Context: an optimization exercise on an open-source flow, tuned for small area, a short achievable clock period and few clock cycles per item. The choices shown serve that exercise and are no tape-out recipe. RTL that was checked went through simulation tests only; none was proved equivalent to the original. The series may have gaps, and a smaller design here may also do less where the tests do not look. Only the layout flow was run in run 10; the RTL was not checked for function there.

Fig. 1: run 1, M3 wires
Bar = 100 microns.
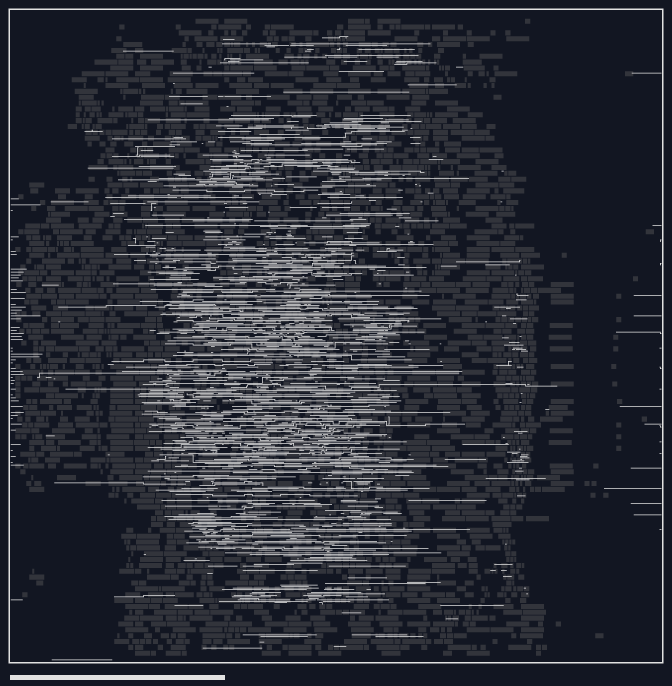
Fig. 2: run 1, clock wiring as the flow saved it
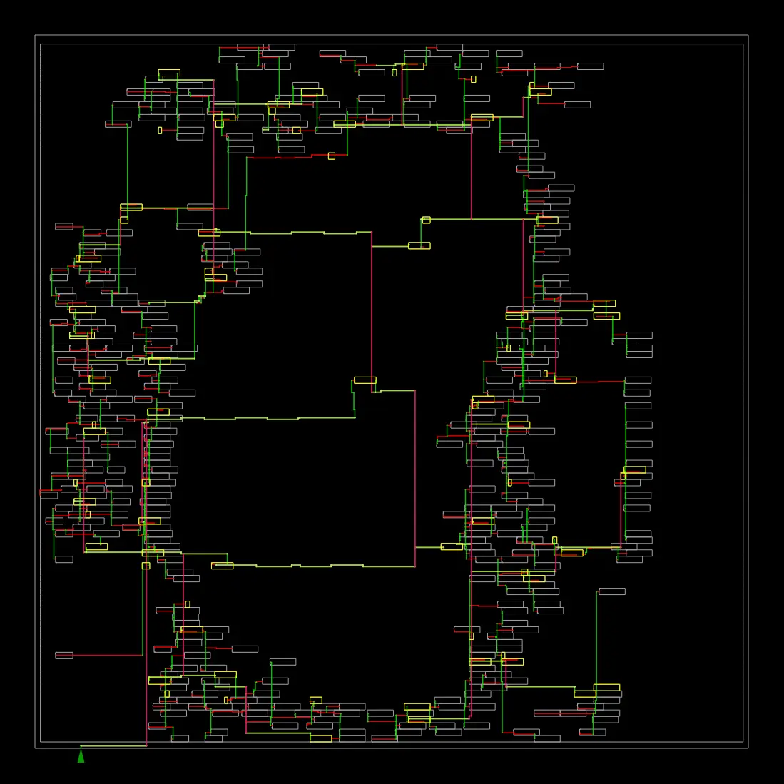
Fig. 3: run 1, local utilization
30 x 30 tiles, from black (low) to pale yellow (high), 0 to 100% covered.
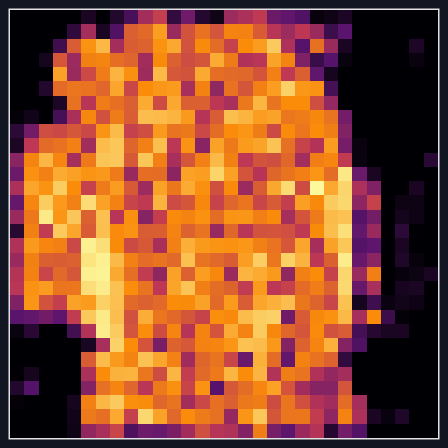
Fig. 4: run 1, wiring by layer
Bar = 100 microns. Two of the layers only.
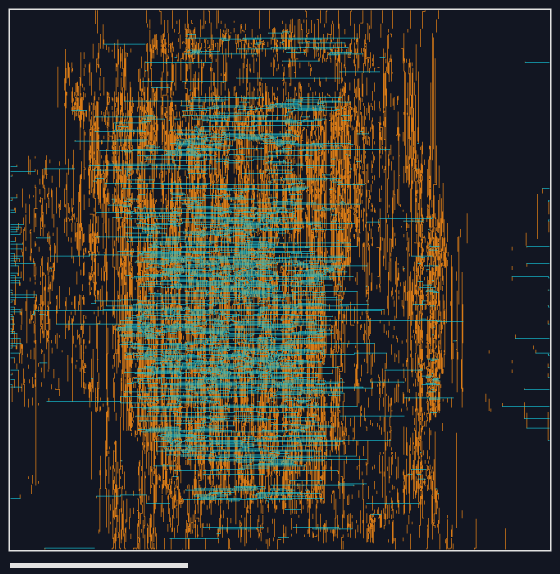
==> flow/design.v, too long to show whole: its modules and the start of the top module <==
// module mult_ex: 3671 lines
module mult_ex #(
    parameter WIDTH = 32
) (
    input  logic            clk,
    input  logic            rst_n,
    input  logic[WIDTH-1:0] a,
    input  logic[WIDTH-1:0] b,
    output logic[WIDTH-1:0] lo,
    output logic[WIDTH-1:0] hi,
    input  logic           valid_in,
    output logic           ready_out,
    output logic           valid_out,
    input  logic           ready_in
);
  // ...
==> flow/flow/run.sh <==
#!/bin/bash
set -euo pipefail
sed '1s/-noshare /-noshare -noabc /' synth_recipe.tcl > flow_synth.tcl
grep -q -- '-noabc' flow_synth.tcl
bash standard.sh SYNTH_SCRIPT="$PWD/flow_synth.tcl" \
    "BUFFER_PORTS_ARGS=-buffer_cell sky130_fd_sc_hd__buf_4" \
    MATCH_CELL_FOOTPRINT=0 SETUP_SLACK_MARGIN=7.6 finish > standard_flow.log 2>&1
==> flow/standard.sh <==
#!/bin/bash
# synth_recipe.tcl (not shown) runs the flow's synth.tcl, then flattens the netlist and writes it again
# the make line also repeats each setting of config.mk as NAME=value (left out here)
make -C /OpenROAD-flow-scripts/flow DESIGN_CONFIG=/design/flow/config.mk WORK_HOME=/design/flow/orfs CLKGATE_MAP_FILE= SYNTH_SCRIPT=/design/flow/synth_recipe.tcl "${@:-finish}"
==> flow/config.mk <==
export PLATFORM = sky130hd
export DESIGN_NAME = mult_ex
export DESIGN_NICKNAME = mult_ex
export VERILOG_FILES = /design/flow/design.v
export SDC_FILE = /design/flow/constraint.sdc
export NUM_CORES = 4
export LEC_CHECK = 0
export ABC_CLOCK_PERIOD_IN_PS = 3000
export CAP_MARGIN = 20
export CORE_MARGIN = 2
export CORE_UTILIZATION = 40
export SLEW_MARGIN = 20
==> flow/constraint.sdc <==
create_clock -name core_clock -period 11.0 [get_ports {clk}]
set_input_delay 2.2000 -clock core_clock [delete_from_list [all_inputs] [get_ports {clk}]]
set_output_delay 2.2000 -clock core_clock [all_outputs]
set_load 0.01 [all_outputs]
==> flow_summary.json, run 1 <==
{
  "worst_pin_slew_ns": 0.9946,
  "max-clock-path-buffers": 3,
  "synth_edf_count": 317,
  "cp_top_family": "compound AO/OA/AOI/OAI gates",
  "drv_slew": 0,
  "timing.fmax_mhz": 254.3,
  "syn-mean-instance-area_sq_um": 11.86,
  "post-synth-top-count-cell": "xnor2_1",
  "largest_reg_flops": 64,
  "clock-root-buffer": "clkbuf_16",
  "synthToLayoutAreaGrowth_pct": 24.59,
  "fill_cells": 7401,
  "drt_iter0_drc": 3823,
  "dr.pass1.iters": 9,
  "rr_worst_depth": 13,
  "globalplace.congestion": 0.9030,
  "cp_slowest_cell": "fa_1",
  "synth_ff_type": "edfxtp_1",
  "finalSetupTns_ns": 0,
  "routed_via_density": 6.285,
  "skew_ns": 0.02052,
  "worstSetupEndpointType": "flip-flop",
  "async_flop_share_pct": 1.295,
  "drive_gt1_share_pct": 31.34,
  "grt_overflow": 0,
  "rrSetupSlack_ns": 7.07,
  "crit_path_start_kind": "flip-flop",
  "cpPeakStageDelay_ns": 0.57,
  "ant_nets": 0,
  "status": "timing/DRC/antenna clean",
  "hold_viol_final": 0,
  "drv_cap": 0,
  "ys_types": 80,
  "die_w_microns": 303.0,
  "yosysTopAreaCell": "edfxtp_1",
  "critical_path_buf_inv_count": 1,
  "grt_start_max_net_pins": 126,
  "dieArea_sq_mm": 0.09182,
  "finalCriticalPeriod_ns": 3.932,
  "path_max_fanout": 3,
  "io_pins": 134,
  "ys_top_cells_by_area": "edfxtp_1, fa_1, xnor2_1",
  "required_ns": 11.34,
  "period_share_pct": 35.74,
  "clock_latency_ns": 0.59,
  "rows": 109,
  "cts_hold_buf": 0,
  "grt_pass1_wl_mm": 183.8,
  "slew_headroom_pct": 33.69,
  "cp.arrival_ns": 4.27,
  "worstHoldPathType": "flip-flop to flip-flop",
  "ys.warnings.count": 1,
  "path_clk_slew_ns": 0.06,
  "hold_path_depth": 1,
  "critical_path.cell_chain": "fa_1, fa_1, ha_4, a21o_1, o21bai_4, a211oi_4, o21ai_2, o21ai_4, a2111oi_4, buf_4, o211ai_1, o21ai_1, xor2_1",
  "synth_seq_cells": 386,
  "antenna_found_initial": 1,
  "worstSetupPathType": "flip-flop to flip-flop",
  "portBuffers": 133,
  "setup_violations": 0,
  "crit_path_frequent_cell": "fa_1"
}
Testbench counts for the RTL of run 1, summed over its fixed seeds: cycles 2,072, items 2,048.
Notes on Fig. 1 above:
main direction: horizontal
longest straight run: 100 microns
wire length on this layer: 17400 microns
share of all routed wire: 14%
GR met3 Demand/Resource: 11.67%
Via Count: 27181
final wirelength: 126.0 mm

Notes on Fig. 2 above:
clock sinks: 386
Seq cells: 386

Notes on Fig. 3 above:
mean over tiles: 47%
nearly empty tiles: 20%
fullest tile: 99%
Starting Density: 40.41%
Core Footprint: 0.08851 sq mm
final core area utilization: 50.34%

Notes on Fig. 4 above:
legend:
  met2:
    colour: orange
    wire_length: 53.0 mm
  met3:
    colour: cyan
    wire_length: 17400 microns
wire per inst: 29.14 microns
overall global routing resource usage: 26.96%

## run 1: final cells by class
class	count	area (sq um)	share of cell area [%]
Multi-Input combinational cell	2183	25680	57.63
Tap cell	1165	1458	3.271
Sequential cell	386	10930	24.53
Clock inverter	28	269.0	0.6037
Clock buffer	50	1112	2.496
Timing Repair Buffer	382	4621	10.37
Antenna cell	1	2.502	0.005616
Inverter	130	488.0	1.095
## run 1: logic make-up after synthesis
group	count (synthesis)	share of synthesized area, %
compound gates	686	14.19
mux	65	1.956
simple gates	250	3.428
flops	386	30.55
xor+xnor	596	14.59
buf+inv	448	4.880
fa+ha+maj	584	30.40
## run 1: stage by stage
| stage | area (sq um) | util (%) | hold slack [ns] | cells | setup slack (ns) |
|---|---|---|---|---|---|
| 2_1_floorplan | 35970 | - | 0.4305 | 3015 | 5.964 |
| 3_3_place_gp | 37720 | 42.62 | 0.4512 | 4078 | 5.999 |
| 3_5_place_dp | 37720 | 42.62 | 0.4622 | 4078 | 5.865 |
| 4_1_cts | 42630 | 48.16 | 0.4726 | 4271 | 7.060 |
| 5_1_grt | 44560 | 50.34 | 0.4881 | 4324 | 6.951 |
| 6_report | 44560 | 50.34 | 0.4762 | 4325 | 7.068 |
## run 1: layer usage
layer  GRT usage [%]  part of all wire, %  up-vias
li1                -                    -    10768
met1           34.67                   38    13710
met2           38.94                   42     2130
met3           11.67                   14      563
met4           12.91                  6.0       10
met5               0                 0.21        -
## run 1: cell usage in the layout (no fill, tap or decap), types with 85 or more instances in the layout
cell,synthesis,layout
a22oi_1,496,277
a22oi_2,0,219
buf_4,2,203
edfxtp_1,317,317
fa_1,475,390
fa_2,0,85
ha_1,109,86
inv_1,130,120
nand2_1,104,95
xnor2_1,538,475
## run 1: repair_timing
item,in CTS,in global routing
resized for setup,531,307
buffers inserted,79,45
cloned,36,8
pin swaps,262,285
endpoints found under the setup margin,346,205
endpoints found under the hold margin,0,0
Fig. 5: run 1, I/O nets highlighted
Bar = 100 microns.
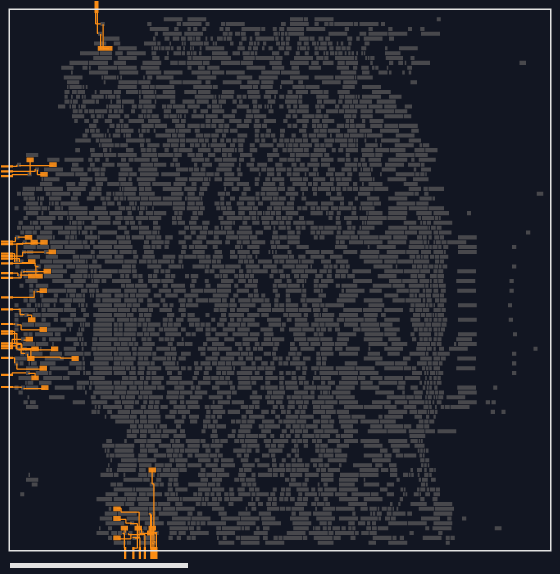

==> run 1 -> run 2 <==
==> flow/flow/run.sh (replaced) <==
#!/bin/bash
set -euo pipefail
sed '1s/-noshare /-noshare -noabc /' synth_recipe.tcl > flow_synth.tcl
grep -q -- '-noabc' flow_synth.tcl
bash standard.sh SYNTH_SCRIPT="$PWD/flow_synth.tcl" \
    "BUFFER_PORTS_ARGS=-buffer_cell sky130_fd_sc_hd__buf_4" \
    MATCH_CELL_FOOTPRINT=0 SETUP_SLACK_MARGIN=7.0 finish > standard_flow.log 2>&1
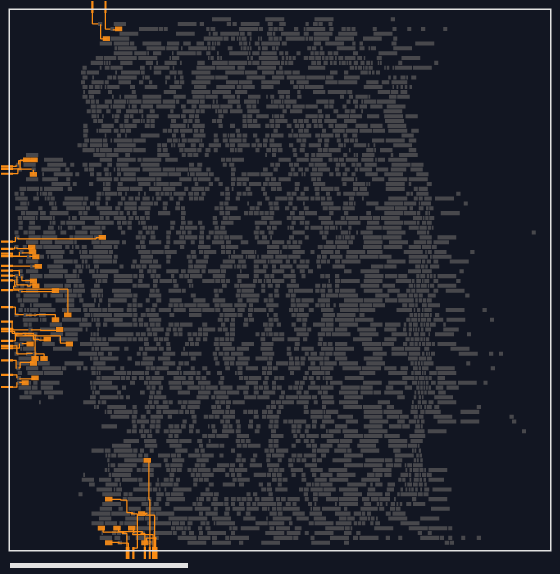
Fig. 6. I/O nets highlighted (run 2).
Bar = 100 microns.
legend:
  `a`:
    colour: orange
    bits: 32
    direction: input
    edge: 22 west, 8 south, 2 north
    end_cells: 32
    wire: 771 microns
IO buf count: 133
I/O pin count: 134

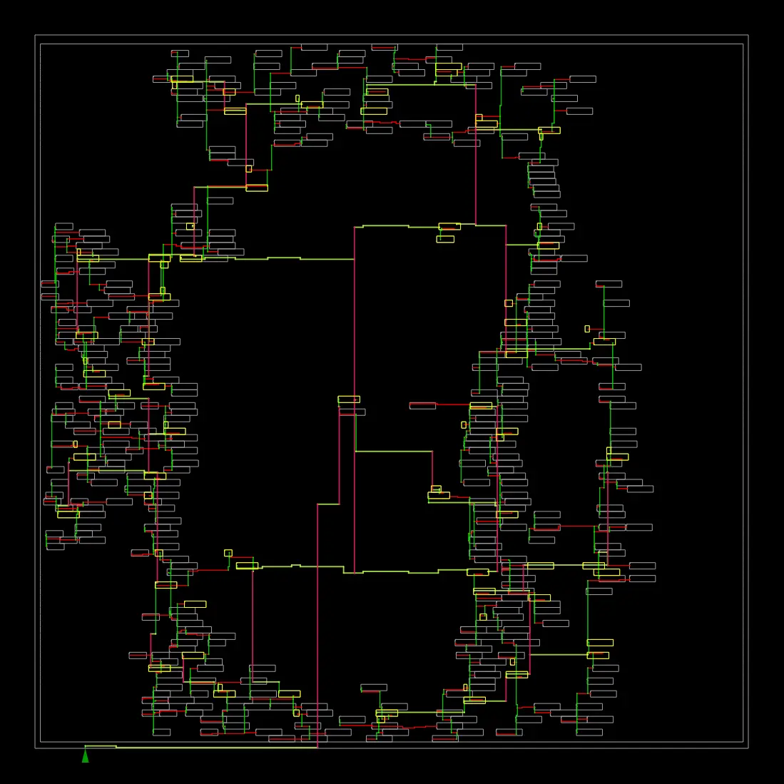
Fig. 7. Clock wiring as the flow saved it (run 2).
Skew-Pair Late Insertion Delay: 0.61 ns
Worst Skew: 0.02624 ns
CTS Buf Count: 45

==> flow_summary.json, run 2 <==
{
  "rsz0062_at_grt": "yes",
  "die_w_microns": 303.0,
  "cp.arrival_ns": 4.33,
  "worstHoldPathType": "flip-flop to flip-flop",
  "drv_slew": 0,
  "gr-usage-all-layers_pct": 25.10,
  "layout_common_cells": "xnor2_1, a22oi_1, fa_1",
  "status": "timing/DRC/antenna clean",
  "worstSetupPathType": "flip-flop to flip-flop",
  "synth_seq_cells": 386,
  "routed_via_density": 6.192,
  "dieArea_sq_mm": 0.09182,
  "rrSetupSlack_ns": 7.01,
  "globalplace.congestion": 0.9518,
  "final_common_cell": "xnor2_1",
  "grt_overflow": 0,
  "synth_seq_area_share_pct": 30.55,
  "setup_slack_ns": 7.011,
  "synth_common_cells": "xnor2_1, a22oi_1, fa_1",
  "h-tree-depth": 2,
  "hold_path_depth": 1,
  "grt_pass1_wl_mm": 173.2,
  "drt_iter0_drc": 3570,
  "initial_core_util_pct": 40.41,
  "finalCriticalPeriod_ns": 3.989,
  "mappedNetlistNets": 3667,
  "drv_cap": 0,
  "grt_start_max_net_pins": 190,
  "max-clock-path-buffers": 3,
  "worst_pin_slew_ns": 1.020,
  "required_ns": 11.34,
  "synth_edf_count": 317,
  "clock-root-buffer": "clkbuf_16",
  "period_share_pct": 36.26,
  "dpl.hpwl_mm": 68.77,
  "largest_reg_flops": 64,
  "path_max_fanout": 8,
  "ys.warnings.count": 1,
  "async_flop_share_pct": 1.295,
  "slew_headroom_pct": 32.02,
  "fin_cells": 4176,
  "fill_cells": 7912,
  "drc": 0,
  "finalSetupTns_ns": 0,
  "ant_nets": 0,
  "pre_cts_ws_ns": 6.613,
  "synth_ff_type": "edfxtp_1",
  "clock_sinks": 386,
  "dr.pass1.iters": 9,
  "drive_gt1_share_pct": 14.13,
  "crit_path_start_kind": "flip-flop",
  "avgRoutedWirePerCell_microns": 27.78,
  "path_clk_slew_ns": 0.06,
  "yosysTopAreaCell": "edfxtp_1",
  "multi_input_area_sq_mm": 0.02346,
  "rows": 109,
  "rr_worst_depth": 14,
  "die_height_microns": 303.0,
  "timing.fmax_mhz": 250.7,
  "cts_tree": "done",
  "sequential_cell_area_sq_mm": 0.01093,
  "syn-mean-instance-area_sq_um": 11.86,
  "hold_viol_final": 0,
  "post-synth-top-count-cell": "xnor2_1",
  "ys_top_cells_by_area": "edfxtp_1, fa_1, xnor2_1",
  "dp.cells": 4077,
  "synthToLayoutAreaGrowth_pct": 10.89,
  "setup_violations": 0,
  "syn-cell-area_sq_mm": 0.03577,
  "layout.nets": 3623,
  "coreArea_sq_mm": 0.08851,
  "grt_pass1_vias": 27977,
  "ys_types": 80,
  "worstSetupEndpointType": "flip-flop",
  "finish.utilization_pct": 44.81,
  "antenna_found_initial": 8
}
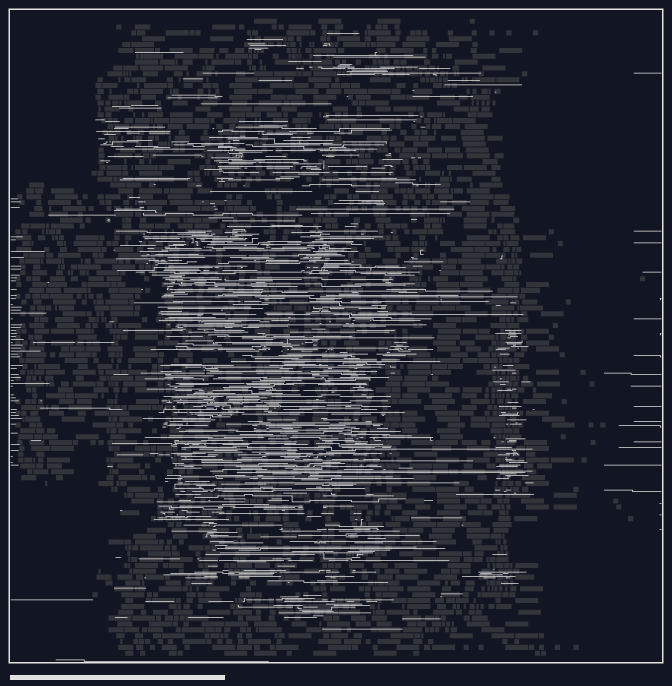
Fig. 8. M3 wires (run 2).
Bar = 100 microns.
longest straight run: 134 microns
main direction: horizontal
share of all routed wire: 14%
wire length on this layer: 15800 microns
nets with wire on the layer: 410
GR met3 Demand/Resource: 9.416%
final wirelength: 116.0 mm
Via Count: 25856

run 2: changes by cell type in the layout (fill, tap and decap cells not counted), sizes merged, moves of 2 or more:
cell    change
inv         +3
nand2b      -2
clkbuf     -33
diode       +3
buf       -120
run 2: layer usage:
metal  part of all wire (%)  up-vias  track usage, %
met5                  0.026        -               0
met4                    4.3        6           10.19
met2                     43     2009           37.07
met3                     14      447           9.416
li1                       -    10445               -
met1                     39    12949           33.22
run 2: kinds of logic (layout without fill, tap and decap cells):
group	count (synthesis)	after routing	synth area share (%)
AOI/OAI and AO/OA	686	686	14.19
xor gates and xnor gates	596	596	14.59
adders and majority gates	584	584	30.40
buffers and inverters	448	440	4.880
DFF	386	386	30.55
and+or+nand+nor	250	250	3.428
muxes	65	65	1.956
other	0	4	0
run 2: metrics by stage:
| step | area [sq um] | hold slack (ns) |
|---|---|---|
| floorplan | 35770 | 0.4305 |
| global placement | 37600 | 0.4509 |
| detailed placement | 37600 | 0.4506 |
| CTS | 39310 | 0.4738 |
| global route | 39660 | 0.4892 |
| finish | 39660 | 0.4709 |
run 2: worst max-delay path, stage by stage, from the launching register on:
cell       delay (ns)
edfxtp_1         0.41
fa_1             0.52
fa_1             0.54
ha_2             0.34
a21oi_1          0.21
o21a_1           0.23
and2_1           0.15
o21ai_1          0.07
o21ai_2          0.18
buf_12           0.14
a2111oi_4        0.06
buf_4            0.17
o211ai_1         0.37
o21ai_1          0.17
xor2_1           0.17
run 2: timing repair:
action / 4_1_cts / 5_1_grt
pin swaps: 9 / 29
setup buffers: 4 / 7
hold buffers: 0 / 0
endpoints found under the setup margin: 16 / 17
resized for setup: 21 / 55
run 2: area by class of cell:
cell class | count | area share (%)
well taps | 1165 | 3.675
inverters | 130 | 1.230
flip-flops and latches | 386 | 27.56
clock inverters | 31 | 0.8454
repair buffers | 227 | 4.473
diodes | 4 | 0.02524
clock buffers | 52 | 3.035
multi-input cells | 2181 | 59.16
Fig. 9: run 2, wiring by layer
Bar = 100 microns. Two of the layers only.
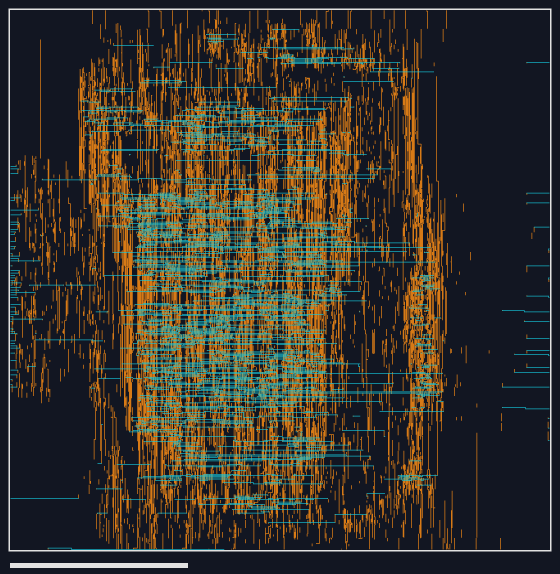

==> run 2 -> run 3 <==
==> flow/flow/run.sh (replaced) <==
#!/bin/bash
set -euo pipefail
sed '1s/-noshare /-noshare -noabc /' synth_recipe.tcl > flow_synth.tcl
grep -q -- '-noabc' flow_synth.tcl
bash standard.sh SYNTH_SCRIPT="$PWD/flow_synth.tcl" \
    "BUFFER_PORTS_ARGS=-buffer_cell sky130_fd_sc_hd__buf_4" \
    MATCH_CELL_FOOTPRINT=0 SETUP_SLACK_MARGIN=7.3 finish > standard_flow.log 2>&1
--- a/flow/config.mk
+++ b/flow/config.mk
@@ -8,5 +8,5 @@
 export ABC_CLOCK_PERIOD_IN_PS = 3000
 export CAP_MARGIN = 20
 export CORE_MARGIN = 2
-export CORE_UTILIZATION = 40
+export CORE_UTILIZATION = 65
 export SLEW_MARGIN = 20
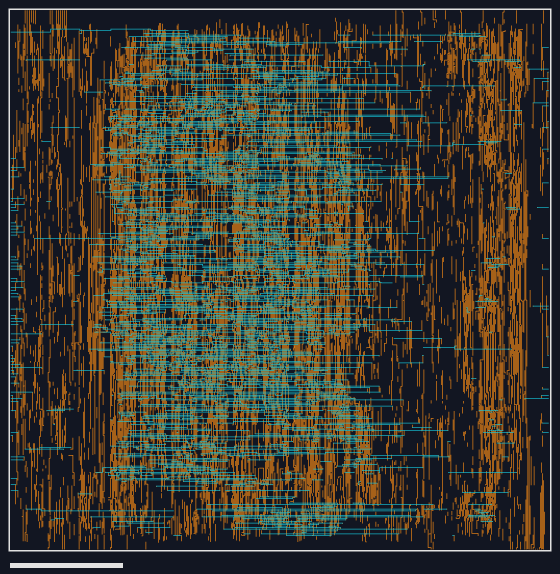
Fig. 10. Wiring by layer (run 3).
Bar = 50 microns. Two of the layers only.
legend:
  met3:
    colour: cyan
    wire_length: 19100 microns
  met2:
    colour: orange
    wire_length: 45.7 mm
overall global routing resource usage: 38.92%
Via Count: 26356
wire per inst: 29.84 microns
final wirelength: 110.9 mm

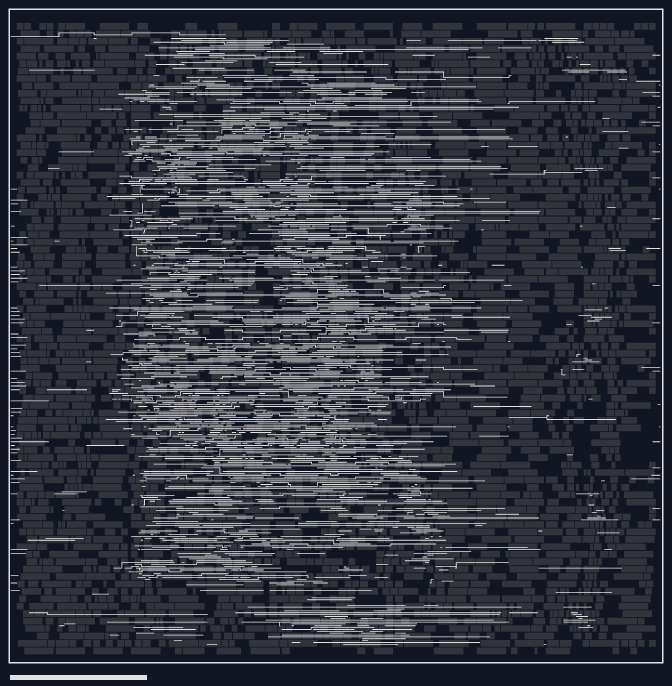
Fig. 11. M3 wires (run 3).
Bar = 50 microns.
main direction: horizontal
wire length on this layer: 19100 microns
share of all routed wire: 17%
GR met3 Demand/Resource: 18.59%

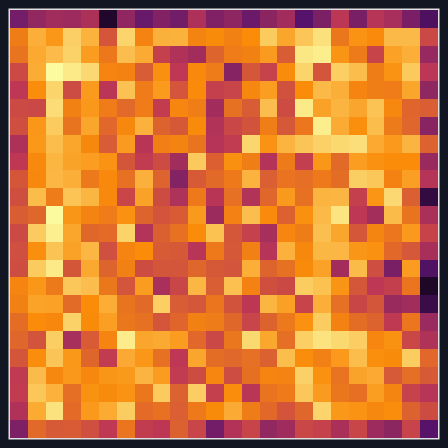
Fig. 12. Local utilization (run 3).
24 x 24 tiles, from black (low) to pale yellow (high), 0 to 100% covered.
fullest tile: 99%
tiles over 75% full: 37%
mean over tiles: 68%
Starting Density: 66.07%
final core area utilization: 72.86%
Core Footprint: 0.05413 sq mm

==> flow_summary.json, run 3 <==
{
  "status": "timing/DRC/antenna clean",
  "ys_top_cells_by_area": "edfxtp_1, fa_1, xnor2_1",
  "syn-cell-area_sq_mm": 0.03577,
  "ys_types": 80,
  "grt_overflow": 0,
  "ys.warnings.count": 1,
  "post-synth-top-count-cell": "xnor2_1",
  "portBuffers": 133,
  "timing.fmax_mhz": 261.4,
  "h-tree-depth": 2,
  "drive_gt1_share_pct": 14.94,
  "path_max_fanout": 5,
  "path_clk_slew_ns": 0.06,
  "cts_tree": "done",
  "synth_edf_count": 317,
  "routed.top_layer": "met5",
  "antenna_found_initial": 6,
  "period_share_pct": 34.78,
  "syn_inst": 3015,
  "wl_met2_mm": 45.65,
  "clock_latency_ns": 0.59,
  "final_common_cell": "xnor2_1",
  "worstSetupPathType": "flip-flop to flip-flop",
  "dpl.hpwl_mm": 66.40,
  "dr.pass1.iters": 9,
  "worst_pin_slew_ns": 0.9083,
  "rrSetupSlack_ns": 7.17,
  "wl_met3_mm": 19.06,
  "ant_nets": 0,
  "synth_seq_cells": 386,
  "syn-mean-instance-area_sq_um": 11.86,
  "fin_cells": 3716,
  "dieArea_sq_mm": 0.05692,
  "sequential_cell_area_sq_mm": 0.01093,
  "io_pins": 134,
  "synth_common_cells": "xnor2_1, a22oi_1, fa_1",
  "met1_length_mm": 40.82,
  "slew_headroom_pct": 39.45,
  "finalCriticalPeriod_ns": 3.826,
  "die_height_microns": 238.6,
  "rsz0062_at_grt": "yes",
  "drt_iter0_drc": 4162,
  "worstHoldPathType": "flip-flop to flip-flop",
  "finalSetupTns_ns": 0,
  "grt_start_max_net_pins": 194,
  "synthToLayoutAreaGrowth_pct": 10.27,
  "layout_common_cells": "xnor2_1, a22oi_1, fa_1",
  "skew_ns": 0.02378,
  "dp.cells": 3610,
  "drc": 0,
  "rr_worst_depth": 12,
  "crit_path_start_kind": "flip-flop",
  "routed_via_density": 7.093,
  "worstSetupEndpointType": "flip-flop",
  "globalplace.congestion": 0.9328,
  "synth_seq_area_share_pct": 30.55,
  "cts_made_buffers": 42,
  "mappedNetlistNets": 3667,
  "cp.arrival_ns": 4.15,
  "hold_path_depth": 1,
  "drv_cap": 0,
  "timing.hold.ws_ns": 0.4729,
  "async_flop_share_pct": 1.295,
  "grt_pass1_wl_mm": 165.1,
  "required_ns": 11.32,
  "synth_ff_type": "edfxtp_1",
  "synth_top_area_share_pct": 26.61,
  "setup_violations": 0,
  "grt_pass1_vias": 27796,
  "rows": 85,
  "clock-root-buffer": "clkbuf_16",
  "multi_input_area_sq_mm": 0.02361,
  "max-clock-path-buffers": 3,
  "fill_cells": 3682,
  "layout.nets": 3638,
  "clock_sinks": 386,
  "yosysTopAreaCell": "edfxtp_1",
  "die_w_microns": 238.6,
  "drv_slew": 0,
  "hold_viol_final": 0,
  "largest_reg_flops": 64
}
run 3: cell counts after synthesis:
No cell type changed its count.
run 3: layout make-up:
| type | count | area share (%) |
|---|---|---|
| Antenna cell | 1 | 0.006345 |
| Inverter | 130 | 1.237 |
| Clock inverter | 23 | 0.5520 |
| Multi-Input combinational cell | 2181 | 59.87 |
| Clock buffer | 54 | 2.963 |
| Timing Repair Buffer | 245 | 5.453 |
| Sequential cell | 386 | 27.71 |
| Tap cell | 696 | 2.208 |
run 3: per-stage QoR:
| stage | setup WS [ns] | instance area (sq um) |
|---|---|---|
| global placement | 6.801 | 37030 |
| global route | 7.077 | 39440 |
| CTS | 7.214 | 38880 |
| detailed placement | 6.729 | 37030 |
| finish | 7.174 | 39440 |
| floorplan | 5.964 | 35770 |
run 3: logic make-up after synthesis:
logic type | count (synthesis) | share of synthesized area (%)
fa+ha+maj | 584 | 30.40
compound gates | 686 | 14.19
simple gates | 250 | 3.428
xor+xnor | 596 | 14.59
flops | 386 | 30.55
buf+inv | 448 | 4.880
mux | 65 | 1.956
run 3: routing by layer:
metal  GRT usage, %  vias to the layer above
met5              0                        -
met4          15.47                       10
met3          18.59                      580
met2          55.41                     2420
met1          51.55                    12889
li1               -                    10457
run 3: timing repair:
action                     in CTS  in global routing
hold buffers                    0                  0
gates cloned                    0                  1
gates resized for setup        72                110
pin swaps                      31                 19
setup endpoints to repair      36                314
setup buffers                  14                 13
run 3: critical path: stages (launching register included):
cell,delay (ns)
edfxtp_1,0.40
fa_1,0.57
fa_1,0.46
ha_4,0.26
a21oi_4,0.13
o21bai_1,0.08
a21o_1,0.17
or4_1,0.48
a311o_1,0.35
o211ai_2,0.15
o21ai_4,0.13
a2111oi_4,0.31
nor3_2,0.08
Fig. 13: run 3, clock wiring as the flow saved it
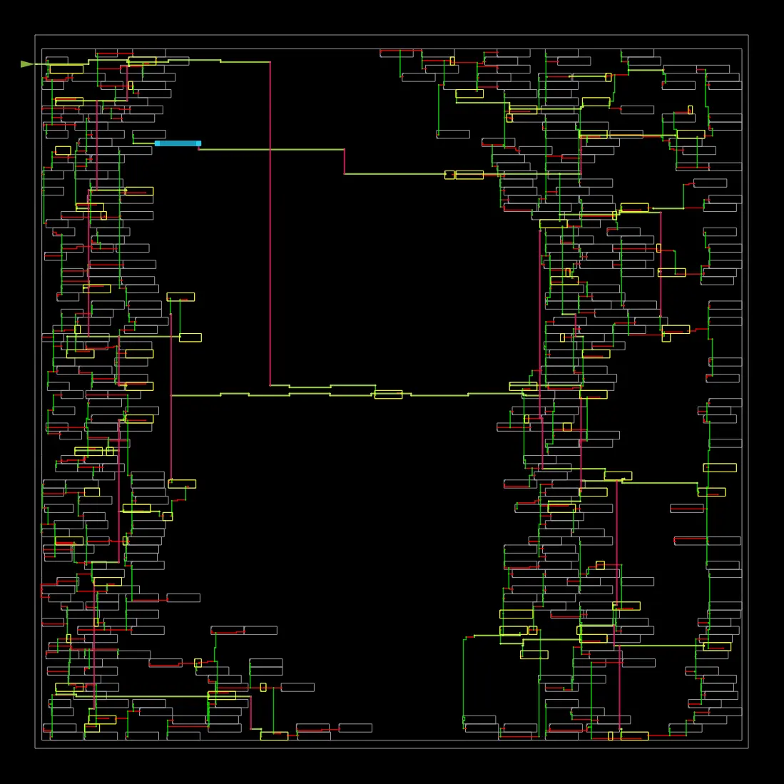

==> run 3 -> run 4 <==
--- a/flow/config.mk
+++ b/flow/config.mk
@@ -8,5 +8,5 @@
 export ABC_CLOCK_PERIOD_IN_PS = 3000
 export CAP_MARGIN = 20
 export CORE_MARGIN = 2
-export CORE_UTILIZATION = 65
+export CORE_UTILIZATION = 55
 export SLEW_MARGIN = 20
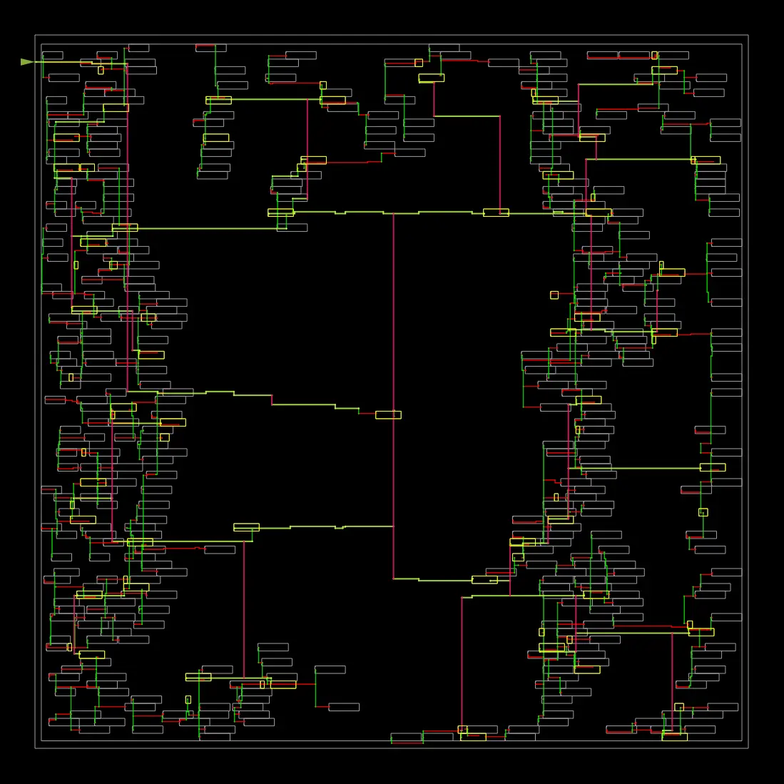
Fig. 14. Clock wiring as the flow saved it (run 4).
Skew-Pair Late Insertion Delay: 0.59 ns
clk_buf instances: 56

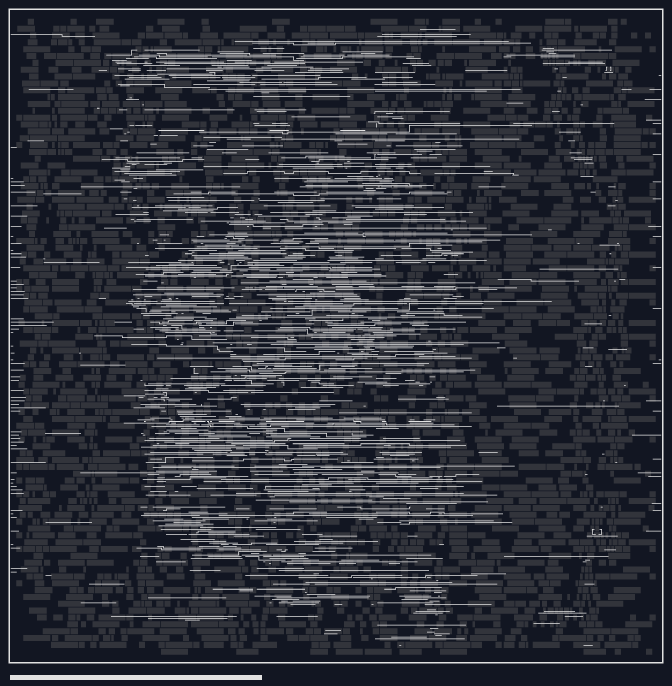
Fig. 15. M3 wires (run 4).
Bar = 100 microns.
wire length on this layer: 16800 microns
longest straight run: 124 microns
nets with wire on the layer: 388
Via Count: 25911
final wirelength: 114.6 mm

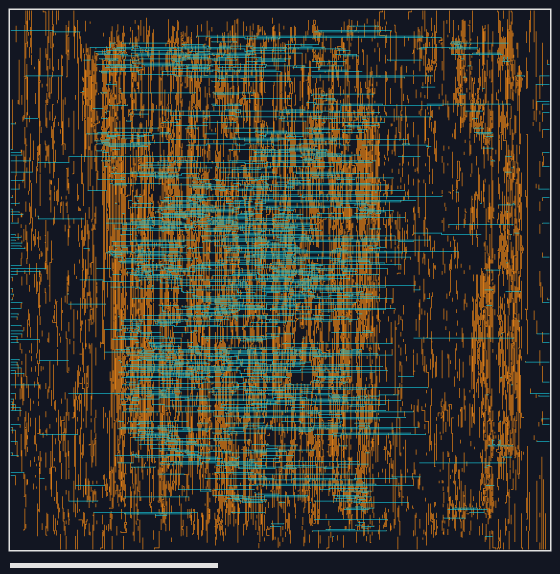
Fig. 16. Wiring by layer (run 4).
Bar = 100 microns. Two of the layers only.
legend:
  met3:
    colour: cyan
    wire_length: 16800 microns
  met2:
    colour: orange
    wire_length: 47.6 mm
wire per inst: 29.53 microns
overall global routing resource usage: 34.20%

==> flow_summary.json, run 4 <==
{
  "rr_worst_depth": 12,
  "wl_met2_mm": 47.63,
  "post-synth-top-count-cell": "xnor2_1",
  "layout_common_cells": "xnor2_1, a22oi_1, fa_1",
  "die_height_microns": 259.0,
  "yosysTopAreaCell": "edfxtp_1",
  "dp.cells": 3769,
  "crit_path_start_kind": "flip-flop",
  "mappedNetlistNets": 3667,
  "synth_ff_type": "edfxtp_1",
  "grt_pass1_wl_mm": 170.5,
  "skew_ns": 0.02130,
  "wl_met3_mm": 16.80,
  "ys_types": 80,
  "worst_pin_slew_ns": 1.040,
  "cts_made_buffers": 45,
  "synthToLayoutAreaGrowth_pct": 11.06,
  "grt_overflow": 0,
  "worstSetupEndpointType": "flip-flop",
  "grt_start_max_net_pins": 149,
  "drc": 0,
  "routed.top_layer": "met5",
  "dpl_cell_area_sq_mm": 0.03724,
  "worstSetupPathType": "flip-flop to flip-flop",
  "synth_seq_area_share_pct": 30.55,
  "ys.warnings.count": 1,
  "syn-mean-instance-area_sq_um": 11.86,
  "io_pins": 134,
  "antenna_cells": 0,
  "status": "timing/DRC/antenna clean",
  "async_flop_share_pct": 1.295,
  "timing.hold.ws_ns": 0.4687,
  "rsz0062_at_grt": "yes",
  "rrSetupSlack_ns": 7.23,
  "finalCriticalPeriod_ns": 3.772,
  "drt_iter0_drc": 3353,
  "clock-root-buffer": "clkbuf_16",
  "multi_input_area_sq_mm": 0.02369,
  "h-tree-depth": 2,
  "worstHoldPathType": "flip-flop to flip-flop",
  "dr.pass1.iters": 6,
  "hold_viol_final": 0,
  "synth_seq_cells": 386,
  "die_w_microns": 259.0,
  "synth_edf_count": 317,
  "final_common_cell": "xnor2_1",
  "globalplace.congestion": 0.8871,
  "drv_slew": 0,
  "max-clock-path-buffers": 3,
  "period_share_pct": 34.29,
  "layout.nets": 3643,
  "syn_inst": 3015,
  "initial_core_util_pct": 55.58,
  "fin_area_sq_mm": 0.03972,
  "ys_top_cells_by_area": "edfxtp_1, fa_1, xnor2_1",
  "setup_violations": 0,
  "grt_pass1_vias": 27635,
  "drive_gt1_share_pct": 15.44,
  "clock_sinks": 386,
  "ant_nets": 0,
  "cts_tree": "done",
  "hold_path_depth": 1,
  "dieArea_sq_mm": 0.06709,
  "cp.arrival_ns": 4.09,
  "drv_cap": 0,
  "required_ns": 11.32,
  "dpl.hpwl_mm": 67.74,
  "rows": 93,
  "antenna_found_initial": 5,
  "fill_cells": 5140,
  "sequential_cell_area_sq_mm": 0.01093,
  "finalSetupTns_ns": 0,
  "routed_via_density": 6.680,
  "coreArea_sq_mm": 0.06435,
  "slew_headroom_pct": 30.69,
  "fin_cells": 3879,
  "path_max_fanout": 3,
  "synth_top_area_share_pct": 26.61,
  "synth_common_cells": "xnor2_1, a22oi_1, fa_1",
  "portBuffers": 133,
  "largest_reg_flops": 64,
  "met1_length_mm": 45.53,
  "syn-cell-area_sq_mm": 0.03577,
  "path_clk_slew_ns": 0.06,
  "timing.fmax_mhz": 265.1
}
[run 4: cell counts after synthesis]
No cell type changed its count.
[run 4: area by class of cell]
class / instances / share of cell area, %
Multi-Input combinational cell: 2181 / 59.64
Sequential cell: 386 / 27.51
Timing Repair Buffer: 247 / 5.462
Clock buffer: 56 / 3.043
Tap cell: 855 / 2.693
Inverter: 130 / 1.228
Clock inverter: 24 / 0.4284
[run 4: kinds of logic after synthesis]
family                     Yosys count  synth area share (%)
AOI/OAI and AO/OA                  686                 14.19
xor gates and xnor gates           596                 14.59
adders and majority gates          584                 30.40
buffers and inverters              448                 4.880
DFF                                386                 30.55
muxes                               65                 1.956
and+or+nand+nor                    250                 3.428
[run 4: per-layer routing]
| metal | vias to the layer above | track usage [%] |
|---|---|---|
| met4 | 12 | 12.83 |
| met2 | 1920 | 47.83 |
| li1 | 10473 | - |
| met3 | 396 | 13.97 |
| met5 | - | 1.211 |
| met1 | 13110 | 47.56 |
[run 4: critical path: stages (launching register included)]
cell and delay [ns]:
edfxtp_1 0.41, fa_2 0.50, fa_2 0.60, ha_4 0.22
a21oi_4 0.17, o21bai_1 0.08, a21o_1 0.17, or4_1 0.40
a311o_1 0.32, o211ai_2 0.13, o21ai_4 0.11, a2111oi_4 0.34
nor3_2 0.08
[run 4: metrics by stage]
stage          worst slack (ns)  util (%)
5_1_grt                   7.104     61.73
6_report                  7.228     61.73
3_5_place_dp              6.764     57.88
3_3_place_gp              6.814     57.88
4_1_cts                   7.129     60.75
2_1_floorplan             5.964         -
[run 4: timing repair]
action,in CTS,in global routing
pin swaps,35,40
buffers inserted,18,12
hold buffers,0,0
resized for setup,69,138
setup endpoints to repair,44,67
Fig. 17: run 4, I/O nets highlighted
Bar = 100 microns.
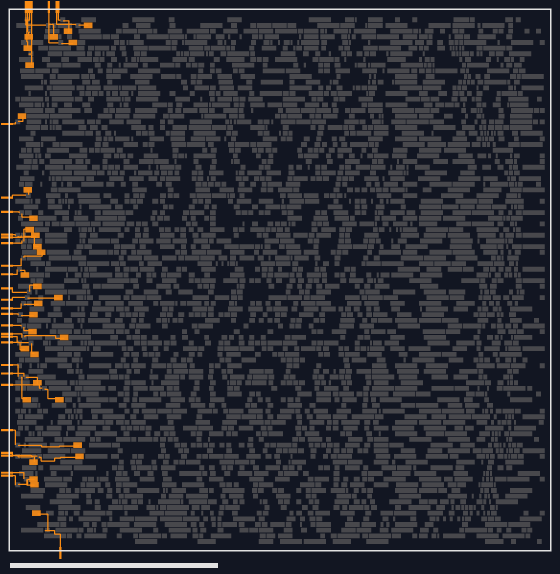

==> run 4 -> run 5 <==
--- a/flow/config.mk
+++ b/flow/config.mk
@@ -5,7 +5,7 @@
 export SDC_FILE = /design/flow/constraint.sdc
 export NUM_CORES = 4
 export LEC_CHECK = 0
-export ABC_CLOCK_PERIOD_IN_PS = 3000
+export ABC_AREA = 1
 export CAP_MARGIN = 20
 export CORE_MARGIN = 2
 export CORE_UTILIZATION = 55
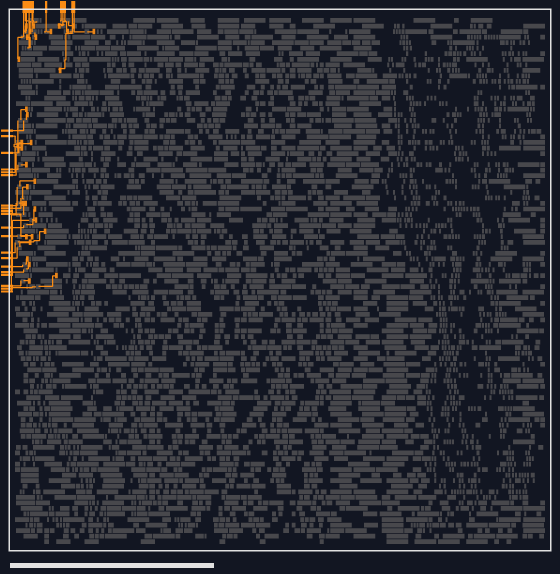
Fig. 18. I/O nets highlighted (run 5).
Bar = 100 microns.
legend:
  `a`:
    colour: orange
    bits: 32
    direction: input
    edge: 20 west, 12 north
    end_cells: 32
    wire: 587 microns

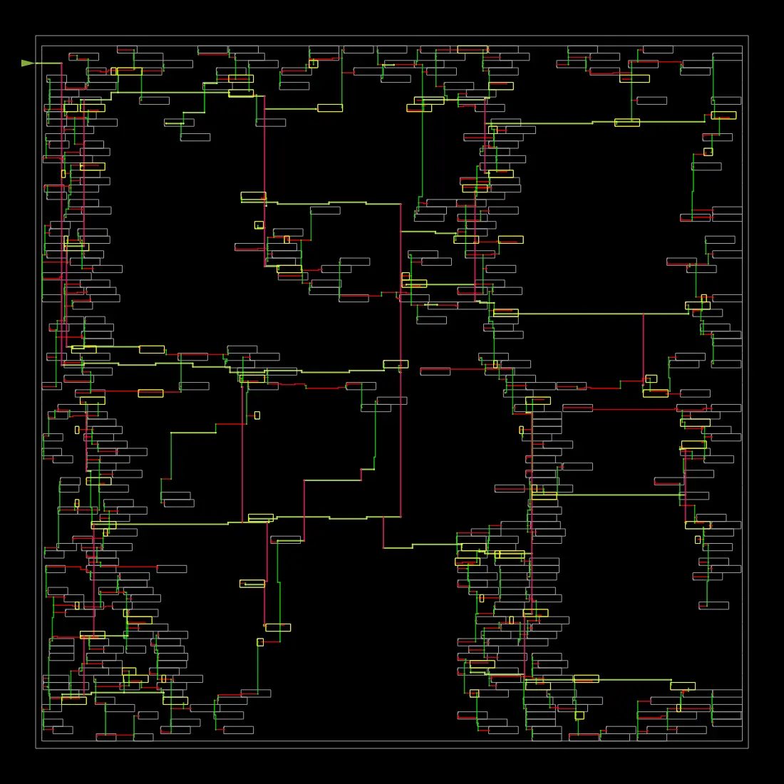
Fig. 19. Clock wiring as the flow saved it (run 5).
Worst Skew: 0.03263 ns

==> flow_summary.json, run 5 <==
{
  "status": "timing/DRC/antenna clean",
  "synth_top_area_share_pct": 25.43,
  "vias": 30260,
  "dr.pass1.iters": 8,
  "slew_headroom_pct": 38.14,
  "drt_iter0_drc": 3864,
  "fin_area_sq_mm": 0.04139,
  "cts_made_buffers": 45,
  "globalplace.congestion": 0.9714,
  "clock-root-buffer": "clkbuf_16",
  "rr_worst_depth": 7,
  "routed_wl_mm": 134.2,
  "path_clk_slew_ns": 0.06,
  "post-synth-top-count-cell": "nand2_1",
  "muxShareOfSynthArea_pct": 0,
  "hold_path_depth": 2,
  "hold_viol_final": 0,
  "syn-cell-area_sq_mm": 0.03744,
  "layout.nets": 4511,
  "drv_cap": 0,
  "grt_start_max_net_pins": 89,
  "grt_pass1_vias": 31533,
  "ys.warnings.count": 1,
  "rrSetupSlack_ns": 7.26,
  "synth_ff_type": "edfxtp_1",
  "fin_cells": 4773,
  "clock_sinks": 386,
  "dp.cells": 4662,
  "ys_top_cells_by_area": "edfxtp_1, fa_1, xor2_1",
  "dieArea_sq_mm": 0.07017,
  "syn-mean-instance-area_sq_um": 9.727,
  "io_pins": 134,
  "synth_seq_area_share_pct": 29.19,
  "synth_common_cells": "nand2_1, xor2_1, o22ai_1",
  "clock_latency_ns": 0.60,
  "dpl.hpwl_mm": 87.47,
  "grt_pass1_wl_mm": 196.6,
  "setup_violations": 0,
  "rows": 95,
  "max-clock-path-buffers": 3,
  "yosys.area_share.simple_pct": 10.68
}
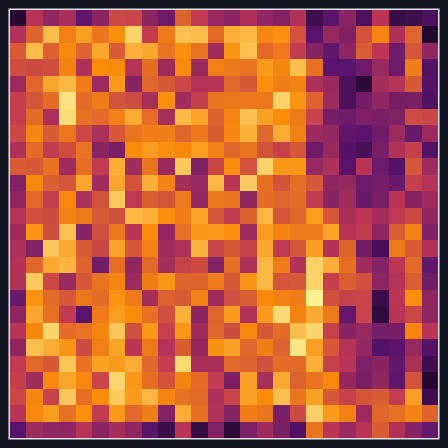
Fig. 20. Local utilization (run 5).
26 x 26 tiles, from black (low) to pale yellow (high), 0 to 100% covered.
emptiest ninth of the die: north-east
mean over tiles: 57%
tiles over 75% full: 19%
Core Footprint: 0.06728 sq mm
Starting Density: 55.65%

run 5: changes by cell type after synthesis, moves of 39 or more:
cell / delta
clkbuf_1: -63
o22ai_1: +490
buf_2: +50
xor2_1: +507
inv_1: +352
nor2_1: +74
nand2_1: +560
a22oi_1: -496
xnor2_1: -535
nand3_1: +62
mux2_2: -39
run 5: routing by layer:
metal,track usage [%],vias to the layer above,share of wire (%)
li1,-,12595,-
met1,46.72,14622,36
met2,57.46,2418,43
met3,16.97,617,15
met4,18.86,8,6.2
met5,0.2772,-,0.071
run 5: cell families (layout without fill, tap and decap cells):
kind of cell               after synthesis  after routing
AOI/OAI and AO/OA                      593            593
xor gates and xnor gates               568            568
adders and majority gates              584            584
buffers and inverters                  763            810
DFF                                    386            386
other                                    0              4
and+or+nand+nor                        955            955
run 5: metrics by stage:
stage          util [%]
2_1_floorplan         -
3_3_place_gp      58.02
3_5_place_dp      58.06
4_1_cts           60.84
5_1_grt           61.50
6_report          61.52
run 5: worst max-delay path: stages, from the launching register on:
cell	delay (ns)
edfxtp_1	0.47
inv_6	0.39
o22ai_1	0.20
xor2_1	0.20
fa_1	0.60
fa_1	0.46
fa_1	0.54
fa_1	0.53
run 5: cell type report:
cell class                      count  share of cell area [%]
Clock inverter                     24                  0.5986
Multi-Input combinational cell   2700                   57.09
Clock buffer                       60                   3.111
Tap cell                          873                   2.639
Antenna cell                        4                 0.02419
Sequential cell                   386                   26.40
Inverter                          491                   4.628
Timing Repair Buffer              235                   5.505
run 5: repair_timing:
item                       CTS  global route
pin swaps                    0             6
gates cloned                 1             1
setup endpoints to repair  246            68
hold buffers                 0             0
gates resized for setup     59           108
buffers inserted            14             7
Fig. 21: run 5, M3 wires
Bar = 100 microns.
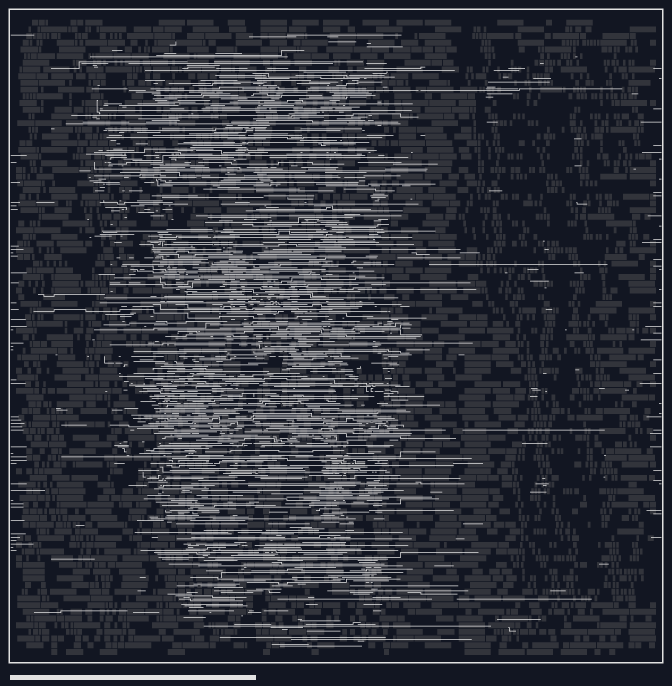

==> run 5 -> run 6 <==
--- a/flow/config.mk
+++ b/flow/config.mk
@@ -5,8 +5,10 @@
 export SDC_FILE = /design/flow/constraint.sdc
 export NUM_CORES = 4
 export LEC_CHECK = 0
-export ABC_AREA = 1
+export ABC_CLOCK_PERIOD_IN_PS = 3000
 export CAP_MARGIN = 20
 export CORE_MARGIN = 2
 export CORE_UTILIZATION = 55
+export CTS_CLUSTER_DIAMETER = 100
+export CTS_CLUSTER_SIZE = 30
 export SLEW_MARGIN = 20
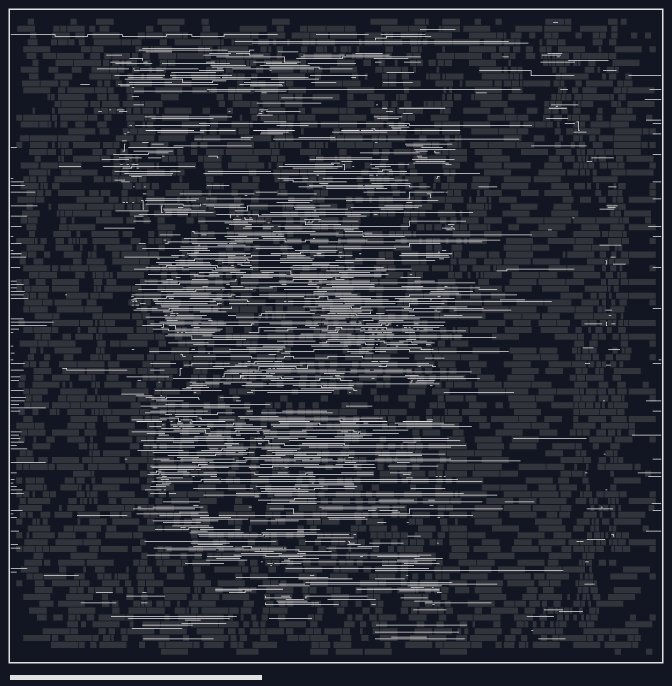
Fig. 22. M3 wires (run 6).
Bar = 100 microns.
longest straight run: 124 microns
main direction: horizontal
share of all routed wire: 14%
Via Count: 25850
GR met3 Demand/Resource: 13.45%
final wirelength: 114.3 mm

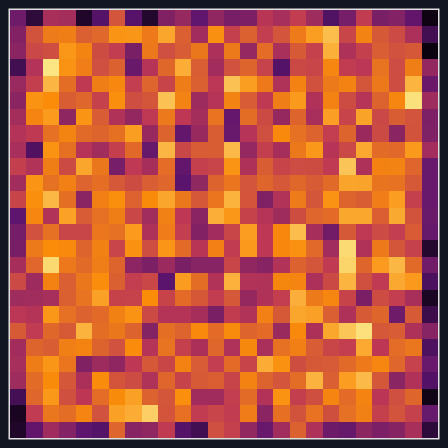
Fig. 23. Local utilization (run 6).
26 x 26 tiles, from black (low) to pale yellow (high), 0 to 100% covered.
tiles over 75% full: 14%
mean over tiles: 57%
fullest tile: 95%
Core Footprint: 0.06435 sq mm
Starting Density: 55.58%

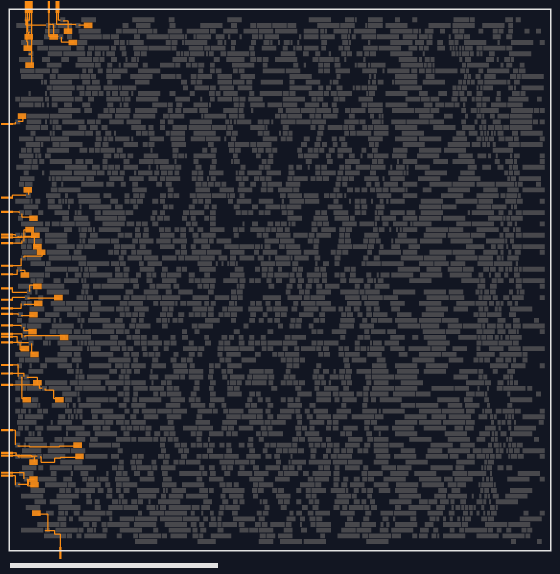
Fig. 24. I/O nets highlighted (run 6).
Bar = 100 microns.
legend:
  `a`:
    colour: orange
    bits: 32
    direction: input
    edge: 24 west, 7 north, 1 south
    end_cells: 32
    wire: 594 microns

==> flow_summary.json, run 6 <==
{
  "worst_pin_slew_ns": 1.014,
  "dpl.hpwl_mm": 67.74,
  "crit_path_start_kind": "flip-flop",
  "synth_ff_type": "edfxtp_1",
  "setup_violations": 0,
  "dieArea_sq_mm": 0.06709,
  "hold_viol_final": 0,
  "layout.nets": 3624,
  "globalplace.congestion": 0.8871,
  "cts_hold_buf": 0,
  "antenna_found_initial": 5,
  "ys.warnings.count": 1,
  "ys_top_cells_by_area": "edfxtp_1, fa_1, xnor2_1",
  "drv_cap": 0,
  "cts_made_buffers": 23,
  "grt_start_max_net_pins": 149,
  "rr_worst_depth": 13,
  "grt_pass1_wl_mm": 169.9,
  "yosysTopAreaCell": "edfxtp_1",
  "required_ns": 11.33,
  "synth_seq_cells": 386,
  "async_flop_share_pct": 1.295,
  "synth_common_cells": "xnor2_1, a22oi_1, fa_1",
  "fill_cells": 5177,
  "syn-cell-area_sq_mm": 0.03577,
  "mappedNetlistNets": 3667,
  "clock_sinks": 386,
  "grt_overflow": 0,
  "grt_pass1_vias": 27432,
  "hold_path_depth": 1,
  "dr.pass1.iters": 6,
  "path_clk_slew_ns": 0.11,
  "synth_seq_area_share_pct": 30.55,
  "timing.fmax_mhz": 261.1,
  "drt_iter0_drc": 3239,
  "slew_headroom_pct": 32.40,
  "skew_ns": 0.03796,
  "drive_gt1_share_pct": 14.69,
  "max-clock-path-buffers": 3,
  "finalCriticalPeriod_ns": 3.829,
  "clock-root-buffer": "clkbuf_16",
  "clock_latency_ns": 0.59,
  "antenna_cells": 0,
  "post-synth-top-count-cell": "xnor2_1",
  "rrSetupSlack_ns": 7.17,
  "die_height_microns": 259.0,
  "synth_top_area_share_pct": 26.61,
  "syn-mean-instance-area_sq_um": 11.86,
  "avgRoutedWirePerCell_microns": 29.74,
  "rows": 93,
  "status": "timing/DRC/antenna clean",
  "io_pins": 134
}
==> run 6: critical path, cell delays in order (launching register included) <==
cell and delay [ns]:
edfxtp_1 0.42, fa_2 0.40, fa_2 0.37, ha_4 0.29, and3_4 0.18, a41oi_4 0.19, and2_4 0.24, o311ai_4 0.42
a311o_1 0.30, o211ai_2 0.16, o21ai_4 0.24, buf_6 0.13, a31oi_4 0.08, xnor2_1 0.14
==> run 6: metrics by stage <==
| step | util (%) | hold slack, ns | cells | area [sq um] |
|---|---|---|---|---|
| 3_3_place_gp | 57.88 | 0.4462 | 3769 | 37240 |
| 6_report | 61.05 | 0.4823 | 3844 | 39280 |
| 5_1_grt | 61.05 | 0.5030 | 3844 | 39280 |
| 3_5_place_dp | 57.88 | 0.4585 | 3769 | 37240 |
| 4_1_cts | 59.88 | 0.4870 | 3830 | 38530 |
| 2_1_floorplan | - | 0.4305 | 3015 | 35770 |
==> run 6: what timing repair did <==
action | in CTS | in global routing
endpoints found under the setup margin | 40 | 76
pin swaps | 32 | 50
buffers inserted | 19 | 14
gates cloned | 0 | 0
resized for setup | 65 | 163
==> run 6: routing by layer <==
layer / wire, microns / track usage (%) / share of wire, %
met3: 16360 / 13.45 / 14
met5: 57 / 0 / 0.050
met1: 45920 / 47.65 / 40
met4: 4177 / 11.56 / 3.7
met2: 47790 / 47.90 / 42
==> run 6: cell type report <==
type | instances | area, sq um | area share (%)
Multi-Input combinational cell | 2181 | 23710 | 60.36
Sequential cell | 386 | 10930 | 27.82
Timing Repair Buffer | 250 | 2251 | 5.730
Tap cell | 855 | 1070 | 2.723
Clock buffer | 26 | 586.8 | 1.494
Inverter | 130 | 488.0 | 1.242
Clock inverter | 16 | 247.7 | 0.6307
==> run 6: cell families (layout without fill, tap and decap cells) <==
kind of cell             Yosys count  in the layout  synth area share, %
buffers and inverters            448            422                4.880
adder cells (fa/ha/maj)          584            584                30.40
XOR/XNOR                         596            596                14.59
flip-flops                       386            386                30.55
AO/OA/AOI/OAI                    686            686                14.19
AND/OR/NAND/NOR                  250            250                3.428
multiplexers                      65             65                1.956
Fig. 25: run 6, wiring by layer
Bar = 100 microns. Two of the layers only.
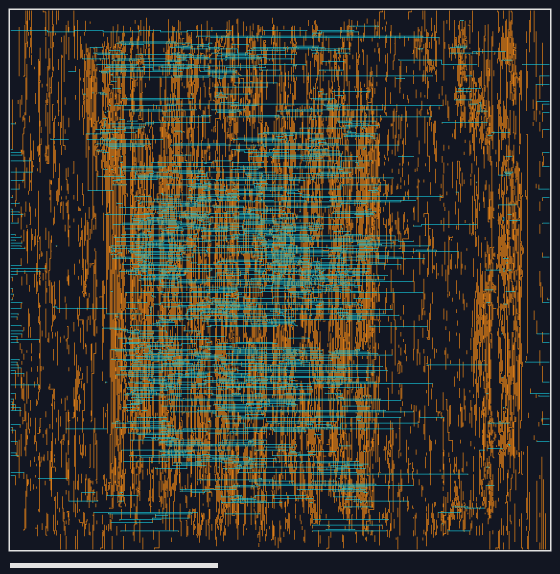

==> run 6 -> run 7 <==
==> flow/flow/run.sh (replaced) <==
#!/bin/bash
set -euo pipefail
sed '1s/-noshare /-noshare -noabc /' synth_recipe.tcl > flow_synth.tcl
grep -q -- '-noabc' flow_synth.tcl
bash standard.sh SYNTH_SCRIPT="$PWD/flow_synth.tcl" \
    "BUFFER_PORTS_ARGS=-buffer_cell sky130_fd_sc_hd__buf_2" \
    MATCH_CELL_FOOTPRINT=0 SETUP_SLACK_MARGIN=7.3 finish > standard_flow.log 2>&1
--- a/flow/config.mk
+++ b/flow/config.mk
@@ -9,6 +9,5 @@
 export CAP_MARGIN = 20
 export CORE_MARGIN = 2
 export CORE_UTILIZATION = 55
-export CTS_CLUSTER_DIAMETER = 100
-export CTS_CLUSTER_SIZE = 30
+export PLACE_DENSITY = 0.75
 export SLEW_MARGIN = 20
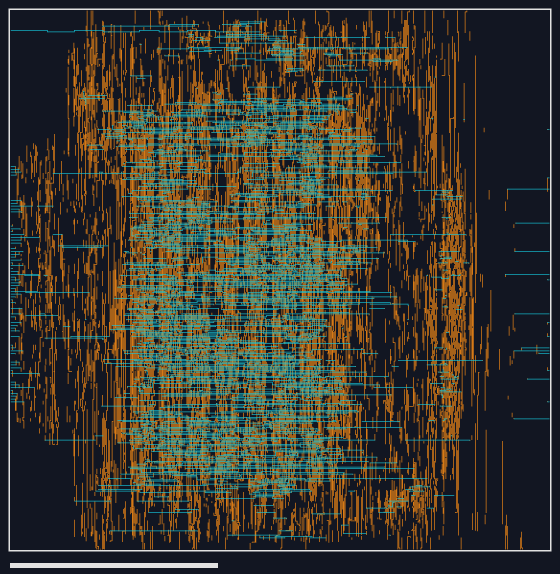
Fig. 26. Wiring by layer (run 7).
Bar = 100 microns. Two of the layers only.
legend:
  met2:
    colour: orange
    wire_length: 46.6 mm
  met3:
    colour: cyan
    wire_length: 18100 microns
final wirelength: 111.0 mm
wire per inst: 28.56 microns
overall global routing resource usage: 32.56%

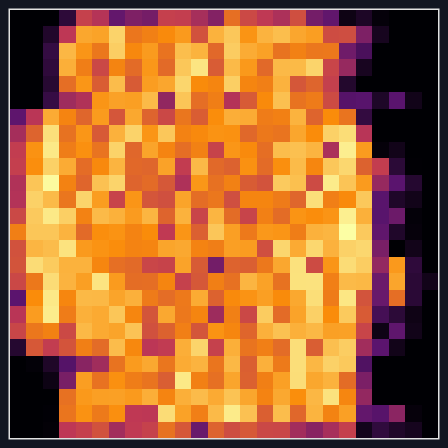
Fig. 27. Local utilization (run 7).
26 x 26 tiles, from black (low) to pale yellow (high), 0 to 100% covered.
nearly empty tiles: 13%
mean over tiles: 57%
fullest tile: 100%
final core area utilization: 61.56%

==> flow_summary.json, run 7 <==
{
  "synth_seq_cells": 386,
  "grt_use_met1_pct": 41.37,
  "ys_types": 80,
  "path_clk_slew_ns": 0.06,
  "clock_latency_ns": 0.59,
  "met1_length_mm": 39.36,
  "routed.top_layer": "met5",
  "synth_top_area_share_pct": 26.61,
  "drv_cap": 0,
  "critical_path_buf_inv_count": 1,
  "clock-root-buffer": "clkbuf_16",
  "layout_common_cells": "xnor2_1, a22oi_1, fa_1",
  "grt_pass1_vias": 28717,
  "cp_slowest_cell": "fa_1",
  "timing.fmax_mhz": 255.5,
  "status": "timing/DRC/antenna clean",
  "setup_violations": 0,
  "syn_inst": 3015,
  "globalplace.congestion": 0.9301,
  "synth_ff_type": "edfxtp_1",
  "io_pins": 134,
  "coreArea_sq_mm": 0.06435,
  "yosysTopAreaCell": "edfxtp_1",
  "syn-cell-area_sq_mm": 0.03577,
  "drt_iter0_drc": 4180,
  "timing.hold.ws_ns": 0.4700,
  "async_flop_share_pct": 1.295,
  "worst-path-stages": 13,
  "antenna_found_initial": 6,
  "globalRouteMet3Util_pct": 14.57,
  "finalSetupTns_ns": 0,
  "cp.arrival_ns": 4.23,
  "cp_top_family": "adder cells",
  "post-synth-top-count-cell": "xnor2_1",
  "mappedNetlistNets": 3667,
  "ys_top_cells_by_area": "edfxtp_1, fa_1, xnor2_1",
  "rr_worst_depth": 13,
  "grt_start_max_net_pins": 168,
  "met2_usage_pct": 47.86,
  "fill_cells": 4822,
  "worstSetupEndpointType": "flip-flop",
  "worst_pin_slew_ns": 1.139,
  "critical_path.cell_chain": "fa_2, fa_1, ha_4, a21oi_4, o21bai_1, a21o_1, or4_1, a311o_1, o211ai_2, o21ai_4, buf_6, a2111oi_4, nor3_2",
  "required_ns": 11.32,
  "grt_pass1_wl_mm": 166.7,
  "wl_met2_mm": 46.60,
  "synth_seq_area_share_pct": 30.55,
  "ant_nets": 0,
  "finalCriticalPeriod_ns": 3.915,
  "cts_made_buffers": 44,
  "crit_path_start_kind": "flip-flop",
  "clock_sinks": 386,
  "syn-mean-instance-area_sq_um": 11.86,
  "die_height_microns": 259.0,
  "skew_ns": 0.03025,
  "dr.pass1.iters": 10,
  "initial_core_util_pct": 55.58,
  "dpl.hpwl_mm": 65.08,
  "busiest_layer": "met2",
  "routed_via_density": 6.937,
  "cpPeakStageDelay_ns": 0.58,
  "rrSetupSlack_ns": 7.09,
  "hold_viol_final": 0,
  "slew_headroom_pct": 24.09,
  "dieArea_sq_mm": 0.06709,
  "cts_hold_buf": 0,
  "grt_overflow": 0,
  "hold_path_depth": 1,
  "wl_met3_mm": 18.07,
  "synthToLayoutAreaGrowth_pct": 10.76,
  "max-clock-path-buffers": 3,
  "drive_gt1_share_pct": 15.51,
  "ys.warnings.count": 1,
  "worstSetupPathType": "flip-flop to flip-flop",
  "synth_common_cells": "xnor2_1, a22oi_1, fa_1",
  "vias": 26966,
  "layout.nets": 3647,
  "path_max_fanout": 3,
  "rows": 93
}
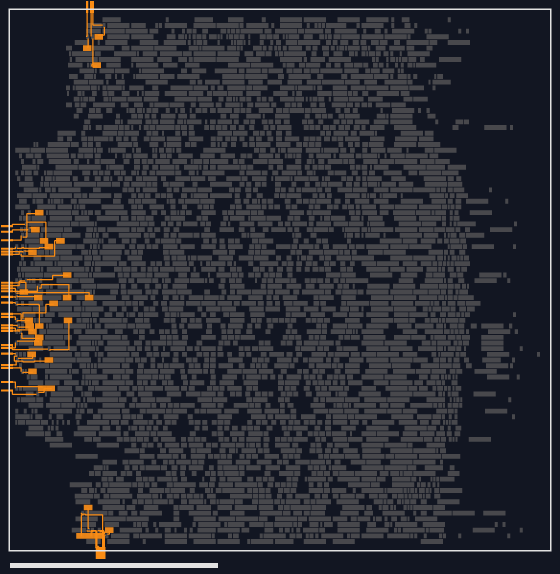
Fig. 28. I/O nets highlighted (run 7).
Bar = 100 microns.
legend:
  `a`:
    colour: orange
    bits: 32
    direction: input
    edge: 24 west, 5 south, 3 north
    end_cells: 32
    wire: 675 microns

## run 7: cell count changes in the layout (fill, tap and decap cells not counted), moves of 3 or more
cell,before,now
clkinv_16,3,0
buf_6,73,81
clkinvlp_4,0,3
clkbuf_16,23,47
bufinv_16,0,4
clkbuf_8,6,2
buf_2,0,133
clkinv_4,0,3
buf_4,164,32
clkbuf_1,3,13
o21ai_2,3,6
clkinv_2,0,3
buf_8,5,1
## run 7: stage by stage
step / utilization, % / instances / instance area [sq um]
after global routing: 61.56 / 3886 / 39610
after global placement: 57.33 / 3768 / 36890
after detailed placement: 57.33 / 3768 / 36890
after CTS: 60.53 / 3870 / 38950
after floorplan: - / 3015 / 35770
final: 61.56 / 3887 / 39610
## run 7: area by class of cell
type / instances / area [sq um] / share of cell area (%)
Sequential cell: 386 / 10930 / 27.59
Tap cell: 855 / 1070 / 2.700
Timing Repair Buffer: 251 / 1907 / 4.814
Inverter: 130 / 488.0 / 1.232
Clock buffer: 61 / 1239 / 3.127
Multi-Input combinational cell: 2182 / 23720 / 59.87
Clock inverter: 21 / 261.5 / 0.6601
Antenna cell: 1 / 2.502 / 0.006317
## run 7: cell families after synthesis
kind of cell	after synthesis	synth area share [%]
AOI/OAI and AO/OA	686	14.19
xor gates and xnor gates	596	14.59
adders and majority gates	584	30.40
buffers and inverters	448	4.880
DFF	386	30.55
and+or+nand+nor	250	3.428
muxes	65	1.956
## run 7: repair_timing
item                                    in CTS  in global routing
hold endpoints to repair                     0                  0
endpoints found under the setup margin     233                 66
resized for setup                           83                130
pin swaps                                   40                 40
cloned                                       1                  0
buffers inserted                            19                 16
## run 7: worst register-to-register path: stages (launching register included)
cell	delay (ns)
edfxtp_1	0.42
fa_2	0.50
fa_1	0.58
ha_4	0.23
a21oi_4	0.13
o21bai_1	0.07
a21o_1	0.17
or4_1	0.47
a311o_1	0.32
o211ai_2	0.12
o21ai_4	0.12
buf_6	0.15
a2111oi_4	0.29
nor3_2	0.08
Fig. 29: run 7, clock wiring as the flow saved it
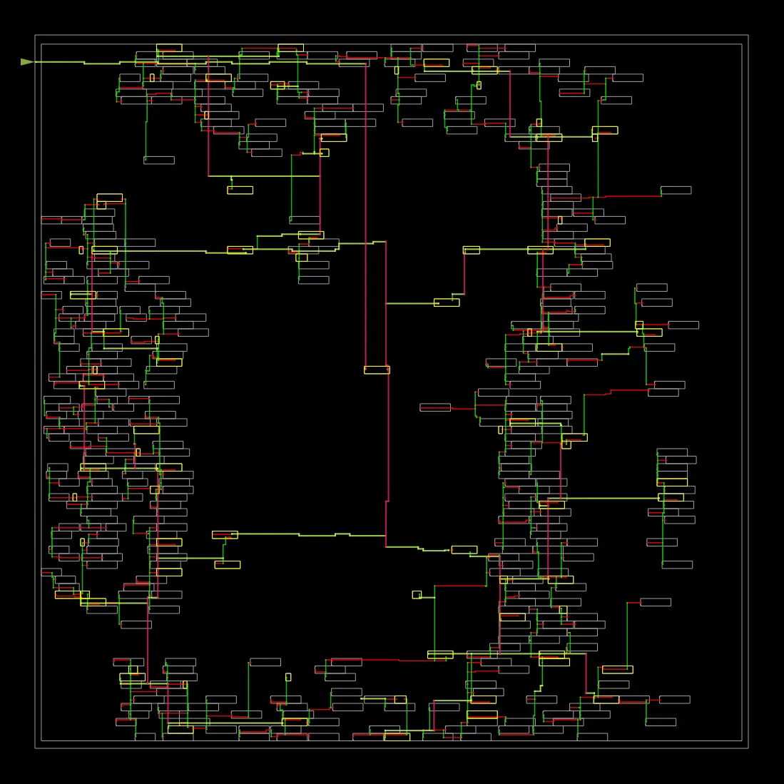

==> run 7 -> run 8 <==
--- a/flow/config.mk
+++ b/flow/config.mk
@@ -9,5 +9,5 @@
 export CAP_MARGIN = 20
 export CORE_MARGIN = 2
 export CORE_UTILIZATION = 55
-export PLACE_DENSITY = 0.75
+export CTS_BUF_LIST = sky130_fd_sc_hd__clkbuf_8
 export SLEW_MARGIN = 20
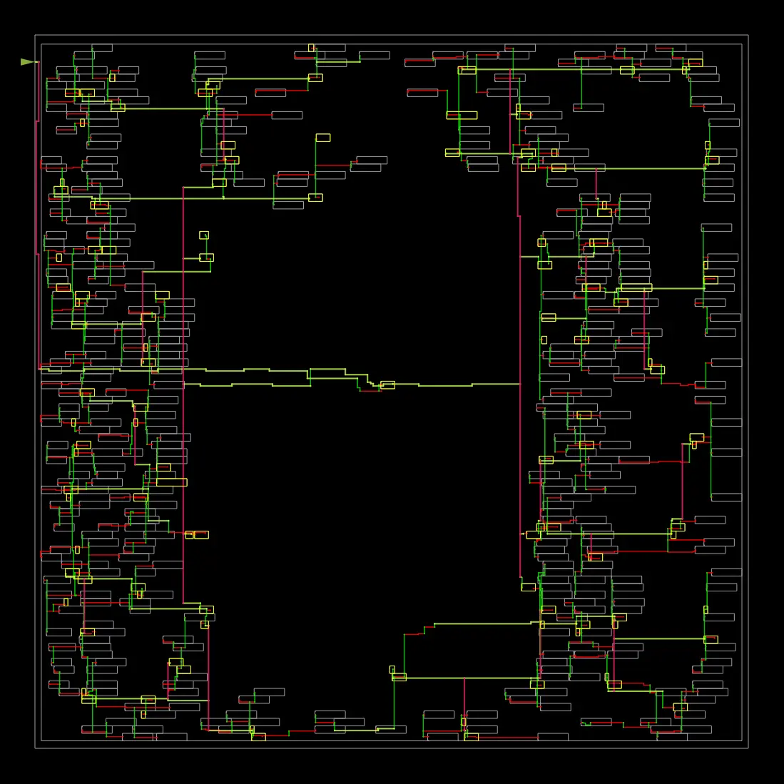
Fig. 30. Clock wiring as the flow saved it (run 8).
clk_buf instances: 76
Worst Skew: 0.05421 ns
Skew-Pair Late Insertion Delay: 0.69 ns

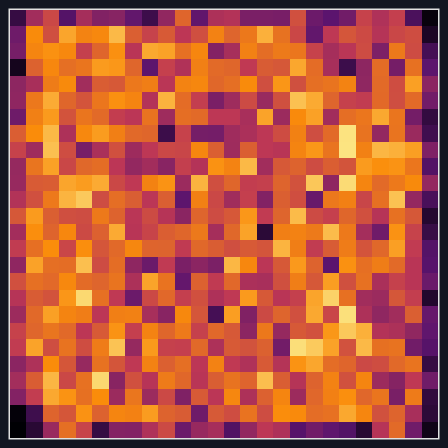
Fig. 31. Local utilization (run 8).
26 x 26 tiles, from black (low) to pale yellow (high), 0 to 100% covered.
nearly empty tiles: 0.30%
tiles over 75% full: 15%
fullest tile: 94%
mean over tiles: 57%
final core area utilization: 61.07%

==> flow_summary.json, run 8 <==
{
  "cp.arrival_ns": 4.19,
  "wl_met3_mm": 16.53,
  "setup_violations": 0,
  "ant_nets": 0,
  "slew_headroom_pct": 39.57,
  "drc": 0,
  "syn_inst": 3015,
  "largest_reg_flops": 64,
  "drv_cap": 0,
  "initial_core_util_pct": 55.58,
  "fill_cells": 5126,
  "synth_seq_area_share_pct": 30.55,
  "globalplace.congestion": 0.9152,
  "rsz0062_at_grt": "yes",
  "cp_top_family": "adder cells",
  "finalCriticalPeriod_ns": 3.799,
  "clock-root-buffer": "clkbuf_8",
  "clock_sinks": 386,
  "crit_path_start_kind": "flip-flop",
  "ys_types": 80,
  "drt_iter0_drc": 3241,
  "critical_path_buf_inv_count": 1,
  "dp.cells": 3771,
  "cts_hold_buf": 0,
  "dieArea_sq_mm": 0.06709,
  "cpPeakStageDelay_ns": 0.58,
  "routed_via_density": 6.628,
  "synthToLayoutAreaGrowth_pct": 9.879,
  "fin_cells": 3921,
  "wl_met2_mm": 47.14,
  "coreArea_sq_mm": 0.06435,
  "period_share_pct": 34.54,
  "worst-path-stages": 13,
  "critical_path.cell_chain": "fa_2, fa_1, ha_4, buf_6, nand2_4, nor2_4, nand3_2, or4_4, nor3_4, o21ai_4, a21boi_2, or4_1, o2111ai_1",
  "yosysTopAreaCell": "edfxtp_1",
  "avgRoutedWirePerCell_microns": 29.02,
  "gr-usage-all-layers_pct": 33.97,
  "synth_common_cells": "xnor2_1, a22oi_1, fa_1",
  "worstHoldPathType": "flip-flop to flip-flop",
  "dpl.hpwl_mm": 67.80,
  "worst_pin_slew_ns": 0.9065,
  "status": "timing/DRC/antenna clean",
  "synth_seq_cells": 386,
  "worstSetupEndpointType": "flip-flop",
  "hold_viol_final": 0,
  "portBuffers": 133,
  "grt_overflow": 0,
  "path_clk_slew_ns": 0.06,
  "cts_made_buffers": 69,
  "hold_path_depth": 1,
  "syn-mean-instance-area_sq_um": 11.86,
  "die_w_microns": 259.0,
  "grt_start_max_net_pins": 92,
  "ys.warnings.count": 1,
  "required_ns": 11.39,
  "drv_slew": 0,
  "layout.nets": 3666,
  "syn-cell-area_sq_mm": 0.03577,
  "ys_top_cells_by_area": "edfxtp_1, fa_1, xnor2_1",
  "worstSetupPathType": "flip-flop to flip-flop",
  "synth_top_area_share_pct": 26.61,
  "rrSetupSlack_ns": 7.20,
  "grt_pass1_wl_mm": 169.4,
  "routed.top_layer": "met5",
  "grt_pass1_vias": 27316,
  "max-clock-path-buffers": 3,
  "synth_edf_count": 317,
  "die_height_microns": 259.0,
  "post-synth-top-count-cell": "xnor2_1",
  "met1_length_mm": 45.92,
  "layout_common_cells": "xnor2_1, a22oi_1, fa_1",
  "timing.fmax_mhz": 263.2,
  "dr.pass1.iters": 6,
  "synth_ff_type": "edfxtp_1",
  "rows": 93,
  "async_flop_share_pct": 1.295,
  "path_max_fanout": 3,
  "mappedNetlistNets": 3667,
  "drive_gt1_share_pct": 15.66,
  "cp_slowest_cell": "fa_2",
  "antenna_found_initial": 6,
  "rr_worst_depth": 13,
  "finalSetupTns_ns": 0,
  "io_pins": 134
}
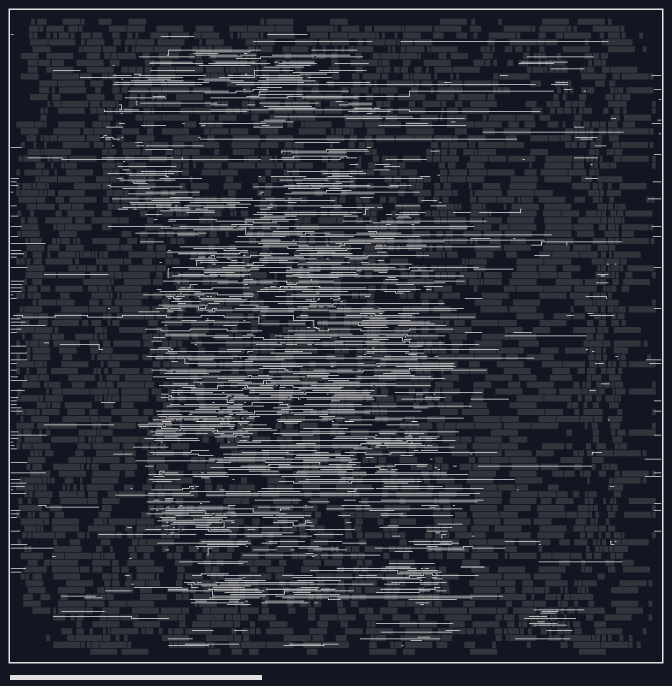
Fig. 32. M3 wires (run 8).
Bar = 100 microns.
wire length on this layer: 16500 microns
main direction: horizontal
nets with wire on the layer: 401
final wirelength: 113.8 mm
GR met3 Demand/Resource: 13.69%
Via Count: 25988

[run 8: layout make-up]
type                       count  area, sq um  area share [%]
multi-input combinational   2181        23580           60.01
clock inverter                46        282.8          0.7195
tap                          855         1070           2.722
timing repair buffer         246         1899           4.833
antenna                        1        2.502        0.006367
clock buffer                  76         1046           2.662
sequential                   386        10930           27.81
inverter                     130        488.0           1.242
[run 8: worst register-to-register path: cells and delay by family (launching register included)]
kind | cells | cell delay [ns]
AO/OA/AOI/OAI | 3 | 0.43
adder cells (fa/ha/maj) | 3 | 1.35
flip-flops | 1 | 0.40
AND/OR/NAND/NOR | 6 | 1.28
buffers and inverters | 1 | 0.10
[run 8: stage by stage]
step	setup slack [ns]	area (sq um)	hold slack [ns]
2_1_floorplan	5.964	35770	0.4305
3_3_place_gp	6.384	36900	0.4507
3_5_place_dp	6.277	36900	0.4526
4_1_cts	7.103	38700	0.4746
5_1_grt	7.089	39300	0.4860
6_report	7.201	39300	0.4730
[run 8: timing repair]
item	4_1_cts	5_1_grt
buffers inserted	12	15
hold endpoints to repair	0	0
pin swaps	37	23
gates resized for setup	81	146
endpoints found under the setup margin	234	145
[run 8: cells by family (layout without fill, tap and decap cells)]
logic type | after synthesis | after routing | synth area share [%]
AOI/OAI and AO/OA | 686 | 686 | 14.19
xor gates and xnor gates | 596 | 596 | 14.59
adders and majority gates | 584 | 584 | 30.40
buffers and inverters | 448 | 498 | 4.880
DFF | 386 | 386 | 30.55
muxes | 65 | 65 | 1.956
other | 0 | 1 | 0
and+or+nand+nor | 250 | 250 | 3.428
[run 8: routing by layer]
metal  GRT usage [%]  up-vias
li1                -    10539
met1           47.24    13046
met2           47.68     2003
met3           13.69      392
met4           12.86        8
met5               0        -
Fig. 33: run 8, wiring by layer
Bar = 100 microns. Two of the layers only.
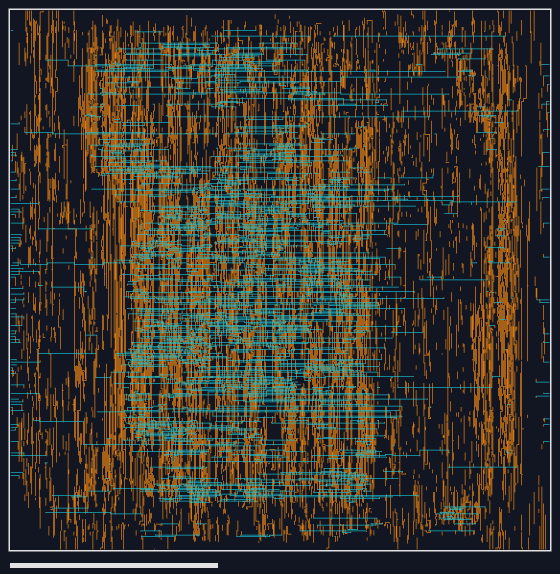

==> run 8 -> run 9 <==
==> flow/flow/run.sh (replaced) <==
#!/bin/bash
set -euo pipefail
sed '1s/-noshare /-noshare -noabc /' synth_recipe.tcl > flow_synth.tcl
grep -q -- '-noabc' flow_synth.tcl
bash standard.sh SYNTH_SCRIPT="$PWD/flow_synth.tcl" \
    "BUFFER_PORTS_ARGS=-buffer_cell sky130_fd_sc_hd__buf_2" \
    MATCH_CELL_FOOTPRINT=0 SETUP_SLACK_MARGIN=7.4 finish > standard_flow.log 2>&1
--- a/flow/config.mk
+++ b/flow/config.mk
@@ -9,5 +9,4 @@
 export CAP_MARGIN = 20
 export CORE_MARGIN = 2
 export CORE_UTILIZATION = 55
-export CTS_BUF_LIST = sky130_fd_sc_hd__clkbuf_8
 export SLEW_MARGIN = 20
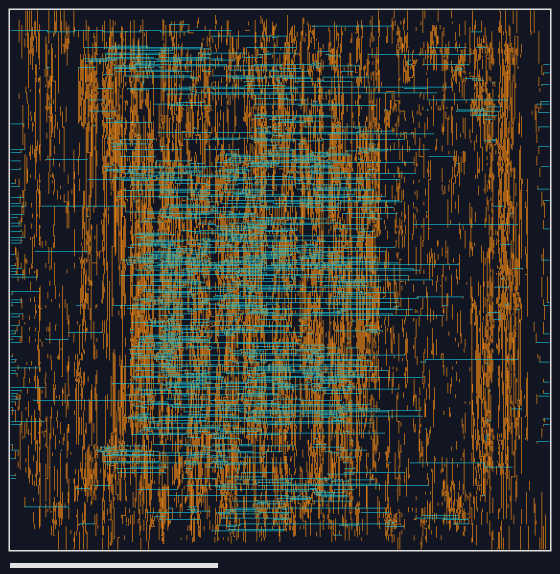
Fig. 34. Wiring by layer (run 9).
Bar = 100 microns. Two of the layers only.
legend:
  met2:
    colour: orange
    wire_length: 47.9 mm
  met3:
    colour: cyan
    wire_length: 15800 microns
final wirelength: 112.6 mm
Via Count: 25711
wire per inst: 28.92 microns

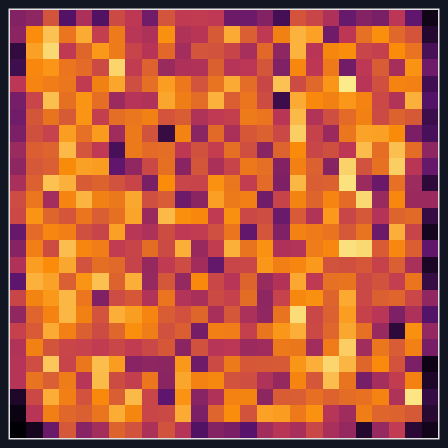
Fig. 35. Local utilization (run 9).
26 x 26 tiles, from black (low) to pale yellow (high), 0 to 100% covered.
mean over tiles: 58%
tiles over 75% full: 17%
nearly empty tiles: 0.10%
fullest tile: 96%
final core area utilization: 61.85%

==> flow_summary.json, run 9 <==
{
  "ys_top_cells_by_area": "edfxtp_1, fa_1, xnor2_1",
  "die_w_microns": 259.0,
  "timing.fmax_mhz": 260.6,
  "worst_pin_slew_ns": 0.8986,
  "hold_path_depth": 1,
  "dr.pass1.iters": 7,
  "gr-usage-all-layers_pct": 33.63,
  "finalSetupTns_ns": 0,
  "clock_sinks": 386,
  "sequential_cell_area_sq_mm": 0.01093,
  "drt_iter0_drc": 3226,
  "rsz0062_at_grt": "yes",
  "h-tree-depth": 2,
  "grt_overflow": 0,
  "layout.nets": 3657,
  "syn-mean-instance-area_sq_um": 11.86,
  "worstSetupEndpointType": "flip-flop",
  "worstSetupPathType": "flip-flop to flip-flop",
  "clock-root-buffer": "clkbuf_16",
  "dpl_cell_area_sq_mm": 0.03690,
  "ys.warnings.count": 1,
  "cp.arrival_ns": 4.16,
  "skew_ns": 0.02259,
  "synth_edf_count": 317,
  "fill_cells": 5107,
  "status": "timing/DRC/antenna clean",
  "crit_path_start_kind": "flip-flop",
  "cts_tree": "done",
  "period_share_pct": 34.89,
  "drv_cap": 0,
  "synth_seq_area_share_pct": 30.55,
  "cts_made_buffers": 45,
  "coreArea_sq_mm": 0.06435,
  "multi_input_area_sq_mm": 0.02369,
  "rr_worst_depth": 14,
  "synth_ff_type": "edfxtp_1",
  "post-synth-top-count-cell": "xnor2_1",
  "mappedNetlistNets": 3667,
  "grt_pass1_wl_mm": 168.7,
  "max-clock-path-buffers": 3,
  "drc": 0,
  "grt_pass1_vias": 27368,
  "io_pins": 134,
  "final_common_cell": "xnor2_1",
  "fin_area_sq_mm": 0.03980,
  "syn_inst": 3015,
  "rrSetupSlack_ns": 7.16,
  "globalplace.congestion": 0.9088,
  "path_max_fanout": 5,
  "fin_cells": 3895,
  "drive_gt1_share_pct": 15.86,
  "layout_common_cells": "xnor2_1, a22oi_1, fa_1",
  "clock_latency_ns": 0.58,
  "required_ns": 11.33,
  "cts_hold_buf": 0,
  "synth_seq_cells": 386,
  "dieArea_sq_mm": 0.06709,
  "finalCriticalPeriod_ns": 3.838,
  "setup_violations": 0,
  "worstHoldPathType": "flip-flop to flip-flop",
  "yosysTopAreaCell": "edfxtp_1",
  "drv_slew": 0,
  "portBuffers": 133,
  "hold_viol_final": 0,
  "die_height_microns": 259.0,
  "largest_reg_flops": 64,
  "dp.cells": 3770,
  "ys_types": 80,
  "ant_nets": 0,
  "grt_start_max_net_pins": 92,
  "initial_core_util_pct": 55.58,
  "rows": 93,
  "dpl.hpwl_mm": 67.28,
  "path_clk_slew_ns": 0.06,
  "synth_common_cells": "xnor2_1, a22oi_1, fa_1",
  "antenna_found_initial": 4,
  "syn-cell-area_sq_mm": 0.03577,
  "routed_via_density": 6.601,
  "async_flop_share_pct": 1.295,
  "synthToLayoutAreaGrowth_pct": 11.27,
  "slew_headroom_pct": 40.09,
  "synth_top_area_share_pct": 26.61
}
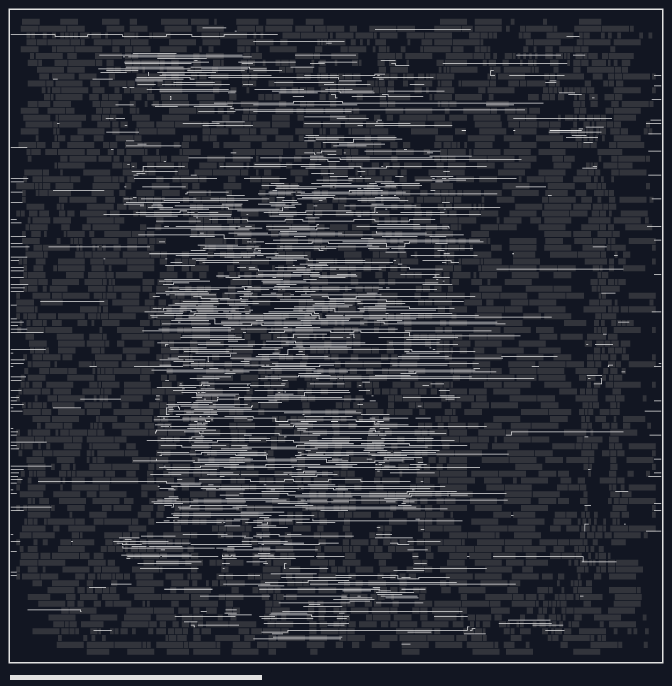
Fig. 36. M3 wires (run 9).
Bar = 100 microns.
share of all routed wire: 14%
longest straight run: 115 microns
main direction: horizontal
wire length on this layer: 15800 microns
nets with wire on the layer: 380
GR met3 Demand/Resource: 12.47%

[run 9: cell counts after synthesis]
Identical to the previous run, type by type.
[run 9: metrics by stage]
stage	setup slack, ns	util, %	hold WS [ns]
floorplan	5.964	-	0.4305
global placement	5.957	57.35	0.4497
detailed placement	5.867	57.35	0.4588
CTS	7.185	60.94	0.4728
global route	7.079	61.85	0.4878
finish	7.163	61.85	0.4709
[run 9: cells by family (layout without fill, tap and decap cells)]
family	Yosys count	after routing	synth area share, %
AOI/OAI and AO/OA	686	686	14.19
muxes	65	65	1.956
xor gates and xnor gates	596	596	14.59
and+or+nand+nor	250	251	3.428
adders and majority gates	584	584	30.40
other	0	1	0
buffers and inverters	448	471	4.880
DFF	386	386	30.55
[run 9: timing repair]
item | 4_1_cts | 5_1_grt
endpoints found under the hold margin | 0 | 0
buffers inserted | 28 | 14
pin swaps | 44 | 29
resized for setup | 148 | 153
endpoints found under the setup margin | 240 | 126
gates cloned | 1 | 0
[run 9: layer usage]
layer	GRT usage, %	share of wire, %	vias up
met5	0	0.029	-
met4	12.27	3.4	4
met3	12.47	14	347
met2	48.36	42	1888
met1	46.69	40	12969
li1	-	-	10503
[run 9: layout make-up]
| class | instances | area share [%] |
|---|---|---|
| flip-flops and latches | 386 | 27.46 |
| inverters | 130 | 1.226 |
| clock buffers | 57 | 3.046 |
| clock inverters | 24 | 0.5502 |
| well taps | 855 | 2.688 |
| multi-input cells | 2182 | 59.52 |
| repair buffers | 260 | 5.502 |
| diodes | 1 | 0.006288 |
[run 9: critical path: stages (launching register included)]
cell and delay (ns):
edfxtp_1 0.40, fa_2 0.41, fa_2 0.42, ha_4 0.29, buf_6 0.09, and3_4 0.18, a41oi_4 0.20, and2_4 0.25
o311ai_4 0.33, a311o_1 0.33, o211ai_4 0.13, o21ai_4 0.23, buf_4 0.16, a21oi_2 0.05, xnor2_1 0.12
Fig. 37: run 9, I/O nets highlighted
Bar = 100 microns.
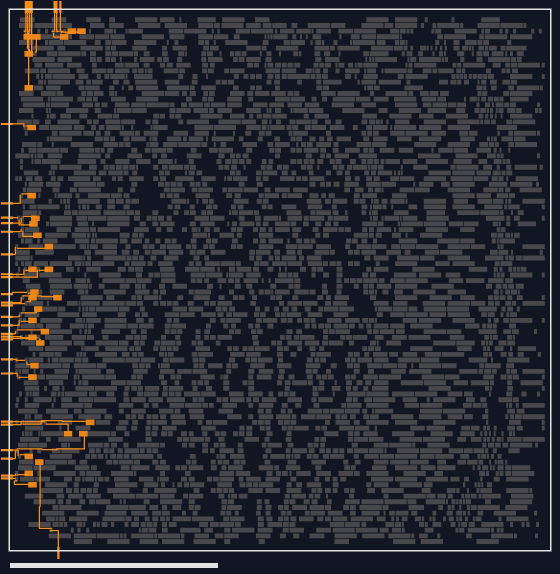

==> run 9 -> run 10 <==
--- a/flow/design.v
+++ b/flow/design.v
@@ -12,7 +12,7 @@
     output logic           valid_out,
     input  logic           ready_in
 );
-logic v0, v1, head_v, sk, rdy;
+logic v0, v1, v2, head_v, sk, rdy;
 logic st;
 logic [WIDTH-1:0] a_r, skid_a, skid_b, a_m, b_m;
 logic [63:0] res, head;
@@ -1819,6 +1819,121 @@
 logic m_c62_0;
 logic m_c63_0;
 logic m_c63_1;
+logic n_c0_0;
+logic n_c0_1;
+logic n_c1_0;
+logic n_c2_0;
+logic n_c3_0;
+logic n_c4_0;
+logic n_c5_0;
+logic n_c6_0;
+logic n_c7_0;
+logic n_c8_0;
+logic n_c8_1;
+logic n_c9_0;
+logic n_c9_1;
+logic n_c10_0;
+logic n_c10_1;
+logic n_c11_0;
+logic n_c11_1;
+logic n_c12_0;
+logic n_c12_1;
+logic n_c13_0;
+logic n_c13_1;
+logic n_c14_0;
+logic n_c14_1;
+logic n_c15_0;
+logic n_c15_1;
+logic n_c16_0;
+logic n_c16_1;
+logic n_c17_0;
+logic n_c17_1;
+logic n_c18_0;
+logic n_c18_1;
+logic n_c19_0;
+logic n_c19_1;
+logic n_c20_0;
+logic n_c20_1;
+logic n_c21_0;
+logic n_c21_1;
+logic n_c22_0;
+logic n_c22_1;
+logic n_c23_0;
+logic n_c23_1;
+logic n_c24_0;
+logic n_c24_1;
+logic n_c25_0;
+logic n_c25_1;
+logic n_c26_0;
+logic n_c26_1;
+logic n_c27_0;
+logic n_c27_1;
+logic n_c28_0;
+logic n_c28_1;
+logic n_c29_0;
+logic n_c29_1;
+logic n_c30_0;
+logic n_c30_1;
+logic n_c31_0;
+logic n_c31_1;
+logic n_c32_0;
+logic n_c32_1;
+logic n_c33_0;
+logic n_c33_1;
+logic n_c34_0;
+logic n_c34_1;
+logic n_c35_0;
+logic n_c35_1;
+logic n_c36_0;
+logic n_c36_1;
+logic n_c37_0;
+logic n_c37_1;
+logic n_c38_0;
+logic n_c38_1;
+logic n_c39_0;
+logic n_c39_1;
+logic n_c40_0;
+logic n_c40_1;
+logic n_c41_0;
+logic n_c41_1;
+logic n_c42_0;
+logic n_c42_1;
+logic n_c43_0;
+logic n_c43_1;
+logic n_c44_0;
+logic n_c44_1;
+logic n_c45_0;
+logic n_c45_1;
+logic n_c46_0;
+logic n_c46_1;
+logic n_c47_0;
+logic n_c47_1;
+logic n_c48_0;
+logic n_c48_1;
+logic n_c49_0;
+logic n_c49_1;
+logic n_c50_0;
+logic n_c50_1;
+logic n_c51_0;
+logic n_c51_1;
+logic n_c52_0;
+logic n_c53_0;
+logic n_c53_1;
+logic n_c54_0;
+logic n_c55_0;
+logic n_c55_1;
+logic n_c56_0;
+logic n_c57_0;
+logic n_c57_1;
+logic n_c58_0;
+logic n_c59_0;
+logic n_c59_1;
+logic n_c60_0;
+logic n_c61_0;
+logic n_c61_1;
+logic n_c62_0;
+logic n_c63_0;
+logic n_c63_1;
 assign st = head_v & ~ready_in;
 assign ready_out = rdy;
 assign valid_out = head_v;
@@ -3462,13 +3577,14 @@
 assign c1626 = (m_c54_0 & m_c54_1) | (m_c54_0 & c1528) | (m_c54_1 & c1528);
 assign s1627 = m_c56_0 ^ m_c56_1 ^ c1530;
 assign c1628 = (m_c56_0 & m_c56_1) | (m_c56_0 & c1530) | (m_c56_1 & c1530);
-assign res = {m_c63_0, m_c62_0, m_c61_0, s1533, m_c59_0, s1531, m_c57_0, s1627, s1529, s1625, s1527, s1623, s1525, s1621, s1619, s1617, s1615, s1613, s1611, s1609, s1607, s1605, s1603, s1601, s1599, s1597, s1595, s1593, s1591, s1589, s1587, s1585, s1583, s1581, s1579, s1577, s1575, s1573, s1571, s1569, s1567, s1565, s1563, s1561, s1559, s1557, s1555, s1553, s1551, s1549, s1547, s1545, s1543, s1541, s1539, s1537, s1535, s1463, m_c5_0, m_c4_0, m_c3_0, m_c2_0, m_c1_0, m_c0_0} + {m_c63_1, 1'b0, c1534, 1'b0, c1532, 1'b0, c1628, 1'b0, c1626, 1'b0, c1624, 1'b0, c1622, c1620, c1618, c1616, c1614, c1612, c1610, c1608, c1606, c1604, c1602, c1600, c1598, c1596, c1594, c1592, c1590, c1588, c1586, c1584, c1582, c1580, c1578, c1576, c1574, c1572, c1570, c1568, c1566, c1564, c1562, c1560, c1558, c1556, c1554, c1552, c1550, c1548, c1546, c1544, c1542, c1540, c1538, c1536, 1'b0, 1'b0, 1'b0, 1'b0, 1'b0, 1'b0, 1'b0, m_c0_1};
+assign res = {n_c63_0, n_c62_0, n_c61_0, n_c60_0, n_c59_0, n_c58_0, n_c57_0, n_c56_0, n_c55_0, n_c54_0, n_c53_0, n_c52_0, n_c51_0, n_c50_0, n_c49_0, n_c48_0, n_c47_0, n_c46_0, n_c45_0, n_c44_0, n_c43_0, n_c42_0, n_c41_0, n_c40_0, n_c39_0, n_c38_0, n_c37_0, n_c36_0, n_c35_0, n_c34_0, n_c33_0, n_c32_0, n_c31_0, n_c30_0, n_c29_0, n_c28_0, n_c27_0, n_c26_0, n_c25_0, n_c24_0, n_c23_0, n_c22_0, n_c21_0, n_c20_0, n_c19_0, n_c18_0, n_c17_0, n_c16_0, n_c15_0, n_c14_0, n_c13_0, n_c12_0, n_c11_0, n_c10_0, n_c9_0, n_c8_0, n_c7_0, n_c6_0, n_c5_0, n_c4_0, n_c3_0, n_c2_0, n_c1_0, n_c0_0} + {n_c63_1, 1'b0, n_c61_1, 1'b0, n_c59_1, 1'b0, n_c57_1, 1'b0, n_c55_1, 1'b0, n_c53_1, 1'b0, n_c51_1, n_c50_1, n_c49_1, n_c48_1, n_c47_1, n_c46_1, n_c45_1, n_c44_1, n_c43_1, n_c42_1, n_c41_1, n_c40_1, n_c39_1, n_c38_1, n_c37_1, n_c36_1, n_c35_1, n_c34_1, n_c33_1, n_c32_1, n_c31_1, n_c30_1, n_c29_1, n_c28_1, n_c27_1, n_c26_1, n_c25_1, n_c24_1, n_c23_1, n_c22_1, n_c21_1, n_c20_1, n_c19_1, n_c18_1, n_c17_1, n_c16_1, n_c15_1, n_c14_1, n_c13_1, n_c12_1, n_c11_1, n_c10_1, n_c9_1, n_c8_1, 1'b0, 1'b0, 1'b0, 1'b0, 1'b0, 1'b0, 1'b0, n_c0_1};
 logic sk_d;
 assign sk_d = st ? (sk | valid_in) : 1'b0;
 always_ff @(posedge clk, negedge rst_n) begin
     if (!rst_n) begin
         v0 <= 1'b0;
         v1 <= 1'b0;
+        v2 <= 1'b0;
         head_v <= 1'b0;
         sk <= 1'b0;
         rdy <= 1'b1;
@@ -3476,7 +3592,8 @@
         if (!st) begin
             v0 <= sk | valid_in;
             v1 <= v0;
-            head_v <= v1;
+            v2 <= v1;
+            head_v <= v2;
         end
         sk <= sk_d;
         rdy <= ~sk_d;
@@ -3665,6 +3782,121 @@
         m_c62_0 <= s1461;
         m_c63_0 <= s1177;
         m_c63_1 <= c1462;
+        n_c0_0 <= m_c0_0;
+        n_c0_1 <= m_c0_1;
+        n_c1_0 <= m_c1_0;
+        n_c2_0 <= m_c2_0;
+        n_c3_0 <= m_c3_0;
+        n_c4_0 <= m_c4_0;
+        n_c5_0 <= m_c5_0;
+        n_c6_0 <= s1463;
+        n_c7_0 <= s1535;
+        n_c8_0 <= s1537;
+        n_c8_1 <= c1536;
+        n_c9_0 <= s1539;
+        n_c9_1 <= c1538;
+        n_c10_0 <= s1541;
+        n_c10_1 <= c1540;
+        n_c11_0 <= s1543;
+        n_c11_1 <= c1542;
+        n_c12_0 <= s1545;
+        n_c12_1 <= c1544;
+        n_c13_0 <= s1547;
+        n_c13_1 <= c1546;
+        n_c14_0 <= s1549;
+        n_c14_1 <= c1548;
+        n_c15_0 <= s1551;
+        n_c15_1 <= c1550;
+        n_c16_0 <= s1553;
+        n_c16_1 <= c1552;
+        n_c17_0 <= s1555;
+        n_c17_1 <= c1554;
+        n_c18_0 <= s1557;
+        n_c18_1 <= c1556;
+        n_c19_0 <= s1559;
+        n_c19_1 <= c1558;
+        n_c20_0 <= s1561;
+        n_c20_1 <= c1560;
+        n_c21_0 <= s1563;
+        n_c21_1 <= c1562;
+        n_c22_0 <= s1565;
+        n_c22_1 <= c1564;
+        n_c23_0 <= s1567;
+        n_c23_1 <= c1566;
+        n_c24_0 <= s1569;
+        n_c24_1 <= c1568;
+        n_c25_0 <= s1571;
+        n_c25_1 <= c1570;
+        n_c26_0 <= s1573;
+        n_c26_1 <= c1572;
+        n_c27_0 <= s1575;
+        n_c27_1 <= c1574;
+        n_c28_0 <= s1577;
+        n_c28_1 <= c1576;
+        n_c29_0 <= s1579;
+        n_c29_1 <= c1578;
+        n_c30_0 <= s1581;
+        n_c30_1 <= c1580;
+        n_c31_0 <= s1583;
+        n_c31_1 <= c1582;
+        n_c32_0 <= s1585;
+        n_c32_1 <= c1584;
+        n_c33_0 <= s1587;
+        n_c33_1 <= c1586;
+        n_c34_0 <= s1589;
+        n_c34_1 <= c1588;
+        n_c35_0 <= s1591;
+        n_c35_1 <= c1590;
+        n_c36_0 <= s1593;
+        n_c36_1 <= c1592;
+        n_c37_0 <= s1595;
+        n_c37_1 <= c1594;
+        n_c38_0 <= s1597;
+        n_c38_1 <= c1596;
+        n_c39_0 <= s1599;
+        n_c39_1 <= c1598;
+        n_c40_0 <= s1601;
+        n_c40_1 <= c1600;
+        n_c41_0 <= s1603;
+        n_c41_1 <= c1602;
+        n_c42_0 <= s1605;
+        n_c42_1 <= c1604;
+        n_c43_0 <= s1607;
+        n_c43_1 <= c1606;
+        n_c44_0 <= s1609;
+        n_c44_1 <= c1608;
+        n_c45_0 <= s1611;
+        n_c45_1 <= c1610;
+        n_c46_0 <= s1613;
+        n_c46_1 <= c1612;
+        n_c47_0 <= s1615;
+        n_c47_1 <= c1614;
+        n_c48_0 <= s1617;
+        n_c48_1 <= c1616;
+        n_c49_0 <= s1619;
+        n_c49_1 <= c1618;
+        n_c50_0 <= s1621;
+        n_c50_1 <= c1620;
+        n_c51_0 <= s1525;
+        n_c51_1 <= c1622;
+        n_c52_0 <= s1623;
+        n_c53_0 <= s1527;
+        n_c53_1 <= c1624;
+        n_c54_0 <= s1625;
+        n_c55_0 <= s1529;
+        n_c55_1 <= c1626;
+        n_c56_0 <= s1627;
+        n_c57_0 <= m_c57_0;
+        n_c57_1 <= c1628;
+        n_c58_0 <= s1531;
+        n_c59_0 <= m_c59_0;
+        n_c59_1 <= c1532;
+        n_c60_0 <= s1533;
+        n_c61_0 <= m_c61_0;
+        n_c61_1 <= c1534;
+        n_c62_0 <= m_c62_0;
+        n_c63_0 <= m_c63_0;
+        n_c63_1 <= m_c63_1;
         head <= res;
     end
 end
==> flow/flow/run.sh (replaced) <==
#!/bin/bash
set -euo pipefail
sed '1s/-noshare /-noshare -noabc /' synth_recipe.tcl > flow_synth.tcl
grep -q -- '-noabc' flow_synth.tcl
bash standard.sh SYNTH_SCRIPT="$PWD/flow_synth.tcl" \
    "BUFFER_PORTS_ARGS=-buffer_cell sky130_fd_sc_hd__buf_4" \
    MATCH_CELL_FOOTPRINT=0 SETUP_SLACK_MARGIN=7.5 finish > standard_flow.log 2>&1
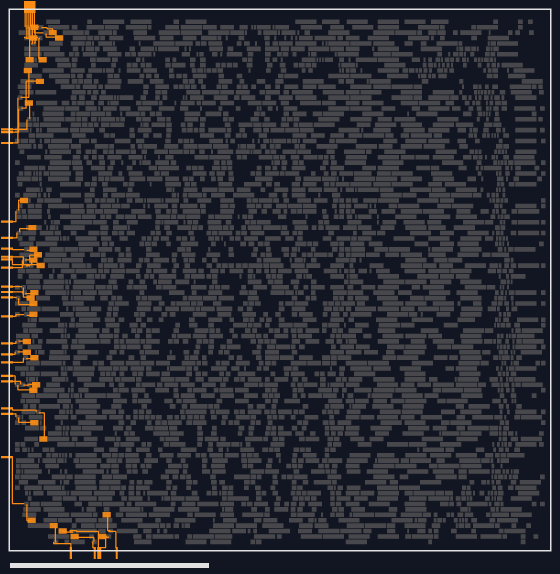
Fig. 38. I/O nets highlighted (run 10).
Bar = 100 microns.
legend:
  `a`:
    colour: orange
    bits: 32
    direction: input
    edge: 21 west, 6 north, 5 south
    end_cells: 32
    wire: 634 microns

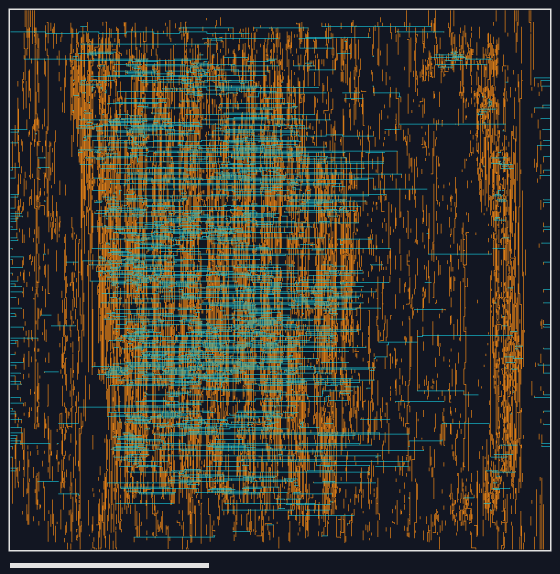
Fig. 39. Wiring by layer (run 10).
Bar = 100 microns. Two of the layers only.
legend:
  met3:
    colour: cyan
    wire_length: 17000 microns
  met2:
    colour: orange
    wire_length: 48.9 mm
final wirelength: 118.4 mm
overall global routing resource usage: 31.88%
Via Count: 27042
wire per inst: 28.74 microns

==> flow_summary.json, run 10 <==
{
  "ys.warnings.count": 1,
  "setup_slack_ns": 7.472,
  "synth_top_area_share_pct": 33.06,
  "final_common_cell": "xnor2_1",
  "finalCriticalPeriod_ns": 3.528,
  "synth_seq_cells": 502,
  "ys_types": 67,
  "routed_via_density": 6.565,
  "finalSetupTns_ns": 0,
  "hold_viol_final": 0,
  "dp.cells": 3995,
  "fin_area_sq_mm": 0.04433,
  "required_ns": 11.34,
  "io_pins": 134,
  "clock_sinks": 502,
  "fin_cells": 4119,
  "dr.pass1.iters": 7,
  "drt_iter0_drc": 3586,
  "layout_common_cells": "xnor2_1, fa_1, edfxtp_1",
  "synthToLayoutAreaGrowth_pct": 12.95,
  "slew_headroom_pct": 29.04,
  "synth_edf_count": 432,
  "antenna_found_initial": 3,
  "dieArea_sq_mm": 0.07350,
  "rsz0062_at_grt": "yes",
  "mappedNetlistNets": 3813,
  "synth_seq_area_share_pct": 36.71,
  "ant_nets": 0,
  "pre_cts_ws_ns": 6.192,
  "portBuffers": 133,
  "globalplace.congestion": 0.9106,
  "cpPeakStageDelay_ns": 0.55,
  "crit_path_start_kind": "flip-flop",
  "worstSetupPathType": "flip-flop to flip-flop",
  "cp_top_family": "adder cells",
  "synth_ff_type": "edfxtp_1",
  "cts_tree": "done",
  "syn_inst": 3161,
  "grt_overflow": 0,
  "syn-mean-instance-area_sq_um": 12.41,
  "clock-root-buffer": "clkbuf_16",
  "timing.fmax_mhz": 283.4,
  "hold_path_depth": 0,
  "max-clock-path-buffers": 3,
  "die_height_microns": 271.1,
  "layout.nets": 3787,
  "synth_common_cells": "xnor2_1, a22oi_1, fa_1",
  "drv_slew": 0,
  "largest_reg_flops": 64,
  "critical_path.cell_chain": "buf_6, clkbuf_16, buf_12, a22oi_1, xnor2_1, fa_1, fa_1, fa_2, fa_2",
  "initial_core_util_pct": 55.75,
  "grt_pass1_wl_mm": 175.9,
  "rows": 97,
  "coreArea_sq_mm": 0.07039,
  "drive_gt1_share_pct": 15.86,
  "die_w_microns": 271.1,
  "grt_pass1_vias": 28434,
  "worstHoldPathType": "flip-flop to flip-flop",
  "setup_violations": 0,
  "dpl_cell_area_sq_mm": 0.04087,
  "drc": 0,
  "path_max_fanout": 8,
  "cp_slowest_cell": "fa_2",
  "skew_ns": 0.02001,
  "grt_start_max_net_pins": 159,
  "status": "timing/DRC/antenna clean",
  "h-tree-depth": 2,
  "dpl.hpwl_mm": 69.00
}
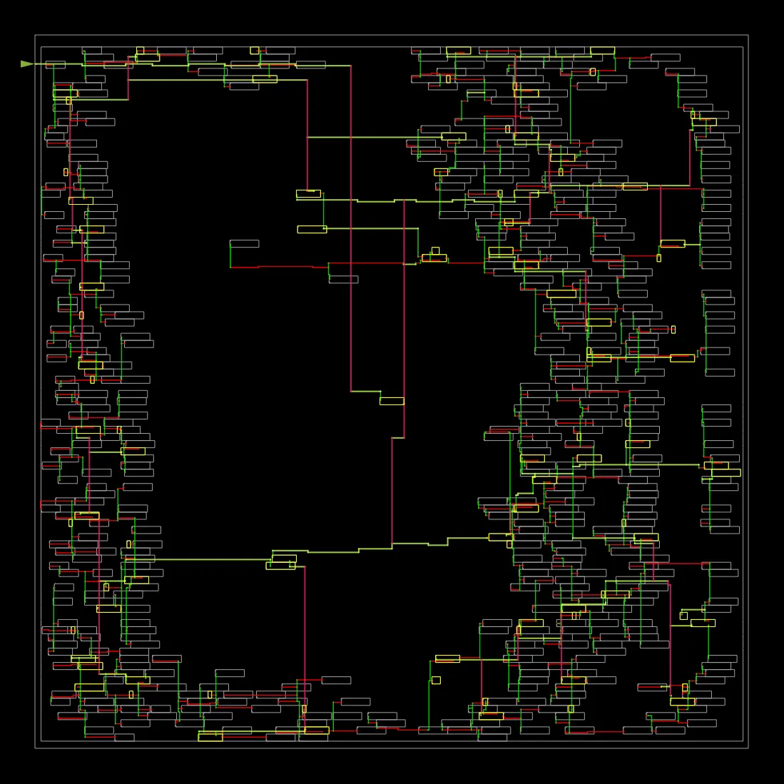
Fig. 40. Clock wiring as the flow saved it (run 10).
CTS Buf Count: 52
Skew-Pair Late Insertion Delay: 0.63 ns
clk_buf instances: 71

==> run 10: timing repair <==
| item | in CTS | in global routing |
|---|---|---|
| hold buffers | 0 | 0 |
| cloned | 1 | 13 |
| pin swaps | 1 | 98 |
| resized for setup | 127 | 265 |
| endpoints found under the setup margin | 164 | 142 |
| setup buffers | 0 | 12 |
==> run 10: layout make-up <==
cell class              instances  area (sq um)
multi-input cells            2210         23750
inverters                     126         473.0
diodes                          2         5.005
fillers                      5390         26070
clock inverters                25         261.5
well taps                     940          1176
flip-flops and latches        502         14410
repair buffers                243          2875
clock buffers                  71          1383
==> run 10: kinds of logic after synthesis <==
logic type	count (synthesis)	share of synthesized area (%)
flip-flops	502	36.71
multiplexers	66	1.805
AO/OA/AOI/OAI	711	13.01
AND/OR/NAND/NOR	255	3.198
adder cells (fa/ha/maj)	584	27.71
XOR/XNOR	594	13.26
buffers and inverters	449	4.317
==> run 10: metrics by stage <==
step	util, %	hold WS [ns]
2_1_floorplan	-	0.4003
3_3_place_gp	58.06	0.4050
3_5_place_dp	58.06	0.4045
4_1_cts	61.00	0.4187
5_1_grt	62.96	0.4262
6_report	62.97	0.4179
==> run 10: per-layer routing <==
metal	vias to the layer above	part of all wire, %	GRT usage, %
li1	11065	-	-
met1	13486	40	45.74
met2	2080	41	43.89
met3	407	14	11.31
met4	4	3.8	13.20
met5	-	0.11	1.220

==> notes/layouts.md <==
Pictures saved along the way, in no particular order.

Local utilization.
(a)
30 x 30 tiles, from black (low) to pale yellow (high), 0 to 100% covered.
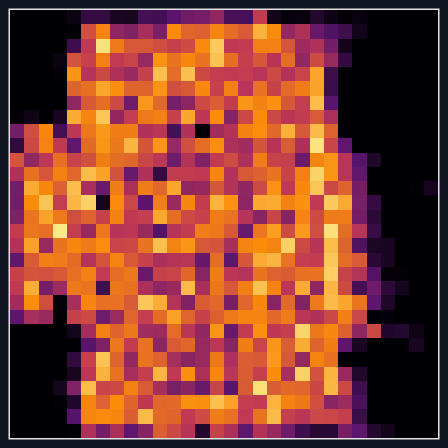
(b)
26 x 26 tiles, from black (low) to pale yellow (high), 0 to 100% covered.
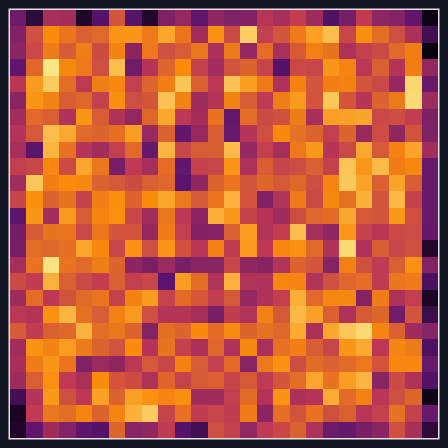
(c)
27 x 27 tiles, from black (low) to pale yellow (high), 0 to 100% covered.
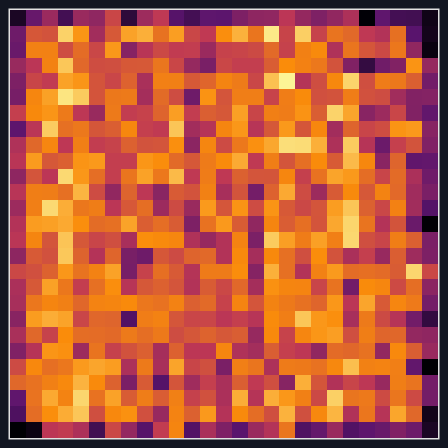
run 4: (b)
run 2: (a)
run 10: (c)

afterwards: timing with drivers on the ports:
The flow's constraints put no driver on any port. The routed layouts listed below were extracted and timed again, unchanged, in two steps. Step 1: set_driving_cell puts a clkbuf_16 on clk and a buf_2 on each other input, an assumption about the parent block. Step 2, shift: input delay + t, output delay - t, t = (earliest + latest rising clock arrival at the registers) / 2. This alone moves slack from input paths to output paths. Three values: ideal ports, drivers, drivers and shift; two values: the first two.
run	t, ns	setup WS [ns]	cell pins on the clock port's net
run 1	0.651	7.068 / 7.068 / 7.068	1
run 2	0.663	7.011 / 7.011 / 6.673	1
run 3	0.637	7.174 / 7.174 / 6.933	1
run 4	0.643	7.228 / 7.228 / 7.093	1
run 5	0.657	7.264 / 7.264 / 6.866	1
run 6	0.639	7.171 / 7.171 / 7.128	1
run 7	0.642	7.085 / 7.085 / 6.844	1
run 8	0.718	7.201 / 7.201 / 6.747	1
run 9	0.636	7.162 / 7.162 / 6.992	1
run 10	0.690	7.472 / 7.472 / 6.963	1
After both steps setup and hold are still met in every run listed. The setup slack of run 10, which loses most, moves by 0.000 ns with the drivers and by -0.509 ns with both steps.
